Context: an optimization exercise on an open-source flow, tuned for small area, a short achievable clock period and few clock cycles per item. The choices shown serve that exercise and are no tape-out recipe. In this exercise RTL edits were held to simulation tests only and were not proved equivalent to the original. Not every run is shown, and edits may drop behaviour that the tests do not exercise. Power figures rest on the tool's default switching activity, not on a simulated workload.

Run 1, nets reached from selected ports:
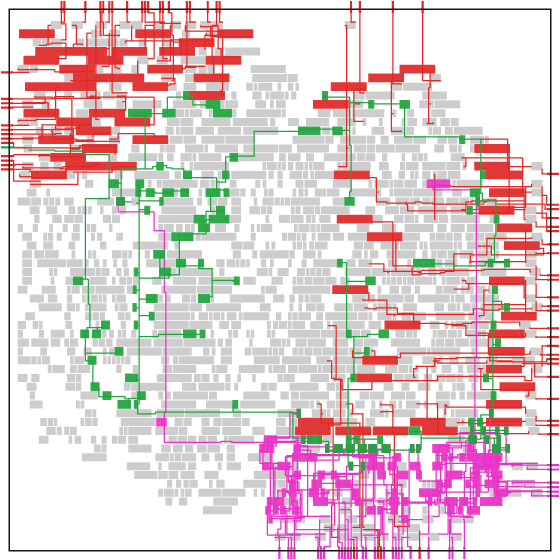
Run 1, cell placement:
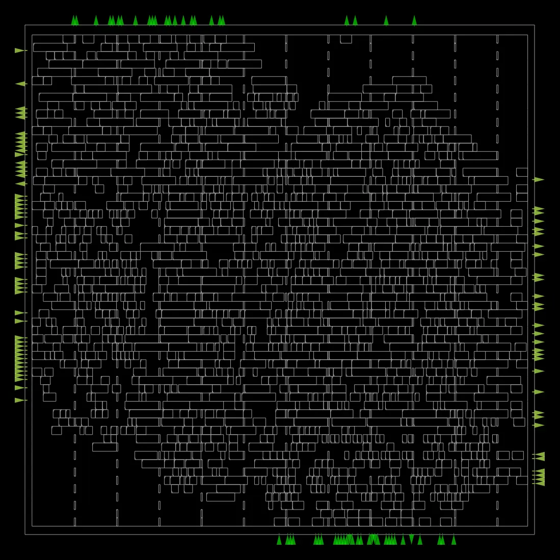
Run 1, pin map:
Pins as bars across the die edge, other pins in gray.
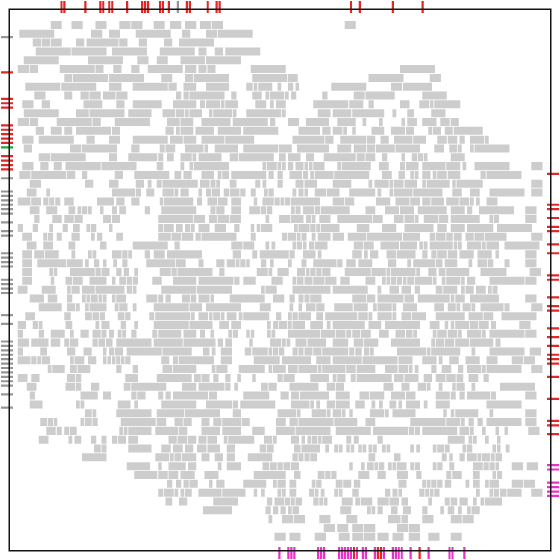
Run 1, cell sizes after repair:
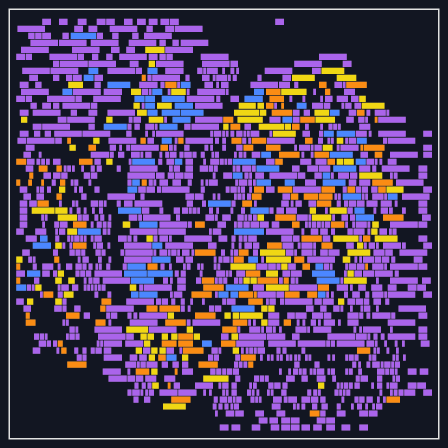
<file path="flow/run.sh">
#!/bin/bash
# synth_recipe.tcl (not shown) runs the flow's synth.tcl, then flattens the netlist and writes it again
# the make line also repeats each setting of config.mk as NAME=value (left out here)
make -C /OpenROAD-flow-scripts/flow DESIGN_CONFIG=/design/flow/config.mk WORK_HOME=/design/flow/orfs CLKGATE_MAP_FILE= SYNTH_SCRIPT=/design/flow/synth_recipe.tcl finish
</file>
<file path="flow/config.mk">
export PLATFORM = sky130hd
export DESIGN_NAME = division_signed_32
export DESIGN_NICKNAME = division_signed_32
export VERILOG_FILES = /design/flow/design.v
export SDC_FILE = /design/flow/constraint.sdc
export NUM_CORES = 4
export LEC_CHECK = 0
export CAP_MARGIN = 20
export CORE_MARGIN = 2
export CORE_UTILIZATION = 40
export SETUP_SLACK_MARGIN = 3
export SLEW_MARGIN = 20
</file>
<file path="flow/constraint.sdc">
create_clock -name core_clock -period 6.5 [get_ports {clock}]
set_input_delay 1.3000 -clock core_clock [delete_from_list [all_inputs] [get_ports {clock}]]
set_output_delay 1.3000 -clock core_clock [all_outputs]
set_load 0.01 [all_outputs]
</file>
<file path="flow/design.v">
module division_signed_32(clock, start, operand1, operand2, result, finish, illegal);
	input clock;
	input start;
	input [31:0] operand1, operand2;
	output [63:0] result;
	output finish;
	output illegal;
	reg [31:0] X;       
	reg [31:0] Z;       
	reg [31:0] Qo;      
	reg [4:0]  cnt;
	reg        chk, busy, done;
	reg        sA, sB, sQ, bz;
	reg [4:0]  lX, lZ;  
	wire bz_in = (operand2 == 32'd0);
	function [4:0] len31(input [30:0] x);
		integer i;
		begin
			len31 = 5'd0;
			for (i = 0; i < 31; i = i + 1)
				if (x[i]) len31 = i + 1;
		end
	endfunction
	wire [32:0] ya = {X[31], X};
	wire [32:0] yb = {Z[31], Z} ^ {33{~sQ}};
	wire        cin = ~sQ;
	wire [32:0] V;
	wire        vz;
	addbk #(.N(33)) u_add(.a(ya), .b(yb), .ci(cin), .s(V), .z(vz));
	wire        acc = sA ? (V[32] | vz) : ~V[32];
	wire [5:0]  k = {1'b0, lX} - {1'b0, lZ};
	wire [31:0] Za = Z << k[4:0];
	wire        quickL = bz | ((lX < lZ) & ~(sA & ~sB & (lX + 5'd1 == lZ)));
	wire        kend = sQ ? k[5] : (k == 6'd0);
	always @(posedge clock) begin
		sA <= operand1[31];
		sB <= operand2[31];
		sQ <= operand1[31] ^ operand2[31];
		bz <= bz_in;
		lX <= len31(operand1[30:0] ^ {31{operand1[31]}});
		lZ <= len31(operand2[30:0] ^ {31{operand2[31]}});
		chk <= start;
		if (start) begin
			X <= operand1;
			Z <= operand2;
			Qo <= bz_in ? {{31{~operand1[31]}}, 1'b1} : 32'd0;
			busy <= 1'b0;
			done <= 1'b0;
		end else if (chk) begin
			if (quickL | ~acc) begin
				done <= 1'b1;
			end else if (kend) begin
				X <= V[31:0];
				Qo <= {{31{sQ}}, 1'b1};
				done <= 1'b1;
			end else begin
				if (sQ) X <= V[31:0];
				Qo <= {32{sQ}};
				Z <= Za;
				cnt <= k[4:0];
				busy <= 1'b1;
			end
		end else if (busy) begin
			if (acc) X <= V[31:0];
			Qo <= {Qo[30:0], acc ^ sQ};
			Z <= {Z[31], Z[31:1]};
			cnt <= cnt - 5'd1;
			if (cnt == 5'd0) begin
				busy <= 1'b0;
				done <= 1'b1;
			end
		end
	end
	assign finish = done | (chk & quickL);
	assign result = {X, Qo};
	assign illegal = bz_in;
endmodule
module addbk #(parameter N = 33, parameter L = 6) (a, b, ci, s, z);
	input  [N-1:0] a, b;
	input          ci;
	output [N-1:0] s;
	output         z;
	wire [N-1:0] p = a ^ b;
	wire [N-1:0] o = a | b;
	wire [N-1:0] g0 = (a & b) | {{(N-1){1'b0}}, p[0] & ci};
	wire [N-1:0] gg [0:L];
	wire [N-1:0] pp [0:L];
	assign gg[0] = g0;
	assign pp[0] = p;
	genvar l, i;
	generate
		for (l = 0; l < L; l = l + 1) begin : up
			for (i = 0; i < N; i = i + 1) begin : b
				if (((i + 1) % (2 << l)) == 0) begin : n
					assign gg[l+1][i] = gg[l][i] | (pp[l][i] & gg[l][i - (1 << l)]);
					assign pp[l+1][i] = pp[l][i] & pp[l][i - (1 << l)];
				end else begin : t
					assign gg[l+1][i] = gg[l][i];
					assign pp[l+1][i] = pp[l][i];
				end
			end
		end
	endgenerate
	wire [N-1:0] dg [0:L];
	assign dg[L] = gg[L];
	generate
		for (l = L - 1; l >= 0; l = l - 1) begin : dn
			for (i = 0; i < N; i = i + 1) begin : b
				if (l < L - 1 && i >= 3 * (1 << l) - 1 && ((i + 1 - (1 << l)) % (2 << l)) == 0) begin : n
					assign dg[l][i] = dg[l+1][i] | (pp[l][i] & dg[l+1][i - (1 << l)]);
				end else begin : t
					assign dg[l][i] = dg[l+1][i];
				end
			end
		end
	endgenerate
	assign s = p ^ {dg[0][N-2:0], ci};
	assign z = ~|(p ^ {o[N-2:0], ci});
endmodule
</file>
==> results by group, run 1 <==
Min path
  – Worst min-delay path class: register to register
  – Hold endpoint: done
  – Hold Path Origin: done

Clocking
  – Clock Path Buffers: 2
  – Worst-path clk slew: 0.06 ns
  – Clock sink count: 118
  – Clk latency of the worst-skew pair: 0.43 ns
  – CTS Buf Count: 17
  – Hold Buf Count CTS: 0
  – Post-CTS Resized: 181
  – CTS tree: built
  – H-tree depth: 4
  – Setup Fix Bufs, Post-CTS: 55

Route
  – DR WL/cell: 20.49 um
  – WL met2: 16460 um
  – WL final: 35940 um
  – DR pass1 iterations: 9
  – Met3 Wirelength: 2957 um
  – Drt drc: 0
  – WL met1: 14960 um

Final layout
  – Final nets: between 1500 and 2000
  – Commonest non-fill, non-tap cell in the layout: nand2_1
  – Commonest cells after routing, fill and taps aside: nand2_1, edfxtp_1, clkdlybuf4s50_1, o21ai_0, inv_1
  – Reg area: around 3400 sq um
  – Fillers: 2315
  – Invs w/o clock: 97
  – Seq/total area: 23.26%
  – Antenna Cells: 0
  – NonClk Buf Share: 15.66%
  – Multi-input gates: approximately 950
  – Multi-input gate area: 7515 sq um
  – Seq cells: 118
  – Leading cell kind: multi-input gates

STA
  – Final max-slew violation count: 0
  – Slew @ Worst Pin: about 0.95 ns
  – Fmax: ~250 MHz
  – Period utilization: 60.88%
  – Endpoints failing setup: 0
  – Slew HR: 36.82%
  – Min Tclk post-route: 3.957 ns
  – Fin. Hold Viols: 0

Global routing
  – GR Layer Usage met1: 32.84%
  – Antenna violations before repair: 0
  – Met3 Use GR: 5.276%
  – Grt ovf: 0
  – Vias in the first global route: 9522
  – GRT Util Overall: between 20 and 25%
  – Global Route met2 Usage: 39.69%
  – Largest net degree at the start of global routing: 85
  – First-pass GRT wire length: 53810 um

Floorplan
  – Initial Utilization: between 40% and 50%
  – Die Area: 27700 sq um
  – Core ar.: approximately 26000 sq um

Status
  – Status: complete, no violations

Critical path
  – CP Data Required Time: 5.20 ns
  – Stages on worst setup path: 5
  – Critical Path Source Type: primary input
  – Critical path peak fanout: 2
  – CP max stage cell: or4_4
  – Family with the most delay on the worst path: simple AND/OR/NAND/NOR gates
  – Crit-path cells: buf_8, or4_4, or3_4, nor4_4, buf_2
  – WP buf/inv: 2
  – Reg2Reg Depth: 16
  – Worst flop-to-flop path endpoint: Z[13]
  – R2R Path Start: sQ
  – Crit path kind: primary input to output pin
  – Peak per-stage delay on the critical path: 0.53 ns
  – WP data arrival: between 2 and 3 ns
  – Crit path to: illegal

Power and ir drop
  – PwrDens: approximately 450 nW/um^2
  – Total power: 6.469 mW
  – Leakage: approximately 6.2 nW
  – VDD IR max: 0.0002608 V

Placement
  – Gpl congestion: between 0.9 and 1
  – Placed wire-length estimate: 24580 um
  – Dpl cells: ~1600
  – Place WS: 1.438 ns

Synthesis
  – Yosys warns: 2
  – Synth top area share: about 29%
  – Number of synthesized flops with an enable pin: between 100 and 150
  – Post-Synth Adder-Cell Area: 11.64%
  – Main combinational cell family by area after synthesis: compound AO/OA/AOI/OAI gates
  – Syn Std Cell Area: 10560 sq um
  – Fraction of registers with async set or reset after synthesis: 0%
  – Post-synthesis mux area share: 5.891%
  – Compound-Gate Fraction of Synth Area: 20.69%
  – Synth area leaders: edfxtp_1, ha_1, xnor2_1
  – Simple-gate share of the synthesized area: roughly 16%
  – Syn_nets: 1380
  – Avg Inst Size Synth: 8.609 sq um

Run
  – Max-cap violations: 0
Testbench counts for the RTL of run 1, summed over its fixed seeds: cycles 14,157, items 2,048.
Back to the opening pictures, 'nets reached from selected ports':
| color | port | bits | direction | end cells | buffers | wire |
|---|---|---|---|---|---|---|
| green | start | 1 | input | 121 | 2 | 1080 um |
| red | result | 64 | output | 64 | 64 | 2680 um |
| magenta | operand1 | 32 | input | 140 | 33 | 2260 um |
number of top-level pins: 132
port bufs: 131

Back to the opening pictures, 'cell placement':
Std-Cell Rows: 59
n_taps: 335
Final Core Density: 55.93%

Back to the opening pictures, 'pin map':
| color | port | pins | direction | edge |
|---|---|---|---|---|
| green | start | 1 | input | left |
| red | result | 64 | output | 24 right, 23 top, 13 left, 4 bottom |
| magenta | operand1 | 32 | input | 26 bottom, 6 right |
die width: 166.4 um
Die Y: 166.4 um

Back to the opening pictures, 'cell sizes after repair':
| color | size | cells | share | most used |
|---|---|---|---|---|
| purple | drive 1 or less | 1117 | 79% | nand2_1 |
| yellow | drive 3 to 4 | 103 | 7.3% | buf_4 |
| blue | drive 6 and up | 76 | 5.4% | buf_6 |
| orange | drive 2 | 123 | 8.7% | xnor2_2 |
Area growth syn-to-layout: 37.70%
min setup slack post-route: 2.543 ns
final instance area: 14530 sq um
bufs w/o clock: 223

[run 1: cells by family after synthesis]
family / count (synthesis)
AO/OA/AOI/OAI: 340
XOR/XNOR: 94
adder cells (fa/ha/maj): 88
buffers and inverters: 164
flip-flops: 118
multiplexers: 53
AND/OR/NAND/NOR: 369
[run 1: sequential cells by signal, summed over array words and instances (netlist names), 5 cells and up]
name,cells
Qo,32
X,32
Z,32
cnt,5
lX,5
lZ,5
[run 1: cells in the mapped netlist (all sizes together), types with 30 or more instances]
library cell,number
inv,96
ha,71
xnor2,64
mux2i,34
xor2,30
nor2,90
o21ai,113
nand2,138
clkbuf,57
a21o,49
a21oi,68
edfxtp,101
nand3,30
[run 1: stage by stage]
stage | hold slack [ns] | utilization (%)
CTS | 0.5373 | 53.65
floorplan | 0.4774 | -
detailed placement | 0.5098 | 47.39
finish | 0.5203 | 55.93
global placement | 0.4953 | 47.39
global route | 0.5655 | 55.93
[run 1: power by group]
| group | total, mW | leakage (nW) | switching, mW | internal [mW] |
|---|---|---|---|---|
| combinational | 4.07 | 4.71 | 2.09 | 1.98 |
| sequential | 1.45 | 1.16 | 0.287 | 1.16 |
| clock | 0.949 | 0.277 | 0.439 | 0.510 |
==> run 2: changes to the inputs <==
--- a/flow/design.v
+++ b/flow/design.v
@@ -12,5 +12,4 @@
 	reg        chk, busy, done;
-	reg        sA, sB, sQ, bz;
+	reg        sA, sB, sQ;
 	reg [4:0]  lX, lZ;  
-	wire bz_in = (operand2 == 32'd0);
 	function [4:0] len31(input [30:0] x);
@@ -32,3 +31,4 @@
 	wire [31:0] Za = Z << k[4:0];
-	wire        quickL = bz | ((lX < lZ) & ~(sA & ~sB & (lX + 5'd1 == lZ)));
+	wire        quickL = (lX < lZ) & ~(sA & ~sB & (lX + 5'd1 == lZ));
+	wire        bz = (lZ == 5'd0) & ~sB;
 	wire        kend = sQ ? k[5] : (k == 6'd0);
@@ -38,3 +38,2 @@
 		sQ <= operand1[31] ^ operand2[31];
-		bz <= bz_in;
 		lX <= len31(operand1[30:0] ^ {31{operand1[31]}});
@@ -42,6 +41,7 @@
 		chk <= start;
+		Z <= start ? operand2 : chk ? Za : {Z[31], Z[31:1]};
+		cnt <= chk ? k[4:0] : cnt - 5'd1;
 		if (start) begin
 			X <= operand1;
-			Z <= operand2;
-			Qo <= bz_in ? {{31{~operand1[31]}}, 1'b1} : 32'd0;
+			Qo <= 32'd0;
 			busy <= 1'b0;
@@ -50,2 +50,5 @@
 			if (quickL | ~acc) begin
+				done <= 1'b1;
+			end else if (bz) begin
+				Qo <= {{31{~sA}}, 1'b1};
 				done <= 1'b1;
@@ -58,4 +61,2 @@
 				Qo <= {32{sQ}};
-				Z <= Za;
-				cnt <= k[4:0];
 				busy <= 1'b1;
@@ -65,4 +66,2 @@
 			Qo <= {Qo[30:0], acc ^ sQ};
-			Z <= {Z[31], Z[31:1]};
-			cnt <= cnt - 5'd1;
 			if (cnt == 5'd0) begin
@@ -75,3 +74,3 @@
 	assign result = {X, Qo};
-	assign illegal = bz_in;
+	assign illegal = (operand2 == 32'd0);
 endmodule
==> run 2 against run 1 <==
Clock power grew 2.6%. Power fell by 20%. Sequential share of layout area decreased by 4.6 points. Count of clock-buffer cells in the layout grew 3. Utilization is 1.2 points higher. Synthesized cell count up 9.3%. Non-clock buffer count is 10 lower. Wire length shrank 0.15%. First-iteration DRC count down 39%. Global-route usage up 1.1 points. Sequential power decreased by 21%. Critical path type unchanged. Critical endpoint unchanged.
==> results by group, run 2 <==
Route
  – Drt drc: 0
  – DR pass1 iterations: 5
  – DR WL/cell: between 15 and 20 um
  – WL final: 35880 um

Clocking
  – Hold Buf Count CTS: 0
  – Setup Fix Bufs, Post-CTS: 43
  – Clk latency of the worst-skew pair: 0.43 ns
  – Post-CTS Resized: 186
  – CTS Buf Count: 17
  – Clock Path Buffers: 2

Global routing
  – Antenna violations before repair: 0
  – GR Layer Usage met1: 34.75%
  – Largest net degree at the start of global routing: just over 100
  – Global Route met2 Usage: 43.19%

STA
  – WHS: 0.4731 ns
  – Fmax: 251.1 MHz
  – Min setup slack post-route: 2.517 ns
  – Fin. Hold Viols: 0
  – Min Tclk post-route: between 3 and 4 ns
  – Slew @ Worst Pin: ~0.93 ns
  – Final max-slew violation count: 0

Placement
  – Port bufs: 131
  – Place WS: 1.685 ns
  – Dpl cells: 1739
  – Gpl congestion: 0.9357

Final layout
  – Commonest cells after routing, fill and taps aside: nand2_1, o21ai_0, clkdlybuf4s50_1, inv_1, dfxtp_1
  – Seq/total area: around a fifth
  – NonClk Buf Share: 15.45%
  – Bufs w/o clock: 213
  – Final nets: 1647
  – Leading cell kind: multi-input gates
  – Largest registers: Qo x32, X x32, Z x32
  – Invs w/o clock: 91
  – Final Core Density: 57.17%
  – Multi-input gate area: a little over 8000 sq um

Status
  – Status: complete, no violations

Floorplan
  – Std-Cell Rows: 58
  – Die Area: roughly 27000 sq um
  – Die width: 164.9 um
  – Number of top-level pins: 132
  – Initial Utilization: 40.91%
  – Die Y: 164.9 um

Power and ir drop
  – Sw Share: 41.86%
  – Sw Pwr: 2.168 mW
  – Largest Pwr Group: combinational cells
  – Clock Power: 974 uW
  – Internal power: 3.011 mW
  – Sequential Power: 1.14 mW
  – Leakage: 5.811 nW
  – Sequential Power Share: 22.0%
  – Clk network pwr share: 18.8%

Synthesis
  – Number of synthesized flops with an enable pin: 34
  – Syn_nets: roughly 1500
  – Synth top area share: roughly 16%
  – Most frequent cells after synthesis: nand2_1, o21ai_0, inv_1
  – Fraction of registers with async set or reset after synthesis: 0%
  – Most common cell in the netlist: nand2_1

Critical path
  – Critical Path Source Type: primary input
  – CP Data Required Time: 5.20 ns
  – R2R Path Start: sQ
  – Critical path peak fanout: 6
  – WP data arrival: 2.68 ns
  – Reg2Reg Depth: 21

Min path
  – Hold Path Origin: cnt[0]
Testbench counts for the RTL of run 2, summed over its fixed seeds: cycles 14,209, items 2,048.
run 2: changes by cell type in the layout (fill, tap and decap cells not counted), sizes merged, moves of 8 or more:
cell,change
a21o,-31
or2,+31
a222oi,-9
a221oi,-11
dfxtp,+66
edfxtp,-67
a21oi,+34
nand2,+50
inv,-11
nor2,-16
o21ai,+45
xnor2,+8
clkdlybuf4s50,+11
run 2: kinds of logic (layout without fill, tap and decap cells):
| group | count (synthesis) | in the layout | share of synthesized area [%] |
|---|---|---|---|
| AOI/OAI and AO/OA | 383 | 384 | 22.37 |
| and+or+nand+nor | 434 | 434 | 19.35 |
| xor gates and xnor gates | 98 | 98 | 8.285 |
| muxes | 51 | 51 | 5.858 |
| adders and majority gates | 87 | 87 | 11.74 |
| buffers and inverters | 170 | 336 | 6.510 |
| DFF | 117 | 117 | 25.89 |
run 2: metal layers:
layer	share of wire (%)	wire length, um
met3	4.6	1665
met5	0	0
met4	3.3	1168
met2	48	17060
met1	45	15990
run 2: worst max-delay path, cell delays in order:
cell,delay (ns)
buf_2,0.14
or4_4,0.54
or3_4,0.41
nor4_4,0.12
buf_2,0.17
Run 2, cell sizes after repair:
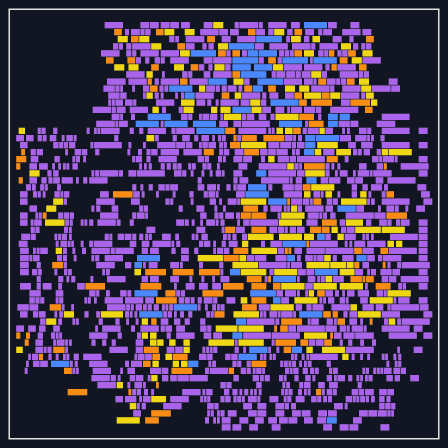
| color | size | cells | share |
|---|---|---|---|
| blue | drive 6 and up | 61 | 4.0% |
| purple | drive 1 or less | 1177 | 78% |
| orange | drive 2 | 132 | 8.8% |
| yellow | drive 3 to 4 | 137 | 9.1% |

Run 2, M2 wires:
Scale bar: 50 um.
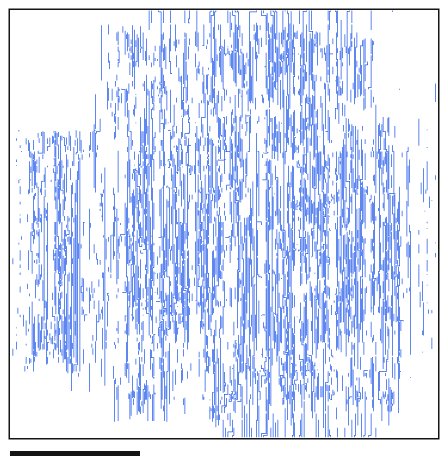
nets with wire on the layer: 1387
wire length on this layer: 17100 um
share of all routed wire: 48%
longest straight run: 84.0 um
main direction: vertical

==> run 3: changes to the inputs <==
--- a/flow/design.v
+++ b/flow/design.v
@@ -25,5 +25,38 @@
 	wire        cin = ~sQ;
-	wire [32:0] V;
-	wire        vz;
-	addbk #(.N(33)) u_add(.a(ya), .b(yb), .ci(cin), .s(V), .z(vz));
+	wire [32:0] p = ya ^ yb;
+	wire [32:0] o = ya | yb;
+	wire [32:0] g0 = (ya & yb) | {32'd0, p[0] & cin};
+	wire [32:0] gg [0:6];
+	wire [32:0] pp [0:6];
+	assign gg[0] = g0;
+	assign pp[0] = p;
+	genvar l, i;
+	generate
+		for (l = 0; l < 6; l = l + 1) begin : up
+			for (i = 0; i < 33; i = i + 1) begin : b
+				if (((i + 1) % (2 << l)) == 0) begin : n
+					assign gg[l+1][i] = gg[l][i] | (pp[l][i] & gg[l][i - (1 << l)]);
+					assign pp[l+1][i] = pp[l][i] & pp[l][i - (1 << l)];
+				end else begin : t
+					assign gg[l+1][i] = gg[l][i];
+					assign pp[l+1][i] = pp[l][i];
+				end
+			end
+		end
+	endgenerate
+	wire [32:0] dg [0:6];
+	assign dg[6] = gg[6];
+	generate
+		for (l = 5; l >= 0; l = l - 1) begin : dn
+			for (i = 0; i < 33; i = i + 1) begin : b
+				if (l < 5 && i >= 3 * (1 << l) - 1 && ((i + 1 - (1 << l)) % (2 << l)) == 0) begin : n
+					assign dg[l][i] = dg[l+1][i] | (pp[l][i] & dg[l+1][i - (1 << l)]);
+				end else begin : t
+					assign dg[l][i] = dg[l+1][i];
+				end
+			end
+		end
+	endgenerate
+	wire [32:0] V = p ^ {dg[0][31:0], cin};
+	wire        vz = ~|(p ^ {o[31:0], cin});
 	wire        acc = sA ? (V[32] | vz) : ~V[32];
@@ -74,45 +107,19 @@
 	assign result = {X, Qo};
-	assign illegal = (operand2 == 32'd0);
-endmodule
-module addbk #(parameter N = 33, parameter L = 6) (a, b, ci, s, z);
-	input  [N-1:0] a, b;
-	input          ci;
-	output [N-1:0] s;
-	output         z;
-	wire [N-1:0] p = a ^ b;
-	wire [N-1:0] o = a | b;
-	wire [N-1:0] g0 = (a & b) | {{(N-1){1'b0}}, p[0] & ci};
-	wire [N-1:0] gg [0:L];
-	wire [N-1:0] pp [0:L];
-	assign gg[0] = g0;
-	assign pp[0] = p;
-	genvar l, i;
+	wire [7:0] z1;
+	wire [1:0] z2;
 	generate
-		for (l = 0; l < L; l = l + 1) begin : up
-			for (i = 0; i < N; i = i + 1) begin : b
-				if (((i + 1) % (2 << l)) == 0) begin : n
-					assign gg[l+1][i] = gg[l][i] | (pp[l][i] & gg[l][i - (1 << l)]);
-					assign pp[l+1][i] = pp[l][i] & pp[l][i - (1 << l)];
-				end else begin : t
-					assign gg[l+1][i] = gg[l][i];
-					assign pp[l+1][i] = pp[l][i];
-				end
-			end
+		for (i = 0; i < 8; i = i + 1) begin : zl1
+			nor4_t u(.a(operand2[4*i+3:4*i]), .y(z1[i]));
+		end
+		for (i = 0; i < 2; i = i + 1) begin : zl2
+			nand4_t u(.a(z1[4*i+3:4*i]), .y(z2[i]));
 		end
 	endgenerate
-	wire [N-1:0] dg [0:L];
-	assign dg[L] = gg[L];
-	generate
-		for (l = L - 1; l >= 0; l = l - 1) begin : dn
-			for (i = 0; i < N; i = i + 1) begin : b
-				if (l < L - 1 && i >= 3 * (1 << l) - 1 && ((i + 1 - (1 << l)) % (2 << l)) == 0) begin : n
-					assign dg[l][i] = dg[l+1][i] | (pp[l][i] & dg[l+1][i - (1 << l)]);
-				end else begin : t
-					assign dg[l][i] = dg[l+1][i];
-				end
-			end
-		end
-	endgenerate
-	assign s = p ^ {dg[0][N-2:0], ci};
-	assign z = ~|(p ^ {o[N-2:0], ci});
+	assign illegal = ~|z2;
 endmodule
+module nor4_t(input [3:0] a, output y);
+	assign y = ~|a;
+endmodule
+module nand4_t(input [3:0] a, output y);
+	assign y = ~&a;
+endmodule
--- a/flow/config.mk
+++ b/flow/config.mk
@@ -12 +12,2 @@
 export SLEW_MARGIN = 20
+export SYNTH_HIERARCHICAL = 1
==> run 3 against run 2 <==
Still clean. Non-clock buffer count fell by 30. Register-to-register slack improved by 0.05 ns. Setup slack improved by 0.25 ns. Power fell by 0.58%. Clock power fell by 5.2%. Final cell count fell by 2.8%. Die area rose by 2.1%. Count of clock-buffer cells in the layout fell by 3. Largest cell class unchanged.
==> results by group, run 3 <==
Placement
  – Port bufs: approximately 130
  – Placed wire-length estimate: 23660 um
  – Area after DPL: 12060 sq um
  – Dpl cells: 1708
  – Place WS: between 1.5 and 2 ns
  – Gpl congestion: 0.9317

Final layout
  – Area growth syn-to-layout: 29.27%
  – Commonest cells after routing, fill and taps aside: nand2_1, a21oi_1, o21ai_0, clkdlybuf4s50_1, nor2_1
  – Antenna Cells: 0
  – Final nets: 1590
  – Final instance area: 13680 sq um
  – Largest registers: Qo x32, X x32, Z x32
  – Commonest non-fill, non-tap cell in the layout: nand2_1

Clocking
  – Worst-path clk slew: about 0.06 ns
  – Hold Buf Count CTS: 0
  – Clk latency of the worst-skew pair: ~0.43 ns
  – Post-CTS Resized: 173
  – Setup Fix Bufs, Post-CTS: 9
  – CTS Buf Count: 17
  – CTS tree: built
  – Clock Path Buffers: 2
  – Clock sink count: ~120
  – H-tree depth: 4

Critical path
  – Family with the most delay on the worst path: compound AO/OA/AOI/OAI gates
  – CP max stage cell: dfxtp_4
  – WP buf/inv: 2
  – CP Data Required Time: 6.78 ns
  – Flop2flop setup slack: 2.76 ns
  – WP data arrival: 4.02 ns
  – Crit-path cells: buf_12, xor2_4, fa_2, or2b_1, a21oi_2, o41ai_4, a211o_1, o21a_1, o31ai_2, mux2_4, nor2b_4, mux2_4, buf_12, nor2_2, a211oi_2
  – CP startpoint: sQ
  – Critical path peak fanout: 9
  – Peak per-stage delay on the critical path: a little over 0.4 ns
  – Critical Path Source Type: register
  – Crit path kind: register to register
  – R2R Path Start: sQ

Floorplan
  – Die width: 166.7 um
  – Die Y: 166.7 um
  – Die Area: 27780 sq um
  – Initial Utilization: 40.73%
  – Number of top-level pins: roughly 130
  – Std-Cell Rows: 59

Synthesis
  – Mapped Cells: around 1300
  – Most frequent cells after synthesis: nand2_1, o21ai_0, a21oi_1
  – Syn_nets: 1460
  – Syn Std Cell Area: 10580 sq um
  – Synth top area share: 15.70%
  – Fraction of registers with async set or reset after synthesis: 0%
  – Synth cell types: 70
  – Yosys reg bits: 117
  – Synth area leader: dfxtp_1
  – Synth area leaders: dfxtp_1, edfxtp_1, ha_1
  – Yosys warns: 7
  – Number of synthesized flops with an enable pin: 34
  – Avg Inst Size Synth: ~8 sq um
  – Most common cell in the netlist: nand2_1
  – Sequential element share of the synthesized area: roughly a quarter
  – Most common flop cell mapped by yosys: dfxtp_1

Global routing
  – Met3 Use GR: 3.042%
  – Vias in the first global route: ~9400
  – Grt ovf: 0
  – GRT Util Overall: 23.16%
  – Antenna violations before repair: 1
  – GRT Max-Usage Layer: met2
  – First-pass GRT wire length: 51810 um
  – Largest net degree at the start of global routing: 70
  – GR Layer Usage met1: 32.92%

Power and ir drop
  – Sequential Power Share: about a quarter
  – Clk network pwr share: 17.9%
  – Total power: 5.150 mW
  – Sequential Power: around 1.2 mW
  – P_comb: 3.00 mW
  – Largest Pwr Group: combinational cells
  – VDD IR max: 0.0002210 V
  – PwrDens: 376.4 nW/um^2
  – Leakage: between 5 and 6 nW
  – Sw Pwr: 2.254 mW
  – Clock Power: 923 uW
  – Sw Share: approximately 44%
  – Comb pwr share: 58.3%
  – Internal power: 2.896 mW

Route
  – DR pass1 iterations: 5
  – DR WL/cell: 19.13 um
  – Antenna-violating nets left: 0
  – Top layer in use: met4
  – Met3 Wirelength: between 1500 and 2000 um
  – Drt drc: 0
  – WL met1: 15820 um
  – WL met2: between 15000 and 20000 um
  – 1st-iter DRT viols: 988

Min path
  – Hold Path Origin: cnt[0]
  – Worst min-delay path class: register to register

STA
  – Fmax: 267.6 MHz
  – Worst Clk Skew: about 0.015 ns
  – Period utilization: a little under three fifths
  – RSZ-0062 raised after global routing: yes
  – Final max-slew violation count: 0
  – Slew HR: 46.89%
  – Endpoints failing setup: 0
  – WHS: 0.4822 ns
  – Fin. Hold Viols: 0
  – Setup_tns: 0 ns
  – Min Tclk post-route: between 3 and 4 ns
  – Min setup slack post-route: 2.764 ns
  – Slew @ Worst Pin: 0.7937 ns

Status
  – Status: complete, no violations

Run
  – Max-cap violations: 0
Testbench counts for the RTL of run 3, summed over its fixed seeds: cycles 14,209, items 2,048.
-- run 3: cell types whose count changed after synthesis, sizes merged, moves of 9 or more --
cell    previous run  this run
nor3              17        29
o21ai            159       122
nand2            191       131
a211oi            11        52
a21oi            102       122
o211ai            12         3
nand3             37        18
or2               34         3
nor2              74       118
-- run 3: path summary, 6_finish.rpt --
kind,endpoint,cells after the start
max,Qo[13],15
min,cnt[0],1
min reg2reg,cnt[0],1
max reg2reg,Qo[13],15
-- run 3: cells by family after synthesis --
kind of cell,Yosys count,share of synthesized area (%)
AO/OA/AOI/OAI,401,24.67
AND/OR/NAND/NOR,381,17.41
buffers and inverters,171,6.939
flip-flops,117,25.35
XOR/XNOR,98,8.110
adder cells (fa/ha/maj),86,11.37
multiplexers,54,6.147
-- run 3: final cells by class --
| class | instances | area, sq um |
|---|---|---|
| Fill cell | 2471 | 12300 |
| Multi-Input combinational cell | 1028 | 7869 |
| Sequential cell | 117 | 2694 |
| Timing Repair Buffer | 183 | 1782 |
| Clock buffer | 17 | 425.4 |
| Tap cell | 335 | 419.2 |
| Inverter | 90 | 341.6 |
| Clock inverter | 15 | 143.9 |
| Timing Repair inverter | 1 | 7.507 |
Run 3, cell placement:
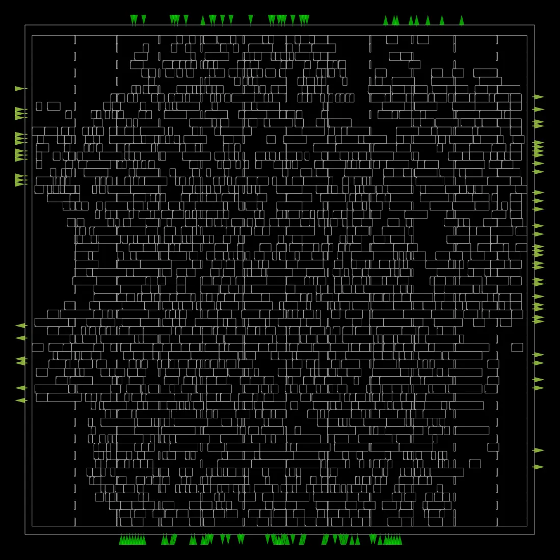
Final Instance Count excl. Fillers: 1786
Core ar.: 25980 sq um
Seq/total area: 19.69%
Final Core Density: 52.65%
Seq cells: 117

Run 3, M2 wires:
Scale bar: 50 um.
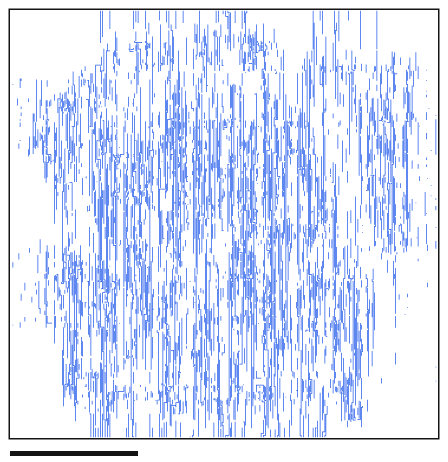
wire length on this layer: 16000 um
nets with wire on the layer: 1290
share of all routed wire: 47%
DR vias: 10180
Global Route met2 Usage: 37.46%
WL final: 34160 um

==> run 4: changes to the inputs <==
==> flow/flow/run.sh (new file) <==
#!/bin/bash
# The standard flow, except that the port buffers start as buf_1 cells
# (the resizer still upsizes them where timing needs it).
set -euo pipefail
bash standard.sh synth > synth.log 2>&1
export BUFFER_PORTS_ARGS="-buffer_cell sky130_fd_sc_hd__buf_1"
bash standard.sh > layout.log 2>&1
==> flow/standard.sh (new file) <==
#!/bin/bash
# synth_recipe.tcl (not shown) runs the flow's synth.tcl, then flattens the netlist and writes it again
# the make line also repeats each setting of config.mk as NAME=value (left out here)
make -C /OpenROAD-flow-scripts/flow DESIGN_CONFIG=/design/flow/config.mk WORK_HOME=/design/flow/orfs CLKGATE_MAP_FILE= SYNTH_SCRIPT=/design/flow/synth_recipe.tcl "${@:-finish}"
--- a/flow/config.mk
+++ b/flow/config.mk
@@ -9,3 +9,3 @@
 export CORE_MARGIN = 2
-export CORE_UTILIZATION = 40
+export CORE_UTILIZATION = 55
 export SETUP_SLACK_MARGIN = 3
removed: flow/run.sh
==> run 4 against run 3 <==
Still clean on timing, DRC and antenna. Clock skew shrank 0.0014 ns. Worst hold slack got worse by 0.013 ns. Non-clock buffer count decreased by 13. Critical path type unchanged. Combinational power shrank 7.0%.
==> results by group, run 4 <==
Status
  – Status: complete, no violations

Clocking
  – Hold Buf Count CTS: 0
  – Setup Fix Bufs, Post-CTS: 15
  – Post-CTS Resized: 61
  – H-tree depth: 4
  – Clock Path Buffers: 2
  – Clock sink count: 117
  – Worst-path clk slew: 0.06 ns

Synthesis
  – Synth cell types: 70
  – Yosys warns: 7
  – Syn_nets: ~1500
  – Fraction of registers with async set or reset after synthesis: 0%
  – Most common flop cell mapped by yosys: dfxtp_1
  – Post-Synth Adder-Cell Area: 11.37%
  – Most common cell in the netlist: nand2_1
  – Compound-Gate Fraction of Synth Area: 24.67%
  – Synth area leader: dfxtp_1
  – Sequential element share of the synthesized area: 25.35%
  – Post-synthesis mux area share: a little over 6%
  – Syn Std Cell Area: 10580 sq um
  – Main combinational cell family by area after synthesis: compound AO/OA/AOI/OAI gates
  – Number of synthesized flops with an enable pin: 34
  – Most frequent cells after synthesis: nand2_1, o21ai_0, a21oi_1
  – Synth top area share: between 10% and 20%
  – Post-synthesis xor/xnor area fraction: 8.110%

Final layout
  – Reg area: 2693 sq um
  – NonClk Buf Share: 7.624%
  – Final nets: approximately 1600
  – Largest registers: Qo x32, X x32, Z x32
  – Multi-input gate area: 7727 sq um
  – Leading cell kind: multi-input gates
  – Bufs w/o clock: 170
  – Commonest cells after routing, fill and taps aside: nand2_1, o21ai_0, a21oi_1, buf_1, inv_1
  – Multi-input gates: 1028
  – Seq/total area: approximately a fifth
  – Invs w/o clock: 91
  – Clock buffers: 17
  – Final instance area: 12600 sq um
  – Clock network share of area: 4.616%
  – Multi-input combinational area share: 61.31%
  – Final Core Density: 67.16%
  – Final Instance Count excl. Fillers: 1672

Floorplan
  – N_taps: 234
  – Core ar.: 18770 sq um
  – Initial Utilization: 56.39%
  – Die width: 142.7 um

Critical path
  – Worst flop-to-flop path endpoint: Qo[5]
  – Flop2flop setup slack: 2.65 ns
  – WP data arrival: 4.12 ns
  – Crit-path cells: buf_8, buf_16, nor2_4, a21oi_2, fa_2, or2b_1, a21oi_2, o41ai_4, a211o_1, o21a_1, o31ai_2, mux2_4, nor2b_4, mux2_4, nor2_2, a211oi_2
  – Stages on worst setup path: 16
  – CP Data Required Time: 6.77 ns
  – Peak per-stage delay on the critical path: 0.39 ns
  – Critical Path Source Type: register
  – Crit path kind: register to register
  – WP buf/inv: 2
  – CP max stage cell: fa_2
  – Crit path to: Qo[5]

STA
  – Min Tclk post-route: 3.852 ns
  – Fmax: 259.6 MHz
  – Period utilization: 59.27%
  – Final max-slew violation count: 0
  – Setup_tns: 0 ns
  – Slew HR: 40.24%
  – Fin. Hold Viols: 0
  – RSZ-0062 raised after global routing: yes
  – Endpoints failing setup: 0

Power and ir drop
  – Clk network pwr share: 19.0%
  – VDD IR max: 0.0003202 V
  – Sw Pwr: 2.235 mW
  – Comb pwr share: 56.5%
  – Clock Power: 935 uW
  – Largest Pwr Group: combinational cells
  – P_comb: about 2.8 mW
  – Total power: 4.928 mW
  – PwrDens: 391.0 nW/um^2
  – Internal power: between 2 and 3 mW

Run
  – Max-cap violations: 0

Route
  – WL final: between 30000 and 40000 um
  – Antenna-violating nets left: 0
  – 1st-iter DRT viols: 915
  – DR WL/cell: about 19 um
  – DR vias: 10100

Global routing
  – Largest net degree at the start of global routing: 95
  – Vias in the first global route: 9088
  – Antenna violations before repair: 1
  – Grt ovf: 0
  – GRT Util Overall: 30.89%

Placement
  – Area after DPL: 11110 sq um
  – Dpl cells: 1606
  – Placed wire-length estimate: 21720 um

Min path
  – Hold Path Origin: cnt[0]
==> run 4: cell counts after synthesis <==
No cell type changed its count.
==> run 4: stage by stage <==
step	setup WS, ns	hold WS, ns
after floorplan	2.946	0.4352
after global placement	1.942	0.4513
after detailed placement	1.853	0.4556
after CTS	2.845	0.4676
after global routing	2.562	0.4866
final	2.648	0.4692
==> run 4: worst reg2reg max path: stages, from the launching register on <==
cell and delay (ns):
dfxtp_4 0.36, buf_8 0.15, buf_16 0.13, nor2_4 0.09, a21oi_2 0.05, fa_2 0.39, or2b_1 0.27, a21oi_2 0.23
o41ai_4 0.11, a211o_1 0.30, o21a_1 0.23, o31ai_2 0.27, mux2_4 0.38, nor2b_4 0.17, mux2_4 0.38, nor2_2 0.14
a211oi_2 0.06
==> run 4: layer usage <==
metal,GRT usage (%),wire length [um],vias up
met3,5.064,1925,29
met5,0,0,-
li1,-,-,4904
met1,43.35,14360,4824
met2,49.49,15290,340
met4,8.286,422,0
==> run 4: Yosys stat by module (local to each module, per instance) <==
module,flops+latches,area [sq um]
division_signed_32,117,10470
nor4_t,0,12.51
nand4_t,0,6.256
Run 4, nets reached from selected ports:
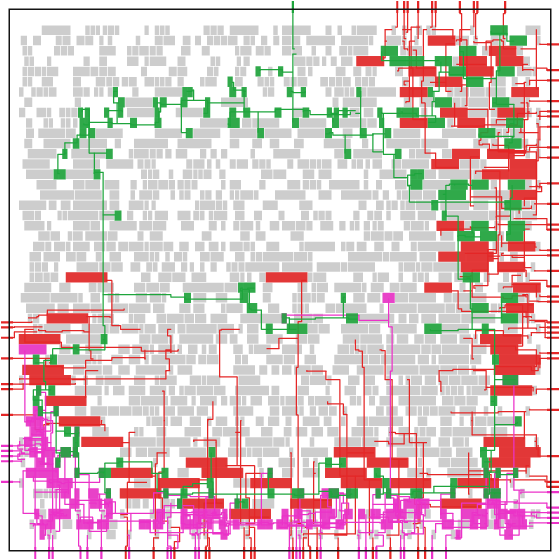
| color | port | bits | direction | end cells | buffers | wire |
|---|---|---|---|---|---|---|
| magenta | operand1 | 32 | input | 133 | 33 | 1600 um |
| green | start | 1 | input | 165 | 2 | 1100 um |
| red | result | 64 | output | 64 | 64 | 2410 um |

Run 4, cell sizes after repair:
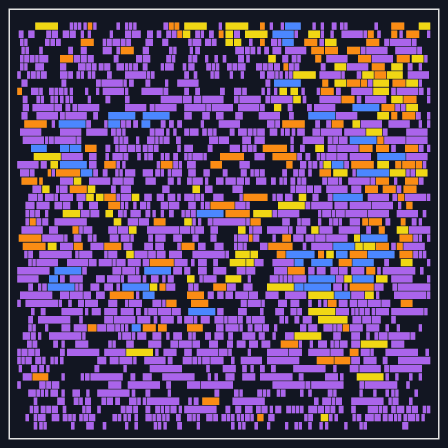
| color | size | cells | share | most used |
|---|---|---|---|---|
| yellow | drive 3 to 4 | 83 | 5.8% | buf_4 |
| orange | drive 2 | 121 | 8.4% | a211oi_2 |
| purple | drive 1 or less | 1191 | 83% | nand2_1 |
| blue | drive 6 and up | 43 | 3.0% | clkbuf_16 |

==> run 5: changes to the inputs <==
--- a/flow/config.mk
+++ b/flow/config.mk
@@ -7,2 +7,3 @@
 export LEC_CHECK = 0
+export ABC_AREA = 1
 export CAP_MARGIN = 20
==> run 5 against run 4 <==
Still clean. First-iteration DRC count down 7.9%. Global-route usage down 0.46 points. Wire length down 3.3%. Critical endpoint is now X[14]. Highest routed layer unchanged.
==> results by group, run 5 <==
Floorplan
  – Core ar.: 18520 sq um
  – N_taps: 234
  – Std-Cell Rows: 50
  – Die width: 140.8 um
  – Initial Utilization: 55.55%
  – Number of top-level pins: around 130

Final layout
  – Multi-input gate area: just over 7000 sq um
  – Reg area: around 2700 sq um
  – Largest registers: Qo x32, X x32, Z x32
  – Area growth syn-to-layout: 23.17%
  – Clock network share of area: between 4 and 5%
  – Fillers: 1685
  – Seq/total area: approximately a fifth
  – Final Core Density: 68.43%
  – Final nets: 1783
  – Antenna Cells: 0
  – Commonest cells after routing, fill and taps aside: nand2_1, inv_1, o21ai_0, buf_1, nor2_1
  – Multi-input gates: 1099
  – Bufs w/o clock: 190
  – Seq cells: 117
  – Invs w/o clock: around 210
  – Leading cell kind: multi-input gates
  – Multi-input combinational area share: about 56%
  – Clock buffers: 17
  – NonClk Buf Share: under 10%
  – Final Instance Count excl. Fillers: 1878
  – Final instance area: 12670 sq um

Global routing
  – Grt ovf: 0
  – First-pass GRT wire length: around 48000 um
  – Met3 Use GR: 4.246%
  – Antenna violations before repair: 0
  – Vias in the first global route: 9455
  – GR Layer Usage met1: 43.04%
  – GRT Util Overall: 30.43%
  – GRT Max-Usage Layer: met2

Synthesis
  – Post-synthesis xor/xnor area fraction: a little over a tenth
  – Post-Synth Adder-Cell Area: a little under an eighth
  – Synth cell types: 50
  – Fraction of registers with async set or reset after synthesis: 0%
  – Yosys reg bits: about 120
  – Synth area leaders: dfxtp_1, nand2_1, edfxtp_1
  – Synth area leader: dfxtp_1
  – Post-synthesis mux area share: 2.141%
  – Syn_nets: 1638
  – Compound-Gate Fraction of Synth Area: between 10% and 20%
  – Main combinational cell family by area after synthesis: simple AND/OR/NAND/NOR gates
  – Synth top area share: 16.15%
  – Simple-gate share of the synthesized area: about 23%
  – Yosys warns: 7
  – Sequential element share of the synthesized area: a little over a quarter
  – Most common flop cell mapped by yosys: dfxtp_1
  – Mapped Cells: 1486
  – Number of synthesized flops with an enable pin: 34
  – Avg Inst Size Synth: 6.923 sq um
  – Most common cell in the netlist: nand2_1
  – Syn Std Cell Area: 10290 sq um

Clocking
  – Clock sink count: ~120
  – Hold Buf Count CTS: 0
  – Setup Fix Bufs, Post-CTS: 28
  – Clk latency of the worst-skew pair: between 0.4 and 0.5 ns
  – Post-CTS Resized: 61
  – Clock Path Buffers: 2
  – CTS tree: built
  – H-tree depth: 4
  – Worst-path clk slew: 0.06 ns

Critical path
  – Critical path peak fanout: 8
  – Worst flop-to-flop path endpoint: X[14]
  – R2R Path Start: sQ
  – Reg2Reg Depth: 23
  – Flop2flop setup slack: about 2.8 ns
  – Critical Path Source Type: register
  – Crit path kind: register to register

STA
  – Min Tclk post-route: 3.675 ns
  – Worst Clk Skew: between 0.01 and 0.015 ns
  – Endpoints failing setup: 0
  – Fin. Hold Viols: 0
  – Fmax: between 200 and 300 MHz
  – Setup_tns: 0 ns
  – Final max-slew violation count: 0
  – Slew @ Worst Pin: between 1 and 1.5 ns
  – Min setup slack post-route: 2.825 ns

Route
  – WL met2: 14160 um
  – DR pass1 iterations: 5
  – Antenna-violating nets left: 0
  – WL met1: about 14000 um
  – Top layer in use: met4

Placement
  – Port bufs: 131

Min path
  – Worst hold path cell count: 1
  – Hold endpoint: cnt[0]

Power and ir drop
  – Total power: 5.741 mW
  – Leakage: 5.980 nW
  – PwrDens: 453.1 nW/um^2
  – VDD IR max: 0.0002263 V

Status
  – Status: complete, no violations

Run
  – Max-cap violations: 0
==> run 5: changes by cell type after synthesis, moves of 18 or more <==
cell	previous run	this run
a211oi_2	31	0
a21oi_1	120	30
inv_1	89	198
nand2_1	131	377
nand3_1	18	36
nor2_1	89	130
nor2_2	29	0
nor3_1	29	5
o21ai_0	121	153
xor2_1	25	72
==> run 5: critical path: stages (launching register included) <==
cell and delay [ns]:
dfxtp_4 0.36, buf_6 0.14, xor2_4 0.18, fa_2 0.37, inv_2 0.06, nand3_2 0.08
nand3_4 0.09, a31oi_4 0.09, o21ai_2 0.18, a21oi_2 0.08, nand3b_4 0.17, o21ai_4 0.19
nand3_2 0.11, nand2_1 0.08, nand2_1 0.06, nand2_1 0.08, o21ai_2 0.06, nand2_2 0.11
nand2_2 0.08, nor2_4 0.13, nor2_4 0.05, a211oi_4 0.28, buf_6 0.19, buf_12 0.14
==> run 5: power breakdown <==
part           internal, mW  switching, mW  leakage (nW)
sequential             1.07          0.258          1.03
combinational          1.45           2.09          4.68
clock                 0.495          0.387         0.269
total                  3.01           2.73          5.98
Run 5, M2 wires:
Scale bar: 50 um.
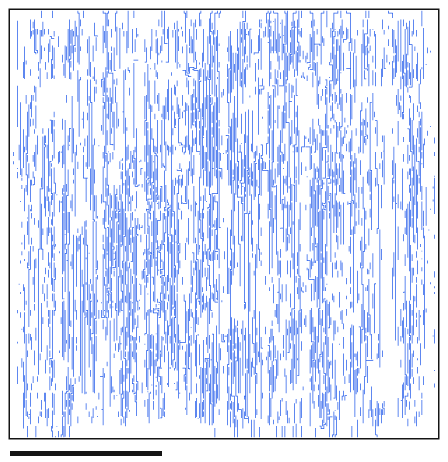
share of all routed wire: 46%
nets with wire on the layer: 1429
longest straight run: 58.1 um
main direction: vertical
wire length on this layer: 14200 um
WL final: 30920 um
DR vias: 10180
Global Route met2 Usage: 49.09%

Run 5, nets reached from selected ports:
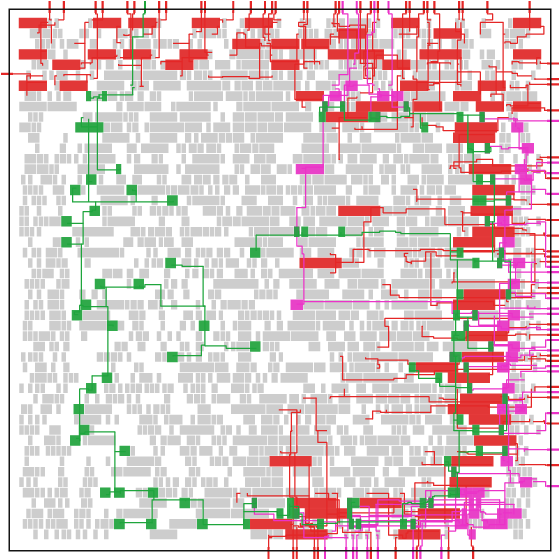
| color | port | bits | direction | end cells | buffers | wire |
|---|---|---|---|---|---|---|
| magenta | operand1 | 32 | input | 68 | 33 | 1340 um |
| green | start | 1 | input | 98 | 2 | 882 um |
| red | result | 64 | output | 64 | 64 | 2320 um |

==> run 6: changes to the inputs <==
--- a/flow/config.mk
+++ b/flow/config.mk
@@ -11,2 +11,3 @@
 export CORE_UTILIZATION = 55
+export CTS_BUF_LIST = sky130_fd_sc_hd__clkbuf_8
 export SETUP_SLACK_MARGIN = 3
==> run 6 against run 5 <==
First-iteration DRC count fell by 6.4%. Utilization decreased by 1.5 points. Wire length shrank 0.99%. Via count decreased by 0.40%. Sequential power about the same. Global-route usage down 0.082 points. Maximum frequency increased by 0.63%. Clock power fell by 29%.
==> results by group, run 6 <==
Status
  – Status: complete, no violations

STA
  – Slew @ Worst Pin: 0.9830 ns
  – Setup_tns: 0 ns
  – Fmax: approximately 270 MHz
  – Period utilization: 56.18%
  – Fin. Hold Viols: 0
  – Min setup slack post-route: approximately 2.8 ns

Synthesis
  – Syn_nets: ~1600
  – Post-synthesis xor/xnor area fraction: a little over a tenth
  – Number of synthesized flops with an enable pin: 34
  – Syn Std Cell Area: 10290 sq um
  – Main combinational cell family by area after synthesis: simple AND/OR/NAND/NOR gates
  – Fraction of registers with async set or reset after synthesis: 0%
  – Most frequent cells after synthesis: nand2_1, inv_1, o21ai_0
  – Sequential element share of the synthesized area: between 20% and 30%
  – Yosys warns: 7
  – Synth top area share: 16.15%
  – Most common cell in the netlist: nand2_1
  – Compound-Gate Fraction of Synth Area: 16.25%
  – Synth area leader: dfxtp_1

Global routing
  – Largest net degree at the start of global routing: 95
  – GRT Util Overall: 30.34%
  – Grt ovf: 0
  – Met3 Use GR: 4.721%
  – Antenna violations before repair: 0
  – Vias in the first global route: 9411
  – GRT Max-Usage Layer: met2
  – Global Route met2 Usage: 47.98%

Critical path
  – WP data arrival: between 3 and 4 ns
  – Crit path kind: register to register
  – R2R Path Start: sQ
  – Worst flop-to-flop path endpoint: X[25]
  – CP Data Required Time: 6.68 ns
  – Reg2Reg Depth: 22
  – Flop2flop setup slack: 2.85 ns
  – Critical path peak fanout: 8

Route
  – Antenna-violating nets left: 0
  – Drt drc: 0
  – WL met2: approximately 14000 um
  – WL final: 30620 um
  – DR vias: 10140
  – 1st-iter DRT viols: 789
  – DR WL/cell: 16.33 um
  – Top layer in use: met4

Placement
  – Place WS: 2.042 ns
  – Placed wire-length estimate: around 21000 um
  – Area after DPL: 10880 sq um
  – Dpl cells: 1793
  – Gpl congestion: ~0.9

Min path
  – Hold endpoint: cnt[0]
  – Worst hold path cell count: 1
  – Hold Path Origin: cnt[0]

Final layout
  – Fillers: ~1700
  – Commonest non-fill, non-tap cell in the layout: nand2_1
  – Final Core Density: 66.88%
  – Final instance area: 12380 sq um
  – Area growth syn-to-layout: 20.38%
  – Antenna Cells: 0
  – Multi-input gate area: 7111 sq um
  – Commonest cells after routing, fill and taps aside: nand2_1, inv_1, o21ai_0, buf_1, nor2_1
  – Largest registers: Qo x32, X x32, Z x32

Power and ir drop
  – VDD IR max: approximately 0.00018 V
  – Leakage: slightly below 6 nW

Clocking
  – H-tree depth: 4
  – Clock sink count: 117
  – Hold Buf Count CTS: 0
  – Worst-path clk slew: 0.08 ns
  – Clock Path Buffers: 2

Floorplan
  – Die Area: 19810 sq um
  – Die Y: 140.8 um

Run
  – Max-cap violations: 0
## run 6: repair_timing
item                                   in CTS  in global routing
buffers inserted                           28                 11
gates resized for setup                    49                 98
endpoints found under the hold margin       0                  0
gates cloned                                4                  7
pin swaps                                  10                 29
setup endpoints to repair                  87                 78
## run 6: cell type report
cell class	count	share of cell area (%)
Inverter	202	6.365
Sequential cell	117	21.73
Timing Repair inverter	3	0.2223
Clock inverter	15	0.9699
Tap cell	234	2.364
Multi-Input combinational cell	1101	57.42
Clock buffer	17	1.889
Timing Repair Buffer	186	9.042
## run 6: power breakdown
part           total (mW)  switching (mW)  internal, mW
clock network       0.630           0.359         0.272
logic                3.44            2.04          1.40
registers            1.32           0.260          1.06
## run 6: critical path, stage by stage, from the launching register on
cell	delay (ns)
dfxtp_4	0.42
buf_12	0.17
xor2_4	0.19
ha_4	0.29
nand3_2	0.07
nand3_2	0.10
a31oi_4	0.10
o21ai_2	0.19
a21oi_2	0.08
nand3b_4	0.17
o21ai_4	0.19
nand3_2	0.10
nand2_1	0.09
nand2_1	0.06
nand2_1	0.09
o21ai_2	0.06
nand2_2	0.10
nand2_2	0.07
nor2_4	0.14
nor2_4	0.06
a211oi_4	0.27
buf_6	0.18
clkbuf_16	0.16
Run 6, pin map:
Pins as bars across the die edge, other pins in gray.
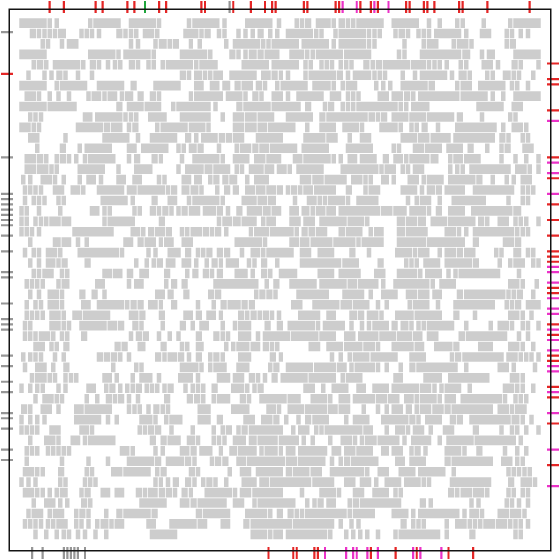
| color | port | pins | direction | edge |
|---|---|---|---|---|
| red | result | 64 | output | 31 top, 22 right, 10 bottom, 1 left |
| green | start | 1 | input | top |
| magenta | operand1 | 32 | input | 19 right, 9 bottom, 4 top |
all pins by edge: 41 right, 37 top, 27 left, 27 bottom

Run 6, cell sizes after repair:
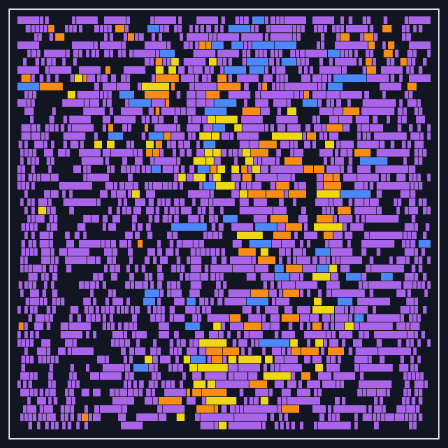
| color | size | cells | share | most used |
|---|---|---|---|---|
| blue | drive 6 and up | 51 | 3.1% | clkbuf_8 |
| purple | drive 1 or less | 1438 | 88% | nand2_1 |
| orange | drive 2 | 90 | 5.5% | xor2_2 |
| yellow | drive 3 to 4 | 62 | 3.8% | buf_4 |

==> run 7: changes to the inputs <==
--- a/flow/design.v
+++ b/flow/design.v
@@ -23,3 +23,3 @@
 	wire [32:0] ya = {X[31], X};
-	wire [32:0] yb = {Z[31], Z} ^ {33{~sQ}};
+	wire [32:0] yb = {Z[31], Z};
 	wire        cin = ~sQ;
@@ -63,3 +63,3 @@
 	wire [5:0]  k = {1'b0, lX} - {1'b0, lZ};
-	wire [31:0] Za = Z << k[4:0];
+	wire [31:0] Za = (Z << k[4:0]) | ({32{~sQ}} & ~(32'hFFFFFFFF << k[4:0]));
 	wire        quickL = (lX < lZ) & ~(sA & ~sB & (lX + 5'd1 == lZ));
@@ -74,3 +74,3 @@
 		chk <= start;
-		Z <= start ? operand2 : chk ? Za : {Z[31], Z[31:1]};
+		Z <= start ? operand2 ^ {32{~(operand1[31] ^ operand2[31])}} : chk ? Za : {Z[31], Z[31:1]};
 		cnt <= chk ? k[4:0] : cnt - 5'd1;
==> run 7 against run 6 <==
Die area up 4.2%. Highest routed layer unchanged. Area after synthesis rose by 4.4%. Critical path depth down 1. Count of clock-buffer cells in the layout did not move. Design area barely moved. Setup slack better by 0.11 ns. Sequential share of layout area decreased by 0.059 points. Final cell count rose by 6.4%. Wire length grew 19%. Utilization fell by 2.8 points. Power down 5.5%.
==> results by group, run 7 <==
Critical path
  – WP buf/inv: 5
  – Crit path kind: register to register
  – Crit-path cells: inv_1, ha_1, nand2_1, inv_1, a221oi_1, nand2_2, nand3_2, nand2_2, a21oi_2, inv_2, nand4_4, nand3b_1, nand2_2, nand2_2, nand2_4, nand2_8, o21ai_2, nand2_2, buf_6, a21oi_4, buf_6
  – Critical Path Source Type: register
  – Most common cell on crit path: nand2_2
  – WP data arrival: 3.73 ns
  – Peak per-stage delay on the critical path: between 0.5 and 0.6 ns

Synthesis
  – Syn Std Cell Area: 10740 sq um
  – Synth area leader: dfxtp_1
  – Avg Inst Size Synth: between 6 and 7 sq um
  – Yosys warns: 7
  – Fraction of registers with async set or reset after synthesis: 0%
  – Synth cell types: 53
  – Yosys reg bits: 117

Final layout
  – Antenna Cells: 0
  – Seq/total area: 21.67%
  – Invs w/o clock: 193
  – Final instance area: about 12000 sq um
  – Seq cells: 117
  – Final nets: 1871
  – Area growth syn-to-layout: 15.38%
  – Commonest non-fill, non-tap cell in the layout: nand2_1
  – Fillers: 1867
  – Final Core Density: between 60% and 70%
  – Clock buffers: 17
  – Leading cell kind: multi-input gates
  – Final Instance Count excl. Fillers: 1995

Global routing
  – First-pass GRT wire length: 55500 um
  – Vias in the first global route: 10120
  – Global Route met2 Usage: between 50% and 60%
  – GRT Util Overall: 35.21%
  – Antenna violations before repair: 0
  – GRT Max-Usage Layer: met2
  – Met3 Use GR: 7.298%

Route
  – DR vias: 10980
  – WL met2: 17000 um
  – WL final: 36440 um
  – Met3 Wirelength: about 2500 um
  – 1st-iter DRT viols: 767
  – DR pass1 iterations: 6
  – WL met1: 15370 um

Power and ir drop
  – PwrDens: approximately 410 nW/um^2
  – Total power: a little over 5 mW
  – Leakage: 5.813 nW

Placement
  – Port bufs: 131
  – Gpl congestion: between 0.9 and 1
  – Placed wire-length estimate: 26920 um
  – Dpl cells: 1919

STA
  – Min Tclk post-route: 3.543 ns
  – Min setup slack post-route: 2.957 ns
  – Worst Clk Skew: 0.01628 ns
  – Fin. Hold Viols: 0
  – Final max-slew violation count: 0
  – Period utilization: 54.51%
  – WHS: 0.5003 ns

Floorplan
  – N_taps: around 270
  – Die width: 143.7 um
  – Std-Cell Rows: 51
  – Die Area: 20660 sq um

Clocking
  – Hold Buf Count CTS: 0
  – H-tree depth: 4
  – CTS Buf Count: 17
  – Clock sink count: ~120

Status
  – Status: complete, no violations
Testbench counts for the RTL of run 7, summed over its fixed seeds: cycles 14,209, items 2,048.
## run 7: path summary, 6_finish.rpt
path / start / to / slack (ns) / cells past startpoint
max: Z[10] / X[9] / 2.96 / 21
min: cnt[0] / cnt[0] / 0.50 / 1
max reg2reg: Z[10] / X[9] / 2.96 / 21
min reg2reg: cnt[0] / cnt[0] / 0.50 / 1
## run 7: repair_timing
item                                    CTS  global route
endpoints found under the setup margin   83            71
buffers inserted                         18            16
endpoints found under the hold margin     0             0
resized for setup                        35            31
pin swaps                                13            14
gates cloned                              7             3
## run 7: cells by family after synthesis
family | Yosys count | share of synthesized area (%)
and+or+nand+nor | 700 | 27.01
DFF | 117 | 24.89
AOI/OAI and AO/OA | 284 | 15.44
adders and majority gates | 88 | 11.51
muxes | 30 | 2.797
xor gates and xnor gates | 101 | 8.238
buffers and inverters | 266 | 10.11
## run 7: power breakdown
part	switching [mW]	internal, mW	leakage, nW
registers	0.300	1.03	1.03
clock network	0.393	0.288	0.198
logic	1.89	1.20	4.59
total	2.59	2.51	5.81
## run 7: Yosys stat by module, one instance, submodules excluded
module,cells,area [sq um],flops+latches,times used
nand4_t,5,18.77,0,2
division_signed_32,1520,10490,117,1
nor4_t,7,26.28,0,8
Run 7, nets reached from selected ports:
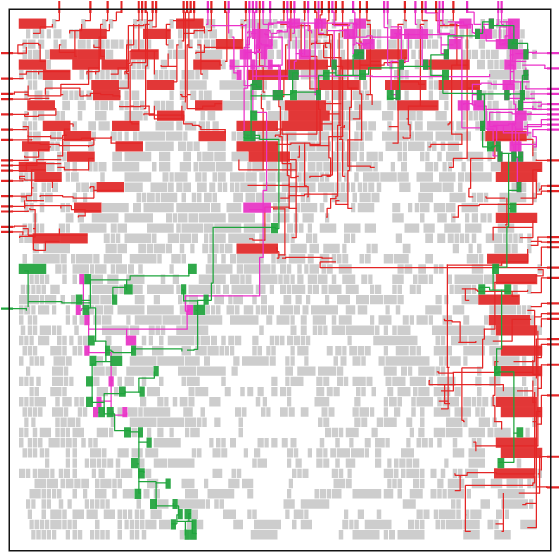
| color | port | bits | direction | end cells | buffers | wire |
|---|---|---|---|---|---|---|
| green | start | 1 | input | 84 | 2 | 688 um |
| magenta | operand1 | 32 | input | 77 | 34 | 1160 um |
| red | result | 64 | output | 64 | 65 | 2670 um |

Run 7, M2 wires:
Scale bar: 50 um.
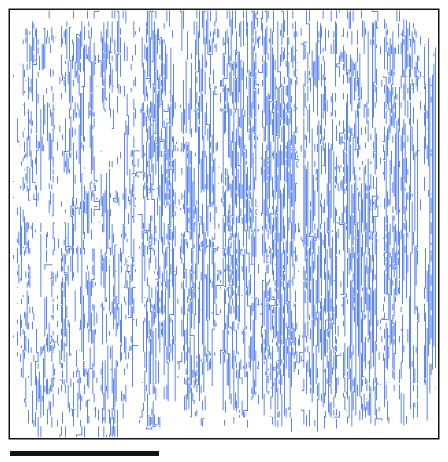
share of all routed wire: 47%
main direction: vertical
wire length on this layer: 17000 um
nets with wire on the layer: 1445

==> run 8: changes to the inputs <==
--- a/flow/config.mk
+++ b/flow/config.mk
@@ -7,3 +7,2 @@
 export LEC_CHECK = 0
-export ABC_AREA = 1
 export CAP_MARGIN = 20
==> run 8 against run 7 <==
Sequential cell count did not move. Global-route usage fell by 2.9 points. Largest power group unchanged. Critical path depth fell by 5. Sequential power fell by 9.8%. Maximum frequency fell by 7.5%. Sequential share of layout area fell by 0.36 points. Worst hold slack got worse by 0.036 ns. Still clean. Die area rose by 0.63%. First-iteration DRC count rose by 54%. Via count fell by 3.2%. Clock skew rose by 0.0037 ns. Register-to-register slack got worse by 0.29 ns.
==> results by group, run 8 <==
Status
  – Status: complete, no violations

Critical path
  – Crit path to: X[31]
  – CP max stage cell: edfxtp_1
  – Crit path kind: register to register
  – Worst flop-to-flop path endpoint: X[31]
  – Stages on worst setup path: 16
  – CP startpoint: X[0]

Clocking
  – H-tree depth: 4
  – Worst-path clk slew: 0.09 ns
  – Clock sink count: 117
  – Clk latency of the worst-skew pair: between 0.4 and 0.5 ns
  – Clock Path Buffers: 2
  – CTS tree: built

Final layout
  – Commonest non-fill, non-tap cell in the layout: nand2_1
  – Final Core Density: 64.73%
  – Commonest cells after routing, fill and taps aside: nand2_1, o21ai_0, a21oi_1, buf_1, nor2_1
  – Final instance area: 12560 sq um
  – Final nets: 1652
  – Antenna Cells: 0
  – Area growth syn-to-layout: 16.18%

STA
  – Min setup slack post-route: 2.670 ns
  – Fmax: 261.1 MHz
  – Endpoints failing setup: 0
  – Setup_tns: 0 ns
  – WHS: 0.4646 ns
  – Slew @ Worst Pin: 0.9469 ns

Synthesis
  – Synth cell types: 70
  – Most frequent cells after synthesis: nand2_1, o21ai_0, a21oi_1
  – Avg Inst Size Synth: 7.837 sq um
  – Fraction of registers with async set or reset after synthesis: 0%
  – Syn_nets: about 1500
  – Number of synthesized flops with an enable pin: 33

Power and ir drop
  – Total power: between 4 and 5 mW
  – Internal power: 2.525 mW
  – Sequential Power Share: 25.7%
  – VDD IR max: between 0.0002 and 0.0003 V
  – Leakage: 5.140 nW
  – Clock Power: 680 uW

Route
  – Met3 Wirelength: ~2700 um
  – DR WL/cell: 18.98 um
  – WL met2: 15220 um
  – DR pass1 iterations: 7

Global routing
  – Vias in the first global route: 9496
  – Grt ovf: 0
  – GRT Max-Usage Layer: met2
  – Largest net degree at the start of global routing: 89
  – Met3 Use GR: 5.530%
  – GR Layer Usage met1: between 40% and 50%

Floorplan
  – Number of top-level pins: between 100 and 150
  – Initial Utilization: 55.71%
  – Die Area: between 20000 and 25000 sq um

Placement
  – Port bufs: 131
  – Dpl cells: 1704
  – Placed wire-length estimate: 23790 um
  – Place WS: around 2.1 ns
  – Gpl congestion: 0.9851

Min path
  – Hold endpoint: Qo[31]
  – Hold Path Origin: Qo[31]
  – Worst hold path cell count: 2

Run
  – Max-cap violations: 0
## run 8: changes by cell type after synthesis, sizes merged, moves of 20 or more
cell,delta
nor3,+20
a21oi,+88
nand3,-26
or2,+28
nor2,-62
inv,-96
a21o,+22
clkbuf,+20
nand2,-295
mux2,+21
## run 8: cell families (layout without fill, tap and decap cells)
| logic type | after synthesis | after routing | synth area share [%] |
|---|---|---|---|
| DFF | 117 | 117 | 24.73 |
| buffers and inverters | 178 | 302 | 6.599 |
| muxes | 59 | 59 | 7.826 |
| AOI/OAI and AO/OA | 413 | 421 | 22.74 |
| adders and majority gates | 88 | 88 | 11.44 |
| xor gates and xnor gates | 98 | 98 | 7.942 |
| and+or+nand+nor | 426 | 426 | 18.73 |
## run 8: cell type report
class	count	area share, %
multi-input cells	1092	62.43
clock buffers	17	1.863
flip-flops and latches	117	21.31
repair buffers	176	7.742
inverters	94	2.810
clock inverters	15	1.206
well taps	265	2.641
## run 8: repair_timing
item                                    4_1_cts  5_1_grt
hold buffers                                  0        0
pin swaps                                    24       24
resized for setup                            43       58
setup buffers                                27        5
cloned                                        8        0
endpoints found under the setup margin       90       96
Run 8, pin map:
Pins as bars across the die edge, other pins in gray.
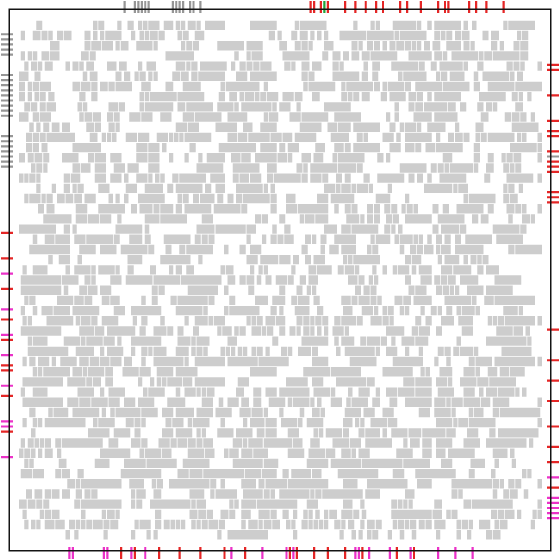
| color | port | pins | direction | edge |
|---|---|---|---|---|
| magenta | operand1 | 32 | input | 18 bottom, 8 left, 6 right |
| green | start | 1 | input | top |
| red | result | 64 | output | 21 right, 19 top, 15 bottom, 9 left |
die width: 144.2 um
Die Y: 144.2 um

Run 8, M2 wires:
Scale bar: 50 um.
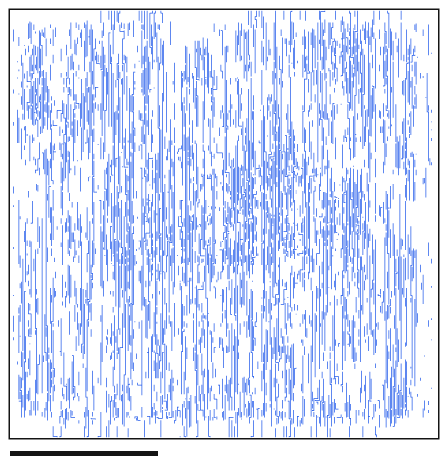
nets with wire on the layer: 1306
wire length on this layer: 15200 um
Global Route met2 Usage: 51.13%
WL final: 33710 um
DR vias: 10620

==> run 9: changes to the inputs <==
--- a/flow/config.mk
+++ b/flow/config.mk
@@ -7,7 +7,8 @@
 export LEC_CHECK = 0
+export ABC_AREA = 1
 export CAP_MARGIN = 20
 export CORE_MARGIN = 2
-export CORE_UTILIZATION = 55
+export CORE_UTILIZATION = 60
 export CTS_BUF_LIST = sky130_fd_sc_hd__clkbuf_8
-export SETUP_SLACK_MARGIN = 3
+export SETUP_SLACK_MARGIN = 3.2
 export SLEW_MARGIN = 20
==> run 9 against run 8 <==
Area after synthesis down 0.65%. Non-clock buffer count up 28. Worst hold slack improved by 0.032 ns. Largest cell class unchanged.
==> results by group, run 9 <==
Status
  – Status: complete, no violations

Global routing
  – GRT Util Overall: 40.13%
  – Global Route met2 Usage: 63.96%
  – GR Layer Usage met1: 51.57%
  – First-pass GRT wire length: just under 60000 um
  – Largest net degree at the start of global routing: 51
  – Grt ovf: 0
  – Antenna violations before repair: 0
  – Met3 Use GR: 9.051%

Min path
  – Worst min-delay path class: register to register
  – Hold endpoint: cnt[0]

Critical path
  – Family with the most delay on the worst path: compound AO/OA/AOI/OAI gates
  – WP buf/inv: 5
  – Critical path peak fanout: 8
  – Stages on worst setup path: 17
  – Worst flop-to-flop path endpoint: X[4]
  – CP max stage cell: dfxtp_1
  – Critical Path Source Type: register

Power and ir drop
  – Total power: 5.521 mW
  – Leakage: roughly 6 nW
  – VDD IR max: 0.0002956 V

Placement
  – Dpl cells: 1879
  – Area after DPL: 11290 sq um
  – Port bufs: about 130

Synthesis
  – Compound-Gate Fraction of Synth Area: 15.44%
  – Yosys warns: 7
  – Simple-gate share of the synthesized area: between 20% and 30%
  – Avg Inst Size Synth: approximately 6.8 sq um
  – Number of synthesized flops with an enable pin: 33
  – Post-synthesis xor/xnor area fraction: 8.238%
  – Post-Synth Adder-Cell Area: 11.51%
  – Synth cell types: 53
  – Synth top area share: 15.66%
  – Synth area leaders: dfxtp_1, nand2_1, edfxtp_1
  – Fraction of registers with async set or reset after synthesis: 0%
  – Syn Std Cell Area: between 10000 and 15000 sq um
  – Syn_nets: around 1700

Final layout
  – Commonest non-fill, non-tap cell in the layout: nand2_1
  – Largest registers: Qo x32, X x32, Z x32
  – Antenna Cells: 0

Floorplan
  – Die width: between 100 and 150 um
  – Initial Utilization: 61.65%
  – Die Y: 137.8 um

STA
  – Slew HR: 43.38%
  – Worst Clk Skew: about 0.027 ns
  – Min Tclk post-route: 3.619 ns
  – Fmax: about 280 MHz
  – RSZ-0062 raised after global routing: yes
  – Fin. Hold Viols: 0
  – Setup_tns: 0 ns
  – Final max-slew violation count: 0

Run
  – Max-cap violations: 0

Clocking
  – Clock sink count: 117
  – Worst-path clk slew: 0.08 ns
  – H-tree depth: 4
  – Post-CTS Resized: 99

Route
  – 1st-iter DRT viols: about 1400
[run 9: logic make-up (layout without fill, tap and decap cells)]
group / Yosys count / count (layout)
and+or+nand+nor: 700 / 700
adders and majority gates: 88 / 88
AOI/OAI and AO/OA: 284 / 286
muxes: 30 / 30
buffers and inverters: 266 / 430
DFF: 117 / 117
xor gates and xnor gates: 101 / 101
[run 9: report_power, final]
group          switching, mW  internal, mW
Combinational           2.07          1.41
Clock                  0.404         0.286
Sequential             0.323          1.03
Total                   2.80          2.72
[run 9: per-layer routing]
layer / vias to the layer above / wire (um)
met1: 5315 / 15510
met3: 165 / 3585
met5: - / 0
met2: 665 / 17770
li1: 5443 / -
met4: 0 / 2125
[run 9: final cells by class]
| class | count | area, sq um | area share (%) |
|---|---|---|---|
| Inverter | 190 | 747.0 | 5.731 |
| Multi-Input combinational cell | 1205 | 7487 | 57.44 |
| Sequential cell | 117 | 2684 | 20.59 |
| Timing Repair Buffer | 204 | 1383 | 10.61 |
| Timing Repair inverter | 4 | 65.06 | 0.4992 |
| Clock inverter | 15 | 152.6 | 1.171 |
| Tap cell | 225 | 281.5 | 2.160 |
| Clock buffer | 17 | 234.0 | 1.795 |
Run 9, pin map:
Pins as bars across the die edge, other pins in gray.
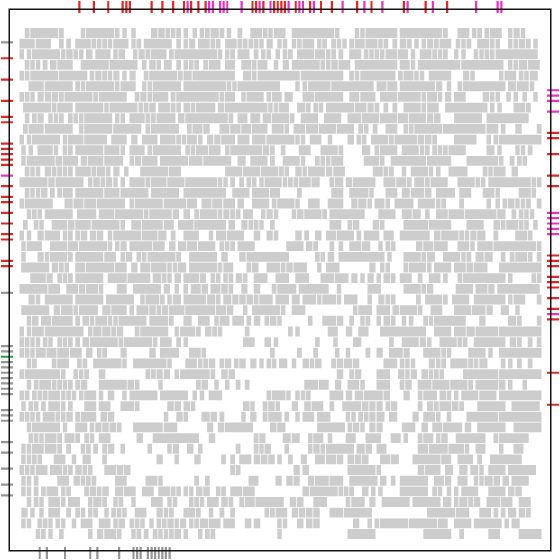
| color | port | pins | direction | edge |
|---|---|---|---|---|
| green | start | 1 | input | left |
| magenta | operand1 | 32 | input | 21 top, 10 right, 1 left |
| red | result | 64 | output | 29 top, 19 left, 16 right |
all pins by edge: 50 top, 40 left, 26 right, 16 bottom

Run 9, cell sizes after repair:
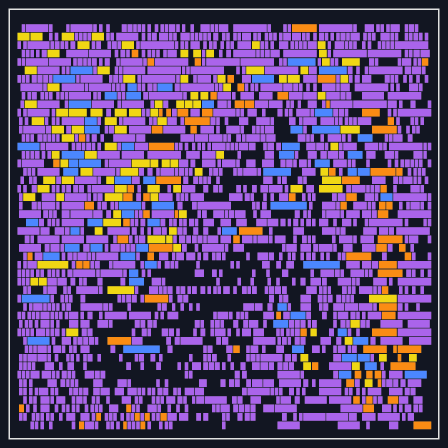
| color | size | cells | share | most used |
|---|---|---|---|---|
| orange | drive 2 | 94 | 5.4% | nand2_2 |
| purple | drive 1 or less | 1493 | 85% | nand2_1 |
| blue | drive 6 and up | 65 | 3.7% | clkbuf_8 |
| yellow | drive 3 to 4 | 100 | 5.7% | buf_4 |
Area growth syn-to-layout: 21.38%
final instance area: 13030 sq um
bufs w/o clock: 204

==> run 10: changes to the inputs <==
--- a/flow/design.v
+++ b/flow/design.v
@@ -63,3 +63,4 @@
 	wire [5:0]  k = {1'b0, lX} - {1'b0, lZ};
-	wire [31:0] Za = (Z << k[4:0]) | ({32{~sQ}} & ~(32'hFFFFFFFF << k[4:0]));
+	wire [31:0] Z0 = operand2 ^ {32{~(operand1[31] ^ operand2[31])}};
+	wire [31:0] Za = (Z0 << k[4:0]) | ({32{~sQ}} & ~(32'hFFFFFFFF << k[4:0]));
 	wire        quickL = (lX < lZ) & ~(sA & ~sB & (lX + 5'd1 == lZ));
@@ -74,3 +75,3 @@
 		chk <= start;
-		Z <= start ? operand2 ^ {32{~(operand1[31] ^ operand2[31])}} : chk ? Za : {Z[31], Z[31:1]};
+		Z <= start ? Z0 : chk ? Za : {Z[31], Z[31:1]};
 		cnt <= chk ? k[4:0] : cnt - 5'd1;
--- a/flow/config.mk
+++ b/flow/config.mk
@@ -10,5 +10,5 @@
 export CORE_MARGIN = 2
-export CORE_UTILIZATION = 60
+export CORE_UTILIZATION = 55
 export CTS_BUF_LIST = sky130_fd_sc_hd__clkbuf_8
-export SETUP_SLACK_MARGIN = 3.2
+export SETUP_SLACK_MARGIN = 3
 export SLEW_MARGIN = 20
==> run 10 against run 9 <==
Utilization decreased by 8.8 points. Design area decreased by 4.6%. Via count decreased by 5.2%. Area after synthesis decreased by 1.4%. Largest power group unchanged.
==> results by group, run 10 <==
Global routing
  – Vias in the first global route: 9772
  – Largest net degree at the start of global routing: 60
  – Antenna violations before repair: 0
  – Grt ovf: 0
  – First-pass GRT wire length: about 52000 um
  – GRT Util Overall: 32.94%

Route
  – DR WL/cell: 17.56 um
  – DR vias: approximately 11000
  – Drt drc: 0
  – WL final: 34570 um
  – 1st-iter DRT viols: 1150
  – Antenna-violating nets left: 0
  – DR pass1 iterations: 7

Critical path
  – Crit-path cells: inv_1, ha_1, xnor2_1, nor4b_1, nand4_1, nor3_2, nand4_1, nand2_1, nand2_2, nand2_4, nand2_2, o21ai_4, and2_4, buf_12, buf_12
  – Critical path peak fanout: 5
  – Stages on worst setup path: 15
  – CP Data Required Time: 6.67 ns
  – Family with the most delay on the worst path: simple AND/OR/NAND/NOR gates
  – Crit path kind: register to register
  – WP data arrival: about 3.7 ns
  – Peak per-stage delay on the critical path: 0.48 ns
  – WP buf/inv: 3
  – Reg2Reg Depth: 15
  – CP startpoint: Z[24]
  – CP max stage cell: dfxtp_1
  – Critical Path Source Type: register

Synthesis
  – Synth area leader: dfxtp_1
  – Post-synthesis xor/xnor area fraction: between 10% and 20%
  – Syn_nets: 1709
  – Most frequent cells after synthesis: nand2_1, inv_1, o21ai_0
  – Sequential element share of the synthesized area: 25.23%
  – Synth area leaders: dfxtp_1, nand2_1, edfxtp_1
  – Yosys reg bits: 117
  – Most common cell in the netlist: nand2_1
  – Yosys warns: 7
  – Post-Synth Adder-Cell Area: 11.67%
  – Mapped Cells: about 1600
  – Most common flop cell mapped by yosys: dfxtp_1
  – Fraction of registers with async set or reset after synthesis: 0%
  – Main combinational cell family by area after synthesis: simple AND/OR/NAND/NOR gates
  – Synth cell types: 50
  – Compound-Gate Fraction of Synth Area: 16.21%
  – Number of synthesized flops with an enable pin: 33
  – Avg Inst Size Synth: 6.811 sq um
  – Post-synthesis mux area share: 0.7561%

Power and ir drop
  – Clock Power: around 870 uW
  – Leakage: 5.791 nW
  – VDD IR max: 0.0001651 V
  – Total power: 5.187 mW
  – Comb pwr share: 58.3%
  – Sequential Power Share: 25.0%
  – Sequential Power: 1.30 mW
  – Largest Pwr Group: combinational cells
  – Sw Pwr: 2.440 mW
  – P_comb: 3.03 mW
  – Sw Share: 47.04%
  – PwrDens: 417.0 nW/um^2
  – Clk network pwr share: between 10% and 20%

STA
  – Min Tclk post-route: roughly 3.5 ns
  – Period utilization: 54.53%
  – RSZ-0062 raised after global routing: yes
  – Fin. Hold Viols: 0
  – Slew @ Worst Pin: roughly 0.9 ns
  – Fmax: approximately 280 MHz
  – Slew HR: between 40 and 50%
  – Worst Clk Skew: 0.01944 ns

Final layout
  – Multi-input gate area: 7164 sq um
  – Antenna Cells: 0
  – Layout cells sized above 1: 10.83%
  – Fillers: 1773
  – Final instance area: between 10000 and 15000 sq um
  – Final nets: 1849
  – Largest registers: Qo x32, X x32, Z x32
  – Commonest cells after routing, fill and taps aside: nand2_1, inv_1, o21ai_0, buf_1, nor2_1
  – Commonest non-fill, non-tap cell in the layout: nand2_1
  – Final Instance Count excl. Fillers: 1968

Floorplan
  – Core ar.: 18830 sq um
  – Die Area: 20380 sq um
  – Number of top-level pins: 132
  – Initial Utilization: 56.25%
  – Die width: 142.8 um
  – Die Y: between 100 and 150 um

Clocking
  – Worst-path clk slew: approximately 0.070 ns
  – Clk latency of the worst-skew pair: roughly 0.46 ns
  – Clock sink count: 117
  – CTS tree: built
  – H-tree depth: 4
  – Clock Path Buffers: 2
  – Hold Buf Count CTS: 0
  – CTS Buf Count: 17

Status
  – Status: complete, no violations

Placement
  – Place WS: 1.964 ns
  – Port bufs: 131
  – Gpl congestion: approximately 1
  – Area after DPL: 11180 sq um
  – Dpl cells: 1887

Min path
  – Hold Path Origin: cnt[0]
  – Worst hold path cell count: 1
  – Worst min-delay path class: register to register

Run
  – Max-cap violations: 0
Testbench counts for the RTL of run 10, summed over its fixed seeds: cycles 14,209, items 2,048.
run 10: cell types whose count changed in the layout (fill, tap and decap cells not counted), sizes merged, moves of 7 or more:
cell	delta
o21ai	+15
xnor2	+13
xor2	+10
mux2i	-22
inv	-16
bufinv	+7
buf	-7
nor2	-22
clkbuf	-9
nand3	-16
a21oi	-15
a221o	-8
o221ai	+20
run 10: metal layers:
layer  vias up  share of wire, %  global-route usage (%)
li1       5331                 -                       -
met5         -                 0                       0
met4         0               2.8                   10.58
met3        78               9.0                   6.908
met1      5013                44                   46.43
met2       560                44                   50.46
run 10: final cells by class:
type / count / share of cell area, %
Timing Repair inverter: 1 / 0.06036
Sequential cell: 117 / 21.55
Clock buffer: 17 / 1.881
Clock inverter: 15 / 2.102
Multi-Input combinational cell: 1187 / 57.60
Tap cell: 260 / 2.615
Timing Repair Buffer: 186 / 8.470
Inverter: 185 / 5.724
run 10: final timing paths:
kind,end,slack [ns]
min reg2reg,cnt[0],0.50
min,cnt[0],0.50
max reg2reg,X[3],2.96
max,X[3],2.96
run 10: repair_timing:
item / 4_1_cts / 5_1_grt
pin swaps: 9 / 22
cloned: 4 / 5
resized for setup: 36 / 53
setup endpoints to repair: 95 / 91
buffers inserted: 18 / 22
Run 10, cell sizes after repair:
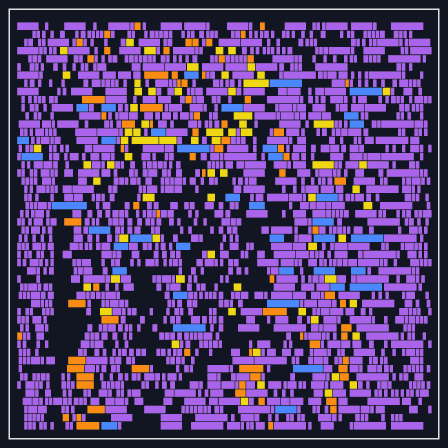
| color | size | cells | share |
|---|---|---|---|
| yellow | drive 3 to 4 | 69 | 4.0% |
| orange | drive 2 | 77 | 4.5% |
| blue | drive 6 and up | 39 | 2.3% |
| purple | drive 1 or less | 1523 | 89% |
min setup slack post-route: 2.956 ns
bufs w/o clock: 186

Run 10, cell placement:
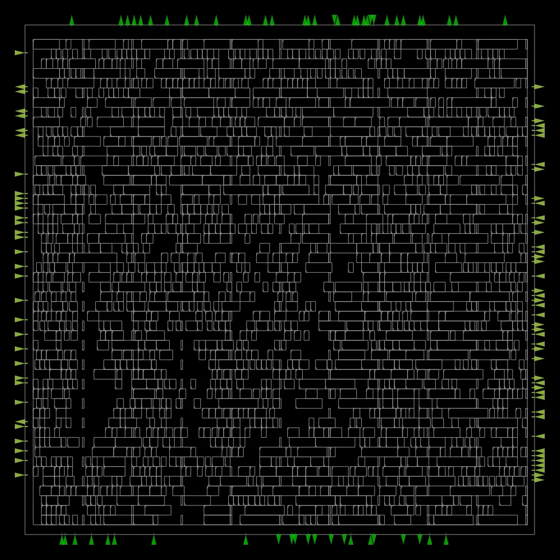
Final Core Density: 66.05%
Std-Cell Rows: 50
Seq/total area: 21.55%
n_taps: 260

==> run 11: changes to the inputs <==
--- a/flow/design.v
+++ b/flow/design.v
@@ -60,3 +60,17 @@
 	wire [32:0] V = p ^ {dg[0][31:0], cin};
-	wire        vz = ~|(p ^ {o[31:0], cin});
+	wire [32:0] zt = ~(p ^ {o[31:0], cin});
+	wire [10:0] zn1;
+	wire [3:0]  zp2;
+	wire        nvz;
+	generate
+		for (i = 0; i < 11; i = i + 1) begin : zv1
+			nand3_t u(.a(zt[3*i+2:3*i]), .y(zn1[i]));
+		end
+		for (i = 0; i < 3; i = i + 1) begin : zv2
+			nor3_t u(.a(zn1[3*i+2:3*i]), .y(zp2[i]));
+		end
+	endgenerate
+	nor2_t u_zv2(.a(zn1[10:9]), .y(zp2[3]));
+	nand4_t u_zv3(.a(zp2), .y(nvz));
+	wire        vz = ~nvz;
 	wire        acc = sA ? (V[32] | vz) : ~V[32];
@@ -126 +140,10 @@
 endmodule
+module nand3_t(input [2:0] a, output y);
+	assign y = ~&a;
+endmodule
+module nor3_t(input [2:0] a, output y);
+	assign y = ~|a;
+endmodule
+module nor2_t(input [1:0] a, output y);
+	assign y = ~|a;
+endmodule
==> run 11 against run 10 <==
Sequential share of layout area fell by 0.13 points. Wire length fell by 2.7%. Maximum frequency grew 1.5%. Non-clock buffer count is 5 lower. Final cell count decreased by 0.20%. Largest cell class unchanged. Largest power group unchanged. Highest routed layer unchanged.
==> results by group, run 11 <==
Status
  – Status: complete, no violations

STA
  – Slew @ Worst Pin: 0.9145 ns
  – Min setup slack post-route: ~3.0 ns
  – Fmax: 286.3 MHz
  – Final max-slew violation count: 0
  – Endpoints failing setup: 0
  – Setup_tns: 0 ns
  – Period utilization: 53.74%

Placement
  – Port bufs: 131
  – Placed wire-length estimate: 23950 um
  – Gpl congestion: 0.9840

Critical path
  – Family with the most delay on the worst path: compound AO/OA/AOI/OAI gates
  – Worst flop-to-flop path endpoint: X[16]
  – Reg2Reg Depth: 25
  – WP buf/inv: 2
  – WP data arrival: 2.19 ns
  – Critical Path Source Type: register
  – Critical path peak fanout: 2
  – Crit-path cells: buf_6, ha_4, xor2_1, a2111o_1, o41ai_4, o21ai_1, buf_2
  – Flop2flop setup slack: a little over 3 ns
  – Peak per-stage delay on the critical path: 0.38 ns

Clocking
  – Worst-path clk slew: 0.09 ns
  – CTS tree: built
  – H-tree depth: 4
  – Clock sink count: 117

Synthesis
  – Yosys warns: 7
  – Most common flop cell mapped by yosys: dfxtp_1
  – Syn_nets: 1714
  – Sequential element share of the synthesized area: between 20% and 30%
  – Syn Std Cell Area: 10690 sq um

Route
  – WL met2: ~15000 um
  – WL final: 33620 um
  – Met3 Wirelength: around 3200 um

Final layout
  – Layout cells sized above 1: 12.32%
  – Commonest cells after routing, fill and taps aside: nand2_1, inv_1, buf_1, o21ai_0, nor2_1

Power and ir drop
  – Sequential Power Share: 25.6%
  – Sequential Power: 1.27 mW
  – Sw Share: around 49%
  – VDD IR max: ~0.00019 V
  – Sw Pwr: around 2.4 mW

Floorplan
  – Initial Utilization: 56.56%
  – Die width: 143.4 um
  – Number of top-level pins: 132
  – Die Y: approximately 140 um

Min path
  – Hold Path Origin: cnt[0]

Run
  – Max-cap violations: 0

Global routing
  – Antenna violations before repair: 0
Testbench counts for the RTL of run 11, summed over its fixed seeds: cycles 14,209, items 2,048.
run 11: cell families (layout without fill, tap and decap cells):
logic type	after synthesis	after routing	share of synthesized area, %
buffers and inverters	271	412	10.15
DFF	117	117	25.01
muxes	7	7	0.6557
and+or+nand+nor	656	658	25.92
xor gates and xnor gates	141	141	11.56
adders and majority gates	87	87	11.45
AOI/OAI and AO/OA	282	282	15.26
run 11: layer usage:
layer | GRT usage [%] | up-vias
li1 | - | 5301
met1 | 42.96 | 4925
met2 | 48.75 | 472
met5 | 0 | -
met3 | 7.398 | 87
met4 | 13.47 | 0
run 11: layout make-up:
cell class	instances	area (sq um)
flip-flops and latches	117	2685
clock inverters	15	157.7
multi-input cells	1175	7251
clock buffers	17	234.0
fillers	1740	6359
inverters	198	769.5
repair buffers	181	1104
repair inverters	1	8.758
well taps	260	325.3
run 11: stage by stage:
stage	std cells	area, sq um	util (%)	power (mW)
5_1_grt	1964	12530	66.34	5.347
3_3_place_gp	1893	11310	59.88	3.914
2_1_floorplan	1561	10720	-	3.261
3_5_place_dp	1893	11310	59.88	3.925
6_report	1964	12530	66.34	4.957
4_1_cts	1944	12100	64.06	4.790
Run 11, cell sizes after repair:
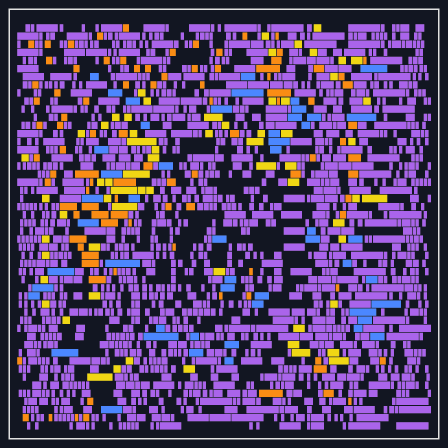
| color | size | cells | share | most used |
|---|---|---|---|---|
| yellow | drive 3 to 4 | 64 | 3.8% | buf_4 |
| orange | drive 2 | 96 | 5.6% | nor2_2 |
| blue | drive 6 and up | 50 | 2.9% | clkbuf_8 |
| purple | drive 1 or less | 1494 | 88% | nand2_1 |
bufs w/o clock: 181
Area growth syn-to-layout: 17.29%
final instance area: 12530 sq um

Run 11, pin map:
Pins as bars across the die edge, other pins in gray.
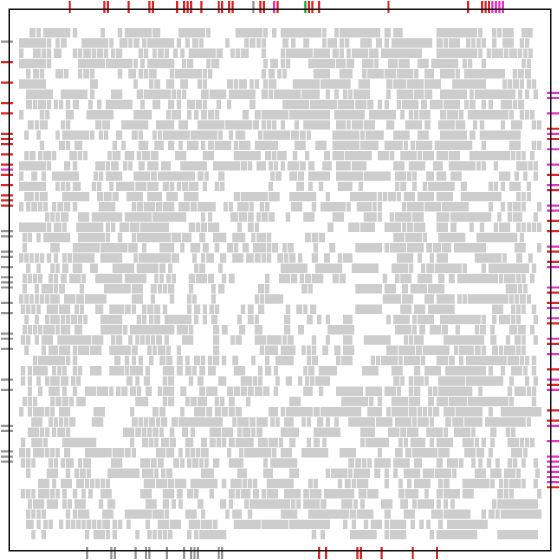
| color | port | pins | direction | edge |
|---|---|---|---|---|
| green | start | 1 | input | top |
| red | result | 64 | output | 26 top, 17 right, 14 left, 7 bottom |
| magenta | operand1 | 32 | input | 26 right, 5 top, 1 left |
all pins by edge: 43 right, 36 left, 33 top, 20 bottom

==> run 12: changes to the inputs <==
--- a/flow/design.v
+++ b/flow/design.v
@@ -27,3 +27,6 @@
 	wire [32:0] o = ya | yb;
-	wire [32:0] g0 = (ya & yb) | {32'd0, p[0] & cin};
+	wire [32:0] g = ya & yb;
+	wire [32:0] g0;
+	assign g0[32:1] = g[32:1];
+	gc_t u_g0(.gh(g[0]), .ph(p[0]), .gl(cin), .g(g0[0]));
 	wire [32:0] gg [0:6];
@@ -37,4 +40,4 @@
 				if (((i + 1) % (2 << l)) == 0) begin : n
-					assign gg[l+1][i] = gg[l][i] | (pp[l][i] & gg[l][i - (1 << l)]);
-					assign pp[l+1][i] = pp[l][i] & pp[l][i - (1 << l)];
+					gpc_t u(.gh(gg[l][i]), .ph(pp[l][i]), .gl(gg[l][i - (1 << l)]), .pl(pp[l][i - (1 << l)]),
+					        .g(gg[l+1][i]), .p(pp[l+1][i]));
 				end else begin : t
@@ -52,3 +55,3 @@
 				if (l < 5 && i >= 3 * (1 << l) - 1 && ((i + 1 - (1 << l)) % (2 << l)) == 0) begin : n
-					assign dg[l][i] = dg[l+1][i] | (pp[l][i] & dg[l+1][i - (1 << l)]);
+					gc_t u(.gh(dg[l+1][i]), .ph(pp[l][i]), .gl(dg[l+1][i - (1 << l)]), .g(dg[l][i]));
 				end else begin : t
@@ -140,2 +143,9 @@
 endmodule
+module gpc_t(input gh, input ph, input gl, input pl, output g, output p);
+	assign g = gh | (ph & gl);
+	assign p = ph & pl;
+endmodule
+module gc_t(input gh, input ph, input gl, output g);
+	assign g = gh | (ph & gl);
+endmodule
 module nand3_t(input [2:0] a, output y);
==> run 12 against run 11 <==
Design area is 0.45% lower. Non-clock buffer count is 2 lower. Final cell count is 3.5% higher. Utilization is 2.0 points lower. Via count is 0.98% lower. Critical endpoint is now illegal. Largest cell class unchanged. Highest routed layer unchanged.
==> results by group, run 12 <==
Clocking
  – CTS tree: built
  – Clock sink count: 117
  – CTS Buf Count: 17
  – Root Buffer: clkbuf_8
  – Clock Path Buffers: 2
  – Worst-path clk slew: 0.08 ns
  – Clk latency of the worst-skew pair: around 0.46 ns
  – Hold Buf Count CTS: 0
  – H-tree depth: 4

Final layout
  – Multi-input combinational area share: 55.90%
  – Seq/total area: 21.50%
  – Clock buffers: 17
  – Clock network share of area: 3.038%
  – Leading cell kind: multi-input gates
  – Final nets: ~1900
  – Layout cells sized above 1: 8.710%
  – Invs w/o clock: 272
  – Seq cells: 117
  – Largest registers: Qo x32, X x32, Z x32
  – Commonest non-fill, non-tap cell in the layout: nand2_1
  – Final instance area: around 12000 sq um
  – NonClk Buf Share: 8.663%
  – Bufs w/o clock: between 150 and 200
  – Multi-input gates: 1168
  – Reg area: 2683 sq um
  – Area growth syn-to-layout: 15.17%
  – Multi-input gate area: ~7000 sq um
  – Antenna Cells: 0
  – Commonest cells after routing, fill and taps aside: nand2_1, inv_1, o21ai_0, buf_1, xnor2_1

Placement
  – Dpl cells: 1968
  – Area after DPL: between 10000 and 15000 sq um
  – Gpl congestion: 0.9612
  – Place WS: 2.147 ns
  – Port bufs: 131
  – Placed wire-length estimate: roughly 23000 um

Floorplan
  – Die Area: roughly 21000 sq um
  – Number of top-level pins: approximately 130
  – Core ar.: 19400 sq um
  – Initial Utilization: 55.85%

Global routing
  – GRT Util Overall: a little under a third
  – Grt ovf: 0
  – Vias in the first global route: 9432
  – First-pass GRT wire length: 49740 um
  – Antenna violations before repair: 0
  – Largest net degree at the start of global routing: 78

Route
  – DR pass1 iterations: 6
  – Drt via density: between 5 and 6
  – DR vias: 10680
  – 1st-iter DRT viols: 892
  – WL final: roughly 32000 um
  – DR WL/cell: 15.98 um
  – Drt drc: 0
  – Antenna-violating nets left: 0

Critical path
  – Critical Path Source Type: primary input
  – CP Data Required Time: 5.20 ns
  – Crit path kind: primary input to output pin
  – WP data arrival: 2.08 ns
  – Crit path capture type: output pin
  – Critical path peak fanout: 3

STA
  – Worst Clk Skew: 0.02762 ns
  – Fin. Hold Viols: 0
  – WHS: approximately 0.46 ns
  – Period utilization: 52.01%
  – Setup_tns: 0 ns
  – RSZ-0062 raised after global routing: yes
  – Final max-slew violation count: 0
  – Slew HR: 31.41%
  – Endpoints failing setup: 0
  – Slew @ Worst Pin: 1.022 ns
  – Fmax: around 300 MHz
  – Min setup slack post-route: 3.119 ns
  – Min Tclk post-route: 3.381 ns

Min path
  – Worst min-delay path class: register to register

Status
  – Status: complete, no violations

Run
  – Max-cap violations: 0

Synthesis
  – Yosys warns: 7
  – Avg Inst Size Synth: around 6.7 sq um
  – Mapped Cells: 1627
  – Syn Std Cell Area: 10830 sq um
  – Syn_nets: 1766

Power and ir drop
  – PwrDens: 414.9 nW/um^2
  – Leakage: 5.988 nW
  – VDD IR max: 0.0002415 V
  – Total power: 5.177 mW
Testbench counts for the RTL of run 12, summed over its fixed seeds: cycles 14,209, items 2,048.
-- run 12: per-layer routing --
| metal | global-route usage [%] | up-vias | wire length (um) |
|---|---|---|---|
| met5 | 0 | - | 0 |
| li1 | - | 5426 | - |
| met2 | 45.85 | 424 | 13750 |
| met3 | 5.927 | 64 | 2511 |
| met1 | 44.84 | 4765 | 15200 |
| met4 | 11.14 | 0 | 1016 |
-- run 12: final timing paths --
check	from	end	slack, ns	cells past startpoint
max reg2reg	lX[0]	Z[28]	3.12	16
min	done	done	0.46	2
max	operand2[6]	illegal	3.12	9
min reg2reg	done	done	0.46	2
-- run 12: timing repair --
action	in CTS	in global routing
setup buffers	3	21
gates cloned	5	3
resized for setup	29	48
setup endpoints to repair	94	90
pin swaps	3	16
-- run 12: where the power goes --
group | switching [mW] | leakage, nW | internal, mW
sequential | 0.228 | 1.03 | 1.07
combinational | 1.94 | 4.76 | 1.26
clock | 0.367 | 0.193 | 0.312
total | 2.54 | 5.99 | 2.64
-- run 12: critical path: stages --
cell and delay [ns]:
buf_1 0.19, inv_1 0.09, nand2_1 0.05, nor2_1 0.08
nand2_1 0.05, inv_1 0.06, nand2_1 0.05, nor2_1 0.08
buf_2 0.13
Run 12, cell placement:
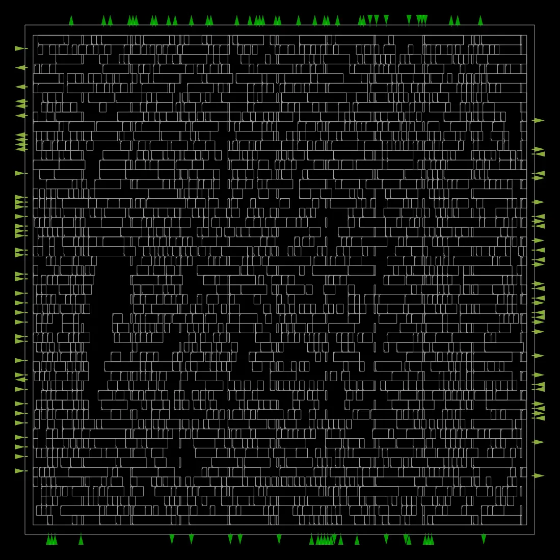
Final Core Density: 64.33%
Std-Cell Rows: 51
n_taps: 265
Fillers: 1855
Final Instance Count excl. Fillers: 2033

Run 12, pin map:
Pins as bars across the die edge, other pins in gray.
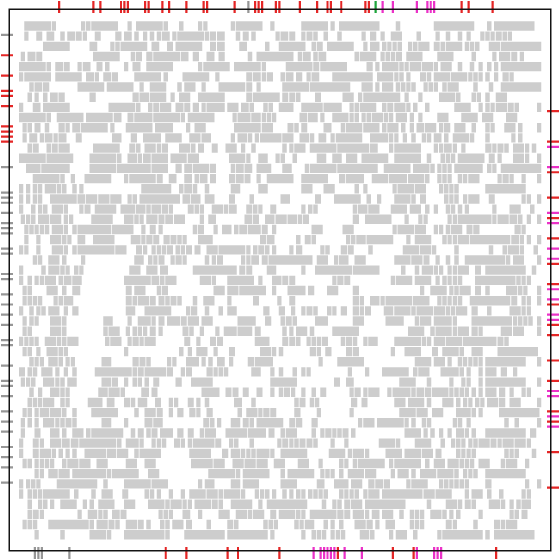
| color | port | pins | direction | edge |
|---|---|---|---|---|
| magenta | operand1 | 32 | input | 14 right, 12 bottom, 6 top |
| red | result | 64 | output | 29 top, 17 right, 9 left, 9 bottom |
| green | start | 1 | input | top |
all pins by edge: 39 left, 37 top, 31 right, 25 bottom
die width: 144.4 um
Die Y: 144.4 um

==> run 13: changes to the inputs <==
--- a/flow/config.mk
+++ b/flow/config.mk
@@ -12,3 +12,3 @@
 export CTS_BUF_LIST = sky130_fd_sc_hd__clkbuf_8
-export SETUP_SLACK_MARGIN = 3
+export SETUP_SLACK_MARGIN = 3.2
 export SLEW_MARGIN = 20
==> run 13 against run 12 <==
Still clean. Clock skew hardly changed. Final cell count is 0.89% higher. Combinational power is 3% higher. Sequential power hardly changed. Largest cell class unchanged. Highest routed layer unchanged.
==> results by group, run 13 <==
Clocking
  – H-tree depth: 4
  – CTS tree: built
  – CTS Buf Count: 17
  – Clock Path Buffers: 2
  – Clk latency of the worst-skew pair: 0.48 ns
  – Hold Buf Count CTS: 0
  – Root Buffer: clkbuf_8
  – Clock sink count: around 120

Min path
  – Worst min-delay path class: register to register
  – Hold Path Origin: done
  – Worst hold path cell count: 2

Synthesis
  – Syn Std Cell Area: 10830 sq um
  – Yosys warns: 7
  – Mapped Cells: 1627
  – Avg Inst Size Synth: 6.659 sq um
  – Syn_nets: 1766

STA
  – Endpoints failing setup: 0
  – Slew @ Worst Pin: about 0.76 ns
  – Worst Clk Skew: 0.02734 ns
  – Final max-slew violation count: 0
  – RSZ-0062 raised after global routing: yes
  – Fin. Hold Viols: 0
  – Fmax: 292.0 MHz
  – WHS: ~0.46 ns

Global routing
  – GRT Max-Usage Layer: met2
  – Global Route met2 Usage: 49.21%
  – GRT Util Overall: between 30% and 40%
  – GR Layer Usage met1: between 40% and 50%
  – Grt ovf: 0
  – Antenna violations before repair: 0
  – Vias in the first global route: between 9000 and 10000
  – Met3 Use GR: 6.490%

Status
  – Status: complete, no violations

Route
  – WL met1: 15410 um
  – Drt drc: 0
  – DR vias: 10990
  – WL met2: 14570 um
  – Drt via density: 5.360
  – Antenna-violating nets left: 0
  – Top layer in use: met4
  – WL final: 33890 um
  – Met3 Wirelength: 2944 um
  – DR pass1 iterations: 9

Critical path
  – Crit path to: finish
  – Peak per-stage delay on the critical path: 0.38 ns
  – Crit-path cells: inv_2, ha_4, inv_2, fa_2, nand2_2, inv_2, nand2_2, nand2_1, nand2_1, o211ai_1, o21ai_1, buf_2
  – Critical Path Source Type: register
  – Crit path kind: register to output pin
  – Critical path peak fanout: 3
  – Worst flop-to-flop path endpoint: X[10]
  – Crit path capture type: output pin
  – CP Data Required Time: 5.20 ns
  – Reg2Reg Depth: 18
  – R2R Path Start: lX[0]
  – Most common cell on crit path: inv_2
  – WP data arrival: ~2.1 ns

Power and ir drop
  – Internal power: ~2.7 mW
  – Leakage: between 6 and 7 nW
  – Largest Pwr Group: combinational cells
  – Sequential Power: around 1.3 mW
  – PwrDens: 409.5 nW/um^2
  – P_comb: ~3.3 mW
  – Comb pwr share: 61.8%
  – Clk network pwr share: 13.9%

Run
  – Max-cap violations: 0

Final layout
  – Reg area: 2681 sq um
  – Seq cells: 117
  – Largest registers: Qo x32, X x32, Z x32
  – Multi-input combinational area share: 55.56%
  – Commonest non-fill, non-tap cell in the layout: nand2_1
  – Clock network share of area: 3.148%
  – Multi-input gate area: 7266 sq um
  – Leading cell kind: multi-input gates
  – Antenna Cells: 0
  – Commonest cells after routing, fill and taps aside: nand2_1, inv_1, o21ai_0, buf_1, xnor2_1
  – Clock buffers: 17
  – Final nets: ~1900

Floorplan
  – Die Area: 20840 sq um
  – Std-Cell Rows: 51
  – Number of top-level pins: 132
  – Die Y: approximately 140 um

Placement
  – Place WS: around 1.8 ns
  – Placed wire-length estimate: 23940 um
run 13: cell count changes in the layout (fill, tap and decap cells not counted), moves of 7 or more:
cell / before / now
xnor2_2: 11 / 18
nand2_1: 480 / 469
inv_2: 7 / 16
nand2_2: 13 / 20
buf_4: 35 / 53
o21ai_0: 128 / 118
clkbuf_2: 2 / 9
xnor2_1: 94 / 83
inv_1: 256 / 244
buf_2: 2 / 10
o21ai_2: 3 / 11
buf_1: 125 / 101
run 13: worst max-delay path, delay by kind of cell, from the launching register on:
family | cells | cell delay [ns]
fa+ha+maj | 2 | 0.46
compound gates | 2 | 0.25
simple gates | 4 | 0.26
buf+inv | 4 | 0.30
flops | 1 | 0.38
run 13: repair_timing:
| action | CTS | global route |
|---|---|---|
| cloned | 6 | 3 |
| buffers inserted | 23 | 18 |
| endpoints found under the setup margin | 99 | 98 |
| gates resized for setup | 58 | 158 |
| pin swaps | 15 | 34 |
run 13: per-stage QoR:
stage / util, % / std cells / instance area [sq um]
3_5_place_dp: 59.08 / 1969 / 11460
4_1_cts: 64.09 / 2030 / 12430
6_report: 67.41 / 2051 / 13080
5_1_grt: 67.41 / 2051 / 13080
3_3_place_gp: 59.08 / 1969 / 11460
2_1_floorplan: - / 1627 / 10860
Run 13, cell placement:
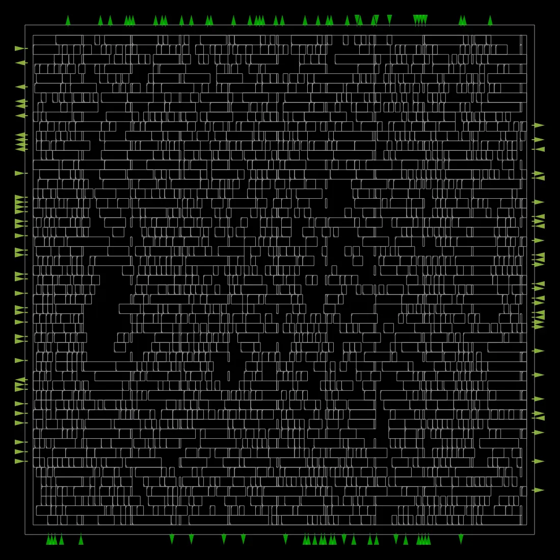
Seq/total area: 20.50%
Final Instance Count excl. Fillers: 2051
Fillers: 1776
Core ar.: 19400 sq um

Run 13, cell sizes after repair:
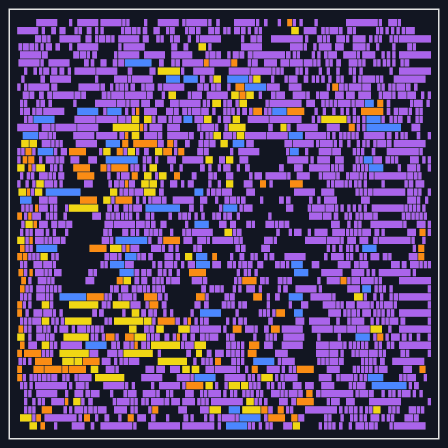
| color | size | cells | share | most used |
|---|---|---|---|---|
| blue | drive 6 and up | 52 | 2.9% | clkbuf_8 |
| purple | drive 1 or less | 1533 | 86% | nand2_1 |
| orange | drive 2 | 109 | 6.1% | nand2_2 |
| yellow | drive 3 to 4 | 92 | 5.2% | buf_4 |
final instance area: 13080 sq um
Area growth syn-to-layout: 20.71%
bufs w/o clock: 196
min setup slack post-route: 3.076 ns

==> run 14: changes to the inputs <==
--- a/flow/config.mk
+++ b/flow/config.mk
@@ -12,3 +12,3 @@
 export CTS_BUF_LIST = sky130_fd_sc_hd__clkbuf_8
-export SETUP_SLACK_MARGIN = 3.2
+export SETUP_SLACK_MARGIN = 3.5
 export SLEW_MARGIN = 20
==> run 14 against run 13 <==
Sequential cell count is the same. Count of clock-buffer cells in the layout unchanged. Clock power shrank 4.7%. Sequential power is essentially flat. Maximum frequency down 2.8%. Synthesized cell count is the same. Global-route usage rose by 0.49 points. Sequential share of layout area shrank 1.1 points. Register-to-register slack better by 0.13 ns. Power rose by 7.5%.
==> results by group, run 14 <==
STA
  – Slew HR: 54.11%
  – Worst Clk Skew: 0.02373 ns
  – Fmax: 283.9 MHz
  – Fin. Hold Viols: 0
  – Period utilization: 54.19%
  – Slew @ Worst Pin: 0.6869 ns
  – Final max-slew violation count: 0
  – Min Tclk post-route: 3.523 ns
  – Setup_tns: 0 ns
  – RSZ-0062 raised after global routing: yes
  – Endpoints failing setup: 0

Critical path
  – CP max stage cell: dfxtp_2
  – Crit path kind: register to output pin
  – Worst flop-to-flop path endpoint: X[30]
  – Crit path capture type: output pin
  – Critical path peak fanout: 2
  – WP buf/inv: 4
  – Most common cell on crit path: inv_2
  – Reg2Reg Depth: 24
  – Family with the most delay on the worst path: adder cells
  – CP startpoint: lX[0]
  – Stages on worst setup path: 12
  – CP Data Required Time: ~5.2 ns
  – Crit-path cells: inv_2, ha_4, inv_2, fa_2, nand2_2, inv_2, nand2_2, nand2_1, nand2_1, o211ai_1, o21ai_1, buf_2
  – R2R Path Start: X[0]
  – Critical Path Source Type: register
  – Flop2flop setup slack: 3.25 ns
  – Peak per-stage delay on the critical path: roughly 0.35 ns
  – Crit path to: finish
  – WP data arrival: roughly 2.2 ns

Final layout
  – Largest registers: Qo x32, X x32, Z x32
  – Area growth syn-to-layout: 27.56%
  – Commonest non-fill, non-tap cell in the layout: nand2_1
  – Commonest cells after routing, fill and taps aside: nand2_1, inv_1, buf_1, o21ai_0, xnor2_1
  – Antenna Cells: 0
  – Layout cells sized above 1: 17.97%
  – Final nets: 1940

Route
  – DR pass1 iterations: 6
  – Drt drc: 0
  – 1st-iter DRT viols: 982
  – DR WL/cell: between 15 and 20 um
  – Antenna-violating nets left: 0
  – Drt via density: 5.479

Floorplan
  – Die Area: 20840 sq um
  – Std-Cell Rows: 51
  – Initial Utilization: 55.85%
  – Number of top-level pins: 132
  – Die Y: ~140 um
  – Die width: between 100 and 150 um
  – Core ar.: roughly 19000 sq um

Clocking
  – CTS Buf Count: 17
  – Root Buffer: clkbuf_8
  – Post-CTS Resized: 110
  – CTS tree: built
  – Clock sink count: approximately 120
  – Worst-path clk slew: 0.09 ns
  – H-tree depth: 4
  – Clk latency of the worst-skew pair: 0.47 ns
  – Hold Buf Count CTS: 0
  – Clock Path Buffers: 2

Power and ir drop
  – VDD IR max: 0.0002186 V
  – Leakage: between 6 and 7 nW
  – PwrDens: 416.4 nW/um^2

Global routing
  – First-pass GRT wire length: 52770 um
  – Largest net degree at the start of global routing: 65
  – Vias in the first global route: between 9000 and 10000
  – GRT Util Overall: 32.80%
  – Antenna violations before repair: 0
  – Grt ovf: 0

Min path
  – Hold endpoint: done
  – Worst min-delay path class: register to register
  – Hold Path Origin: done
  – Worst hold path cell count: 2

Run
  – Max-cap violations: 0

Status
  – Status: complete, no violations

Synthesis
  – Avg Inst Size Synth: approximately 6.7 sq um
  – Yosys warns: 7
  – Syn_nets: 1766
  – Syn Std Cell Area: 10830 sq um
  – Mapped Cells: 1627

Placement
  – Placed wire-length estimate: 23870 um
  – Port bufs: approximately 130
  – Gpl congestion: 0.9757
  – Dpl cells: around 2000
[run 14: stage by stage]
stage	instance area [sq um]	total power, mW	setup slack [ns]	hold slack [ns]
global placement	11520	4.251	2.144	0.4461
CTS	12870	5.311	3.105	0.4743
finish	13820	5.755	2.977	0.5008
global route	13820	6.210	2.947	0.5046
floorplan	10930	3.537	3.256	0.4297
detailed placement	11520	4.283	2.227	0.4569
[run 14: final cells by class]
class / count / area [sq um]
timing repair inverter: 1 / 7.507
clock buffer: 17 / 234.0
fill: 1680 / 5579
clock inverter: 15 / 156.4
sequential: 117 / 2680
timing repair buffer: 223 / 1737
tap: 265 / 331.6
multi-input combinational: 1170 / 7604
inverter: 271 / 1070
[run 14: routing by layer]
metal	vias up	GRT usage, %	routed length, um
met1	5194	46.05	15690
li1	5543	-	-
met4	0	12.26	1231
met2	558	49.54	15500
met5	-	0	0
met3	96	6.821	3280
[run 14: power by group]
part	internal, mW	leakage, nW	switching [mW]	total (mW)
clock	0.319	0.199	0.389	0.708
combinational	1.56	5.32	2.18	3.74
sequential	1.07	1.03	0.236	1.31
Run 14, M2 wires:
Scale bar: 50 um.
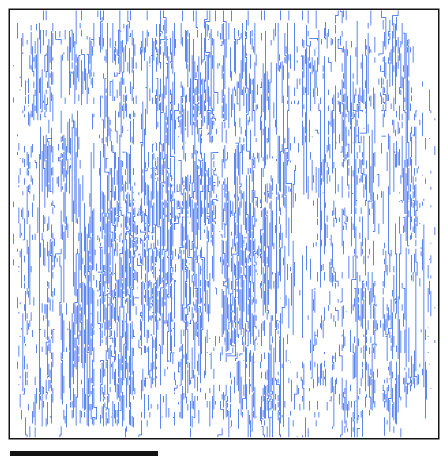
wire length on this layer: 15500 um
share of all routed wire: 43%
nets with wire on the layer: 1529
main direction: vertical
longest straight run: 80.2 um
DR vias: 11390
WL final: 35700 um
Global Route met2 Usage: 49.54%

Run 14, cell placement:
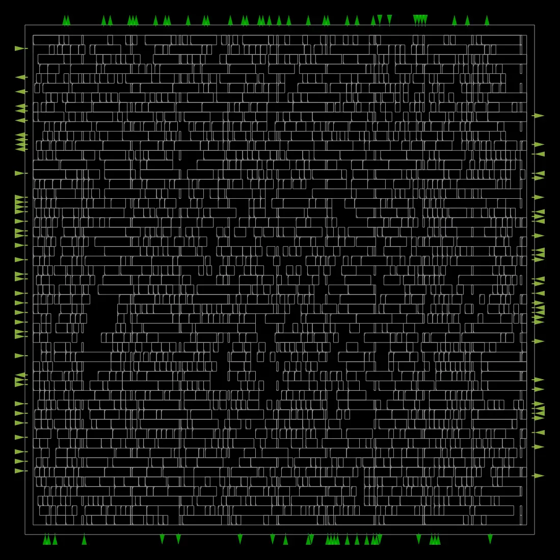
Final Core Density: 71.24%
Seq/total area: 19.39%
Final Instance Count excl. Fillers: 2079

==> run 15: changes to the inputs <==
--- a/flow/config.mk
+++ b/flow/config.mk
@@ -12,3 +12,3 @@
 export CTS_BUF_LIST = sky130_fd_sc_hd__clkbuf_8
-export SETUP_SLACK_MARGIN = 3.5
+export SETUP_SLACK_MARGIN = 2.8
 export SLEW_MARGIN = 20
==> run 15 against run 14 <==
Still clean on timing, DRC and antenna. Clock skew hardly changed. Worst hold slack worse by 0.042 ns. Combinational power is 18% lower. Global-route usage is 2.3 points lower. Critical path depth is 2 higher. First-iteration DRC count is 14% lower. Wire length is 11% lower. Area after synthesis stayed put. Non-clock buffer count is 69 lower. Count of clock-buffer cells in the layout stayed put.
==> results by group, run 15 <==
Status
  – Status: complete, no violations

Critical path
  – WP buf/inv: 2
  – Critical Path Source Type: primary input
  – CP startpoint: operand1[31]
  – WP data arrival: 3.83 ns
  – Crit path to: Z[28]
  – Family with the most delay on the worst path: compound AO/OA/AOI/OAI gates
  – Peak per-stage delay on the critical path: 0.48 ns
  – Critical path peak fanout: 16
  – Reg2Reg Depth: 15
  – Flop2flop setup slack: 2.99 ns
  – R2R Path Start: lX[0]
  – CP Data Required Time: 6.79 ns
  – Crit-path cells: clkbuf_2, inv_2, nand2_1, nand2_8, xnor2_1, o21ai_0, nand2_1, o21ai_1, mux2i_1, nand2_1, o21ai_1, o221ai_1, o21ai_1, o221ai_1
  – Stages on worst setup path: 14
  – Worst flop-to-flop path endpoint: Z[29]
  – Crit path capture type: register
  – CP max stage cell: xnor2_1
  – Crit path kind: primary input to register

Route
  – Drt via density: 5.249
  – Met3 Wirelength: 2602 um
  – DR pass1 iterations: 7
  – Top layer in use: met4
  – WL met2: 13450 um
  – DR vias: 10540
  – Antenna-violating nets left: 0
  – WL met1: 14910 um
  – DR WL/cell: between 15 and 20 um
  – Drt drc: 0
  – WL final: roughly 32000 um
  – 1st-iter DRT viols: 840

Placement
  – Area after DPL: 11430 sq um
  – Dpl cells: 1968
  – Place WS: 2.147 ns
  – Placed wire-length estimate: roughly 23000 um
  – Port bufs: about 130
  – Gpl congestion: 0.9612

STA
  – Endpoints failing setup: 0
  – Fin. Hold Viols: 0
  – Period utilization: 54.44%
  – Worst Clk Skew: 0.02388 ns
  – Min Tclk post-route: 3.538 ns
  – RSZ-0062 raised after global routing: no
  – Slew HR: a little over two fifths
  – Fmax: 282.6 MHz
  – Final max-slew violation count: 0
  – Slew @ Worst Pin: 0.8495 ns
  – WHS: 0.4593 ns
  – Setup_tns: 0 ns

Synthesis
  – Syn_nets: 1766
  – Avg Inst Size Synth: ~6.7 sq um
  – Mapped Cells: 1627
  – Syn Std Cell Area: ~11000 sq um
  – Yosys warns: 7

Global routing
  – Global Route met2 Usage: 45.00%
  – Largest net degree at the start of global routing: 78
  – GRT Max-Usage Layer: met2
  – GR Layer Usage met1: ~44%
  – Vias in the first global route: 9340
  – GRT Util Overall: 30.48%
  – First-pass GRT wire length: 49110 um
  – Met3 Use GR: around 6.3%
  – Grt ovf: 0

Floorplan
  – Die Area: 20840 sq um
  – Core ar.: 19400 sq um
  – Number of top-level pins: 132
  – Die Y: 144.4 um
  – Initial Utilization: 55.85%
  – Std-Cell Rows: 51
  – Die width: 144.4 um

Final layout
  – Largest registers: Qo x32, X x32, Z x32
  – Commonest cells after routing, fill and taps aside: nand2_1, inv_1, o21ai_0, buf_1, xnor2_1
  – Final nets: 1869
  – Fillers: 1913
  – Final Core Density: 61.95%
  – Final Instance Count excl. Fillers: 2008
  – Layout cells sized above 1: 5.852%
  – Antenna Cells: 0

Clocking
  – Clock sink count: 117
  – Hold Buf Count CTS: 0
  – CTS tree: built
  – H-tree depth: 4
  – CTS Buf Count: 17
  – Root Buffer: clkbuf_8
  – Clock Path Buffers: 2
  – Clk latency of the worst-skew pair: around 0.45 ns
  – Worst-path clk slew: 0.08 ns

Min path
  – Worst hold path cell count: 2
  – Worst min-delay path class: register to register

Run
  – Max-cap violations: 0

Power and ir drop
  – Sw Share: 49.40%
  – Comb pwr share: between 60% and 70%
  – Internal power: between 2 and 3 mW
  – Sequential Power Share: 25.8%
  – VDD IR max: 0.0002410 V
  – Sw Pwr: about 2.5 mW
  – Total power: 5.024 mW
  – PwrDens: 418.1 nW/um^2
==> run 15: how the worst min path moves through the flow <==
stage | start | end | slack (ns)
after floorplan | done | done | 0.43
after global placement | done | done | 0.44
after detailed placement | done | done | 0.45
after CTS | done | done | 0.47
after global routing | done | done | 0.49
final | done | done | 0.46
==> run 15: cell type report <==
type | count | area (sq um) | area share (%)
multi-input cells | 1168 | 6850 | 57.01
clock buffers | 17 | 234.0 | 1.947
inverters | 271 | 1021 | 8.496
flip-flops and latches | 117 | 2675 | 22.26
well taps | 265 | 331.6 | 2.759
clock inverters | 15 | 145.1 | 1.208
repair inverters | 1 | 5.005 | 0.04165
repair buffers | 154 | 754.5 | 6.279
==> run 15: power by group through the flow <==
stage	clock (mW)	sequential [mW]	combinational (mW)
after floorplan	0	1.33	2.17
final	0.674	1.30	3.05
after detailed placement	0	1.31	2.93
after global routing	0.715	1.33	3.46
after CTS	0.685	1.29	2.98
after global placement	0	1.30	2.91
==> run 15: what timing repair did <==
item                       CTS  global route
resized for setup           12            17
gates cloned                 2             2
setup endpoints to repair   78            82
buffers inserted             0             2
pin swaps                    0             3
Run 15, cell sizes after repair:
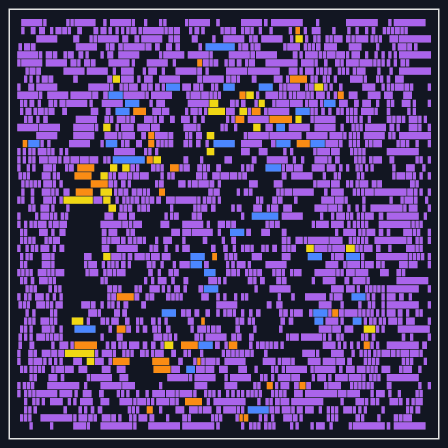
| color | size | cells | share | most used |
|---|---|---|---|---|
| orange | drive 2 | 39 | 2.2% | xnor2_2 |
| purple | drive 1 or less | 1641 | 94% | nand2_1 |
| blue | drive 6 and up | 34 | 2.0% | clkbuf_8 |
| yellow | drive 3 to 4 | 29 | 1.7% | buf_4 |
final instance area: 12020 sq um
min setup slack post-route: 2.962 ns
Area growth syn-to-layout: 10.91%
bufs w/o clock: 154

Run 15, pin map:
Pins as bars across the die edge, other pins in gray.
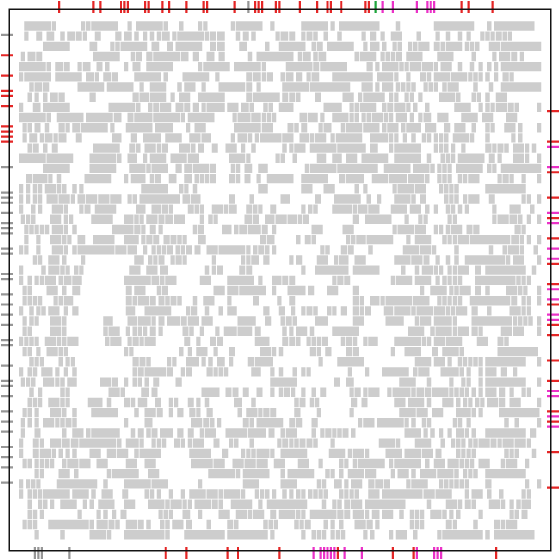
| color | port | pins | direction | edge |
|---|---|---|---|---|
| green | start | 1 | input | top |
| red | result | 64 | output | 29 top, 17 right, 9 left, 9 bottom |
| magenta | operand1 | 32 | input | 14 right, 12 bottom, 6 top |


## Gallery

Cell sizes after repair.
Plate I
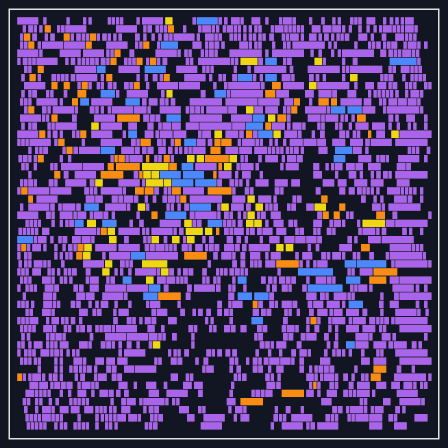
Plate II
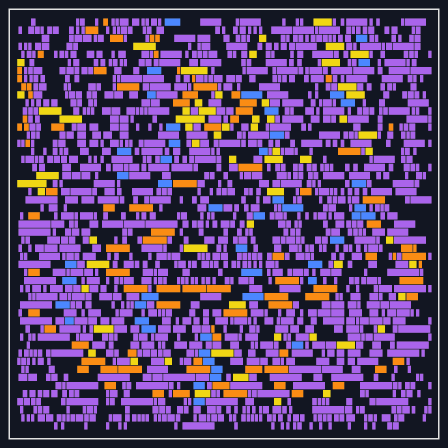
Plate III
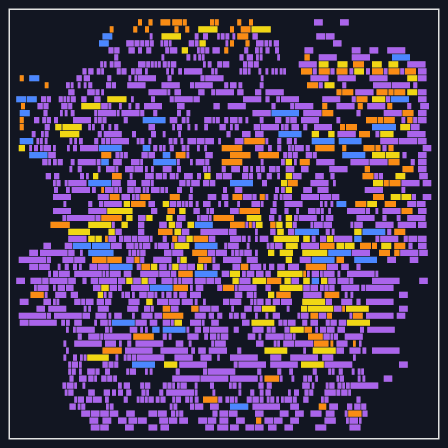
Plate IV
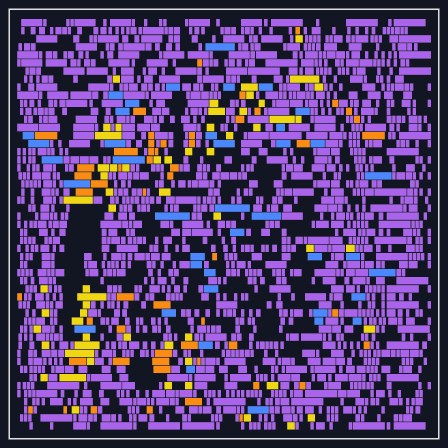
Plate V
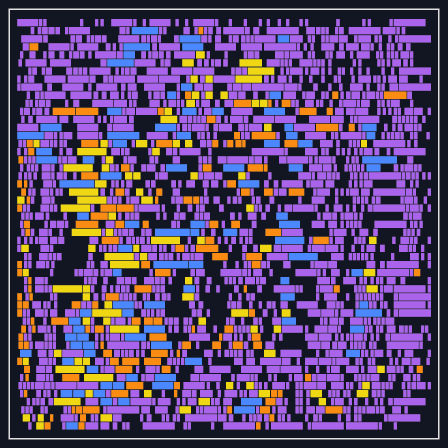
Plate VI
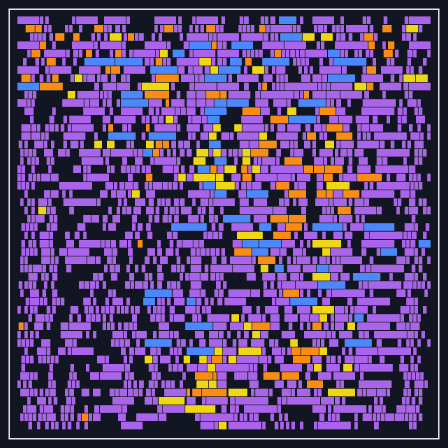
Plate VI comes from run 5.
Plate II comes from run 8.
Plate I comes from run 7.
Plate III comes from run 3.
Plate V comes from run 14.
Plate IV comes from run 12.

Key to Plate I:
| color | size | cells | share | most used |
|---|---|---|---|---|
| purple | drive 1 or less | 1539 | 89% | nand2_1 |
| blue | drive 6 and up | 50 | 2.9% | clkbuf_8 |
| yellow | drive 3 to 4 | 50 | 2.9% | buf_4 |
| orange | drive 2 | 91 | 5.3% | nor2_2 |

afterwards: timing with drivers on the ports:
The results above use ideal ports. As a check the final layouts listed here were re-extracted and re-timed, cells and wires unchanged.
Step 1 (the two cells are an assumption about what drives the block):
set clk [get_ports {clock}]
set_driving_cell -lib_cell sky130_fd_sc_hd__clkbuf_16 $clk
set_driving_cell -lib_cell sky130_fd_sc_hd__buf_2 [delete_from_list [all_inputs] $clk]
Step 2 moves the port delays by t, midway between the first and last clock arrival at a register: inputs arrive t later, outputs are due t later. That takes back most of the time a late clock gives input paths.
a / b / c = ideal / step 1 / step 2; a / b = the first two.
| run | shift t [ns] | slack for setup (ns) | worst hold slack (ns) |
|---|---|---|---|
| run 1 | 0.477 | 2.543 / 2.500 / 2.500 | 0.520 / 0.520 / 0.520 |
| run 2 | 0.467 | 2.517 / 2.499 / 2.499 | 0.473 / 0.473 / 0.473 |
| run 3 | 0.468 | 2.764 / 2.764 / 2.764 | 0.482 / 0.482 / 0.482 |
| run 4 | 0.468 | 2.648 / 2.648 / 2.648 | 0.469 / 0.469 / 0.469 |
| run 5 | 0.470 | 2.825 / 2.825 / 2.825 | 0.460 / 0.460 / 0.460 |
| run 6 | 0.501 | 2.848 / 2.848 / 2.828 | 0.454 / 0.454 / 0.454 |
| run 7 | 0.504 | 2.957 / 2.957 / 2.789 | 0.500 / 0.500 / 0.500 |
| run 8 | 0.514 | 2.670 / 2.670 / 2.670 | 0.465 / 0.465 / 0.465 |
| run 9 | 0.518 | 2.881 / 2.881 / 2.834 | 0.497 / 0.497 / 0.497 |
| run 10 | 0.491 | 2.956 / 2.956 / 2.634 | 0.505 / 0.505 / 0.505 |
| run 11 | 0.497 | 3.007 / 2.964 / 2.549 | 0.499 / 0.499 / 0.499 |
| run 12 | 0.491 | 3.119 / 3.073 / 2.674 | 0.462 / 0.462 / 0.462 |
| run 13 | 0.516 | 3.076 / 3.031 / 2.682 | 0.461 / 0.461 / 0.461 |
| run 14 | 0.501 | 2.977 / 2.930 / 2.899 | 0.501 / 0.501 / 0.501 |
| run 15 | 0.488 | 2.962 / 2.942 / 2.495 | 0.459 / 0.459 / 0.459 |
After both steps every run listed still meets setup and hold. The setup slack of run 15, which loses most, moves by -0.020 ns with the drivers and by -0.467 ns with both steps.
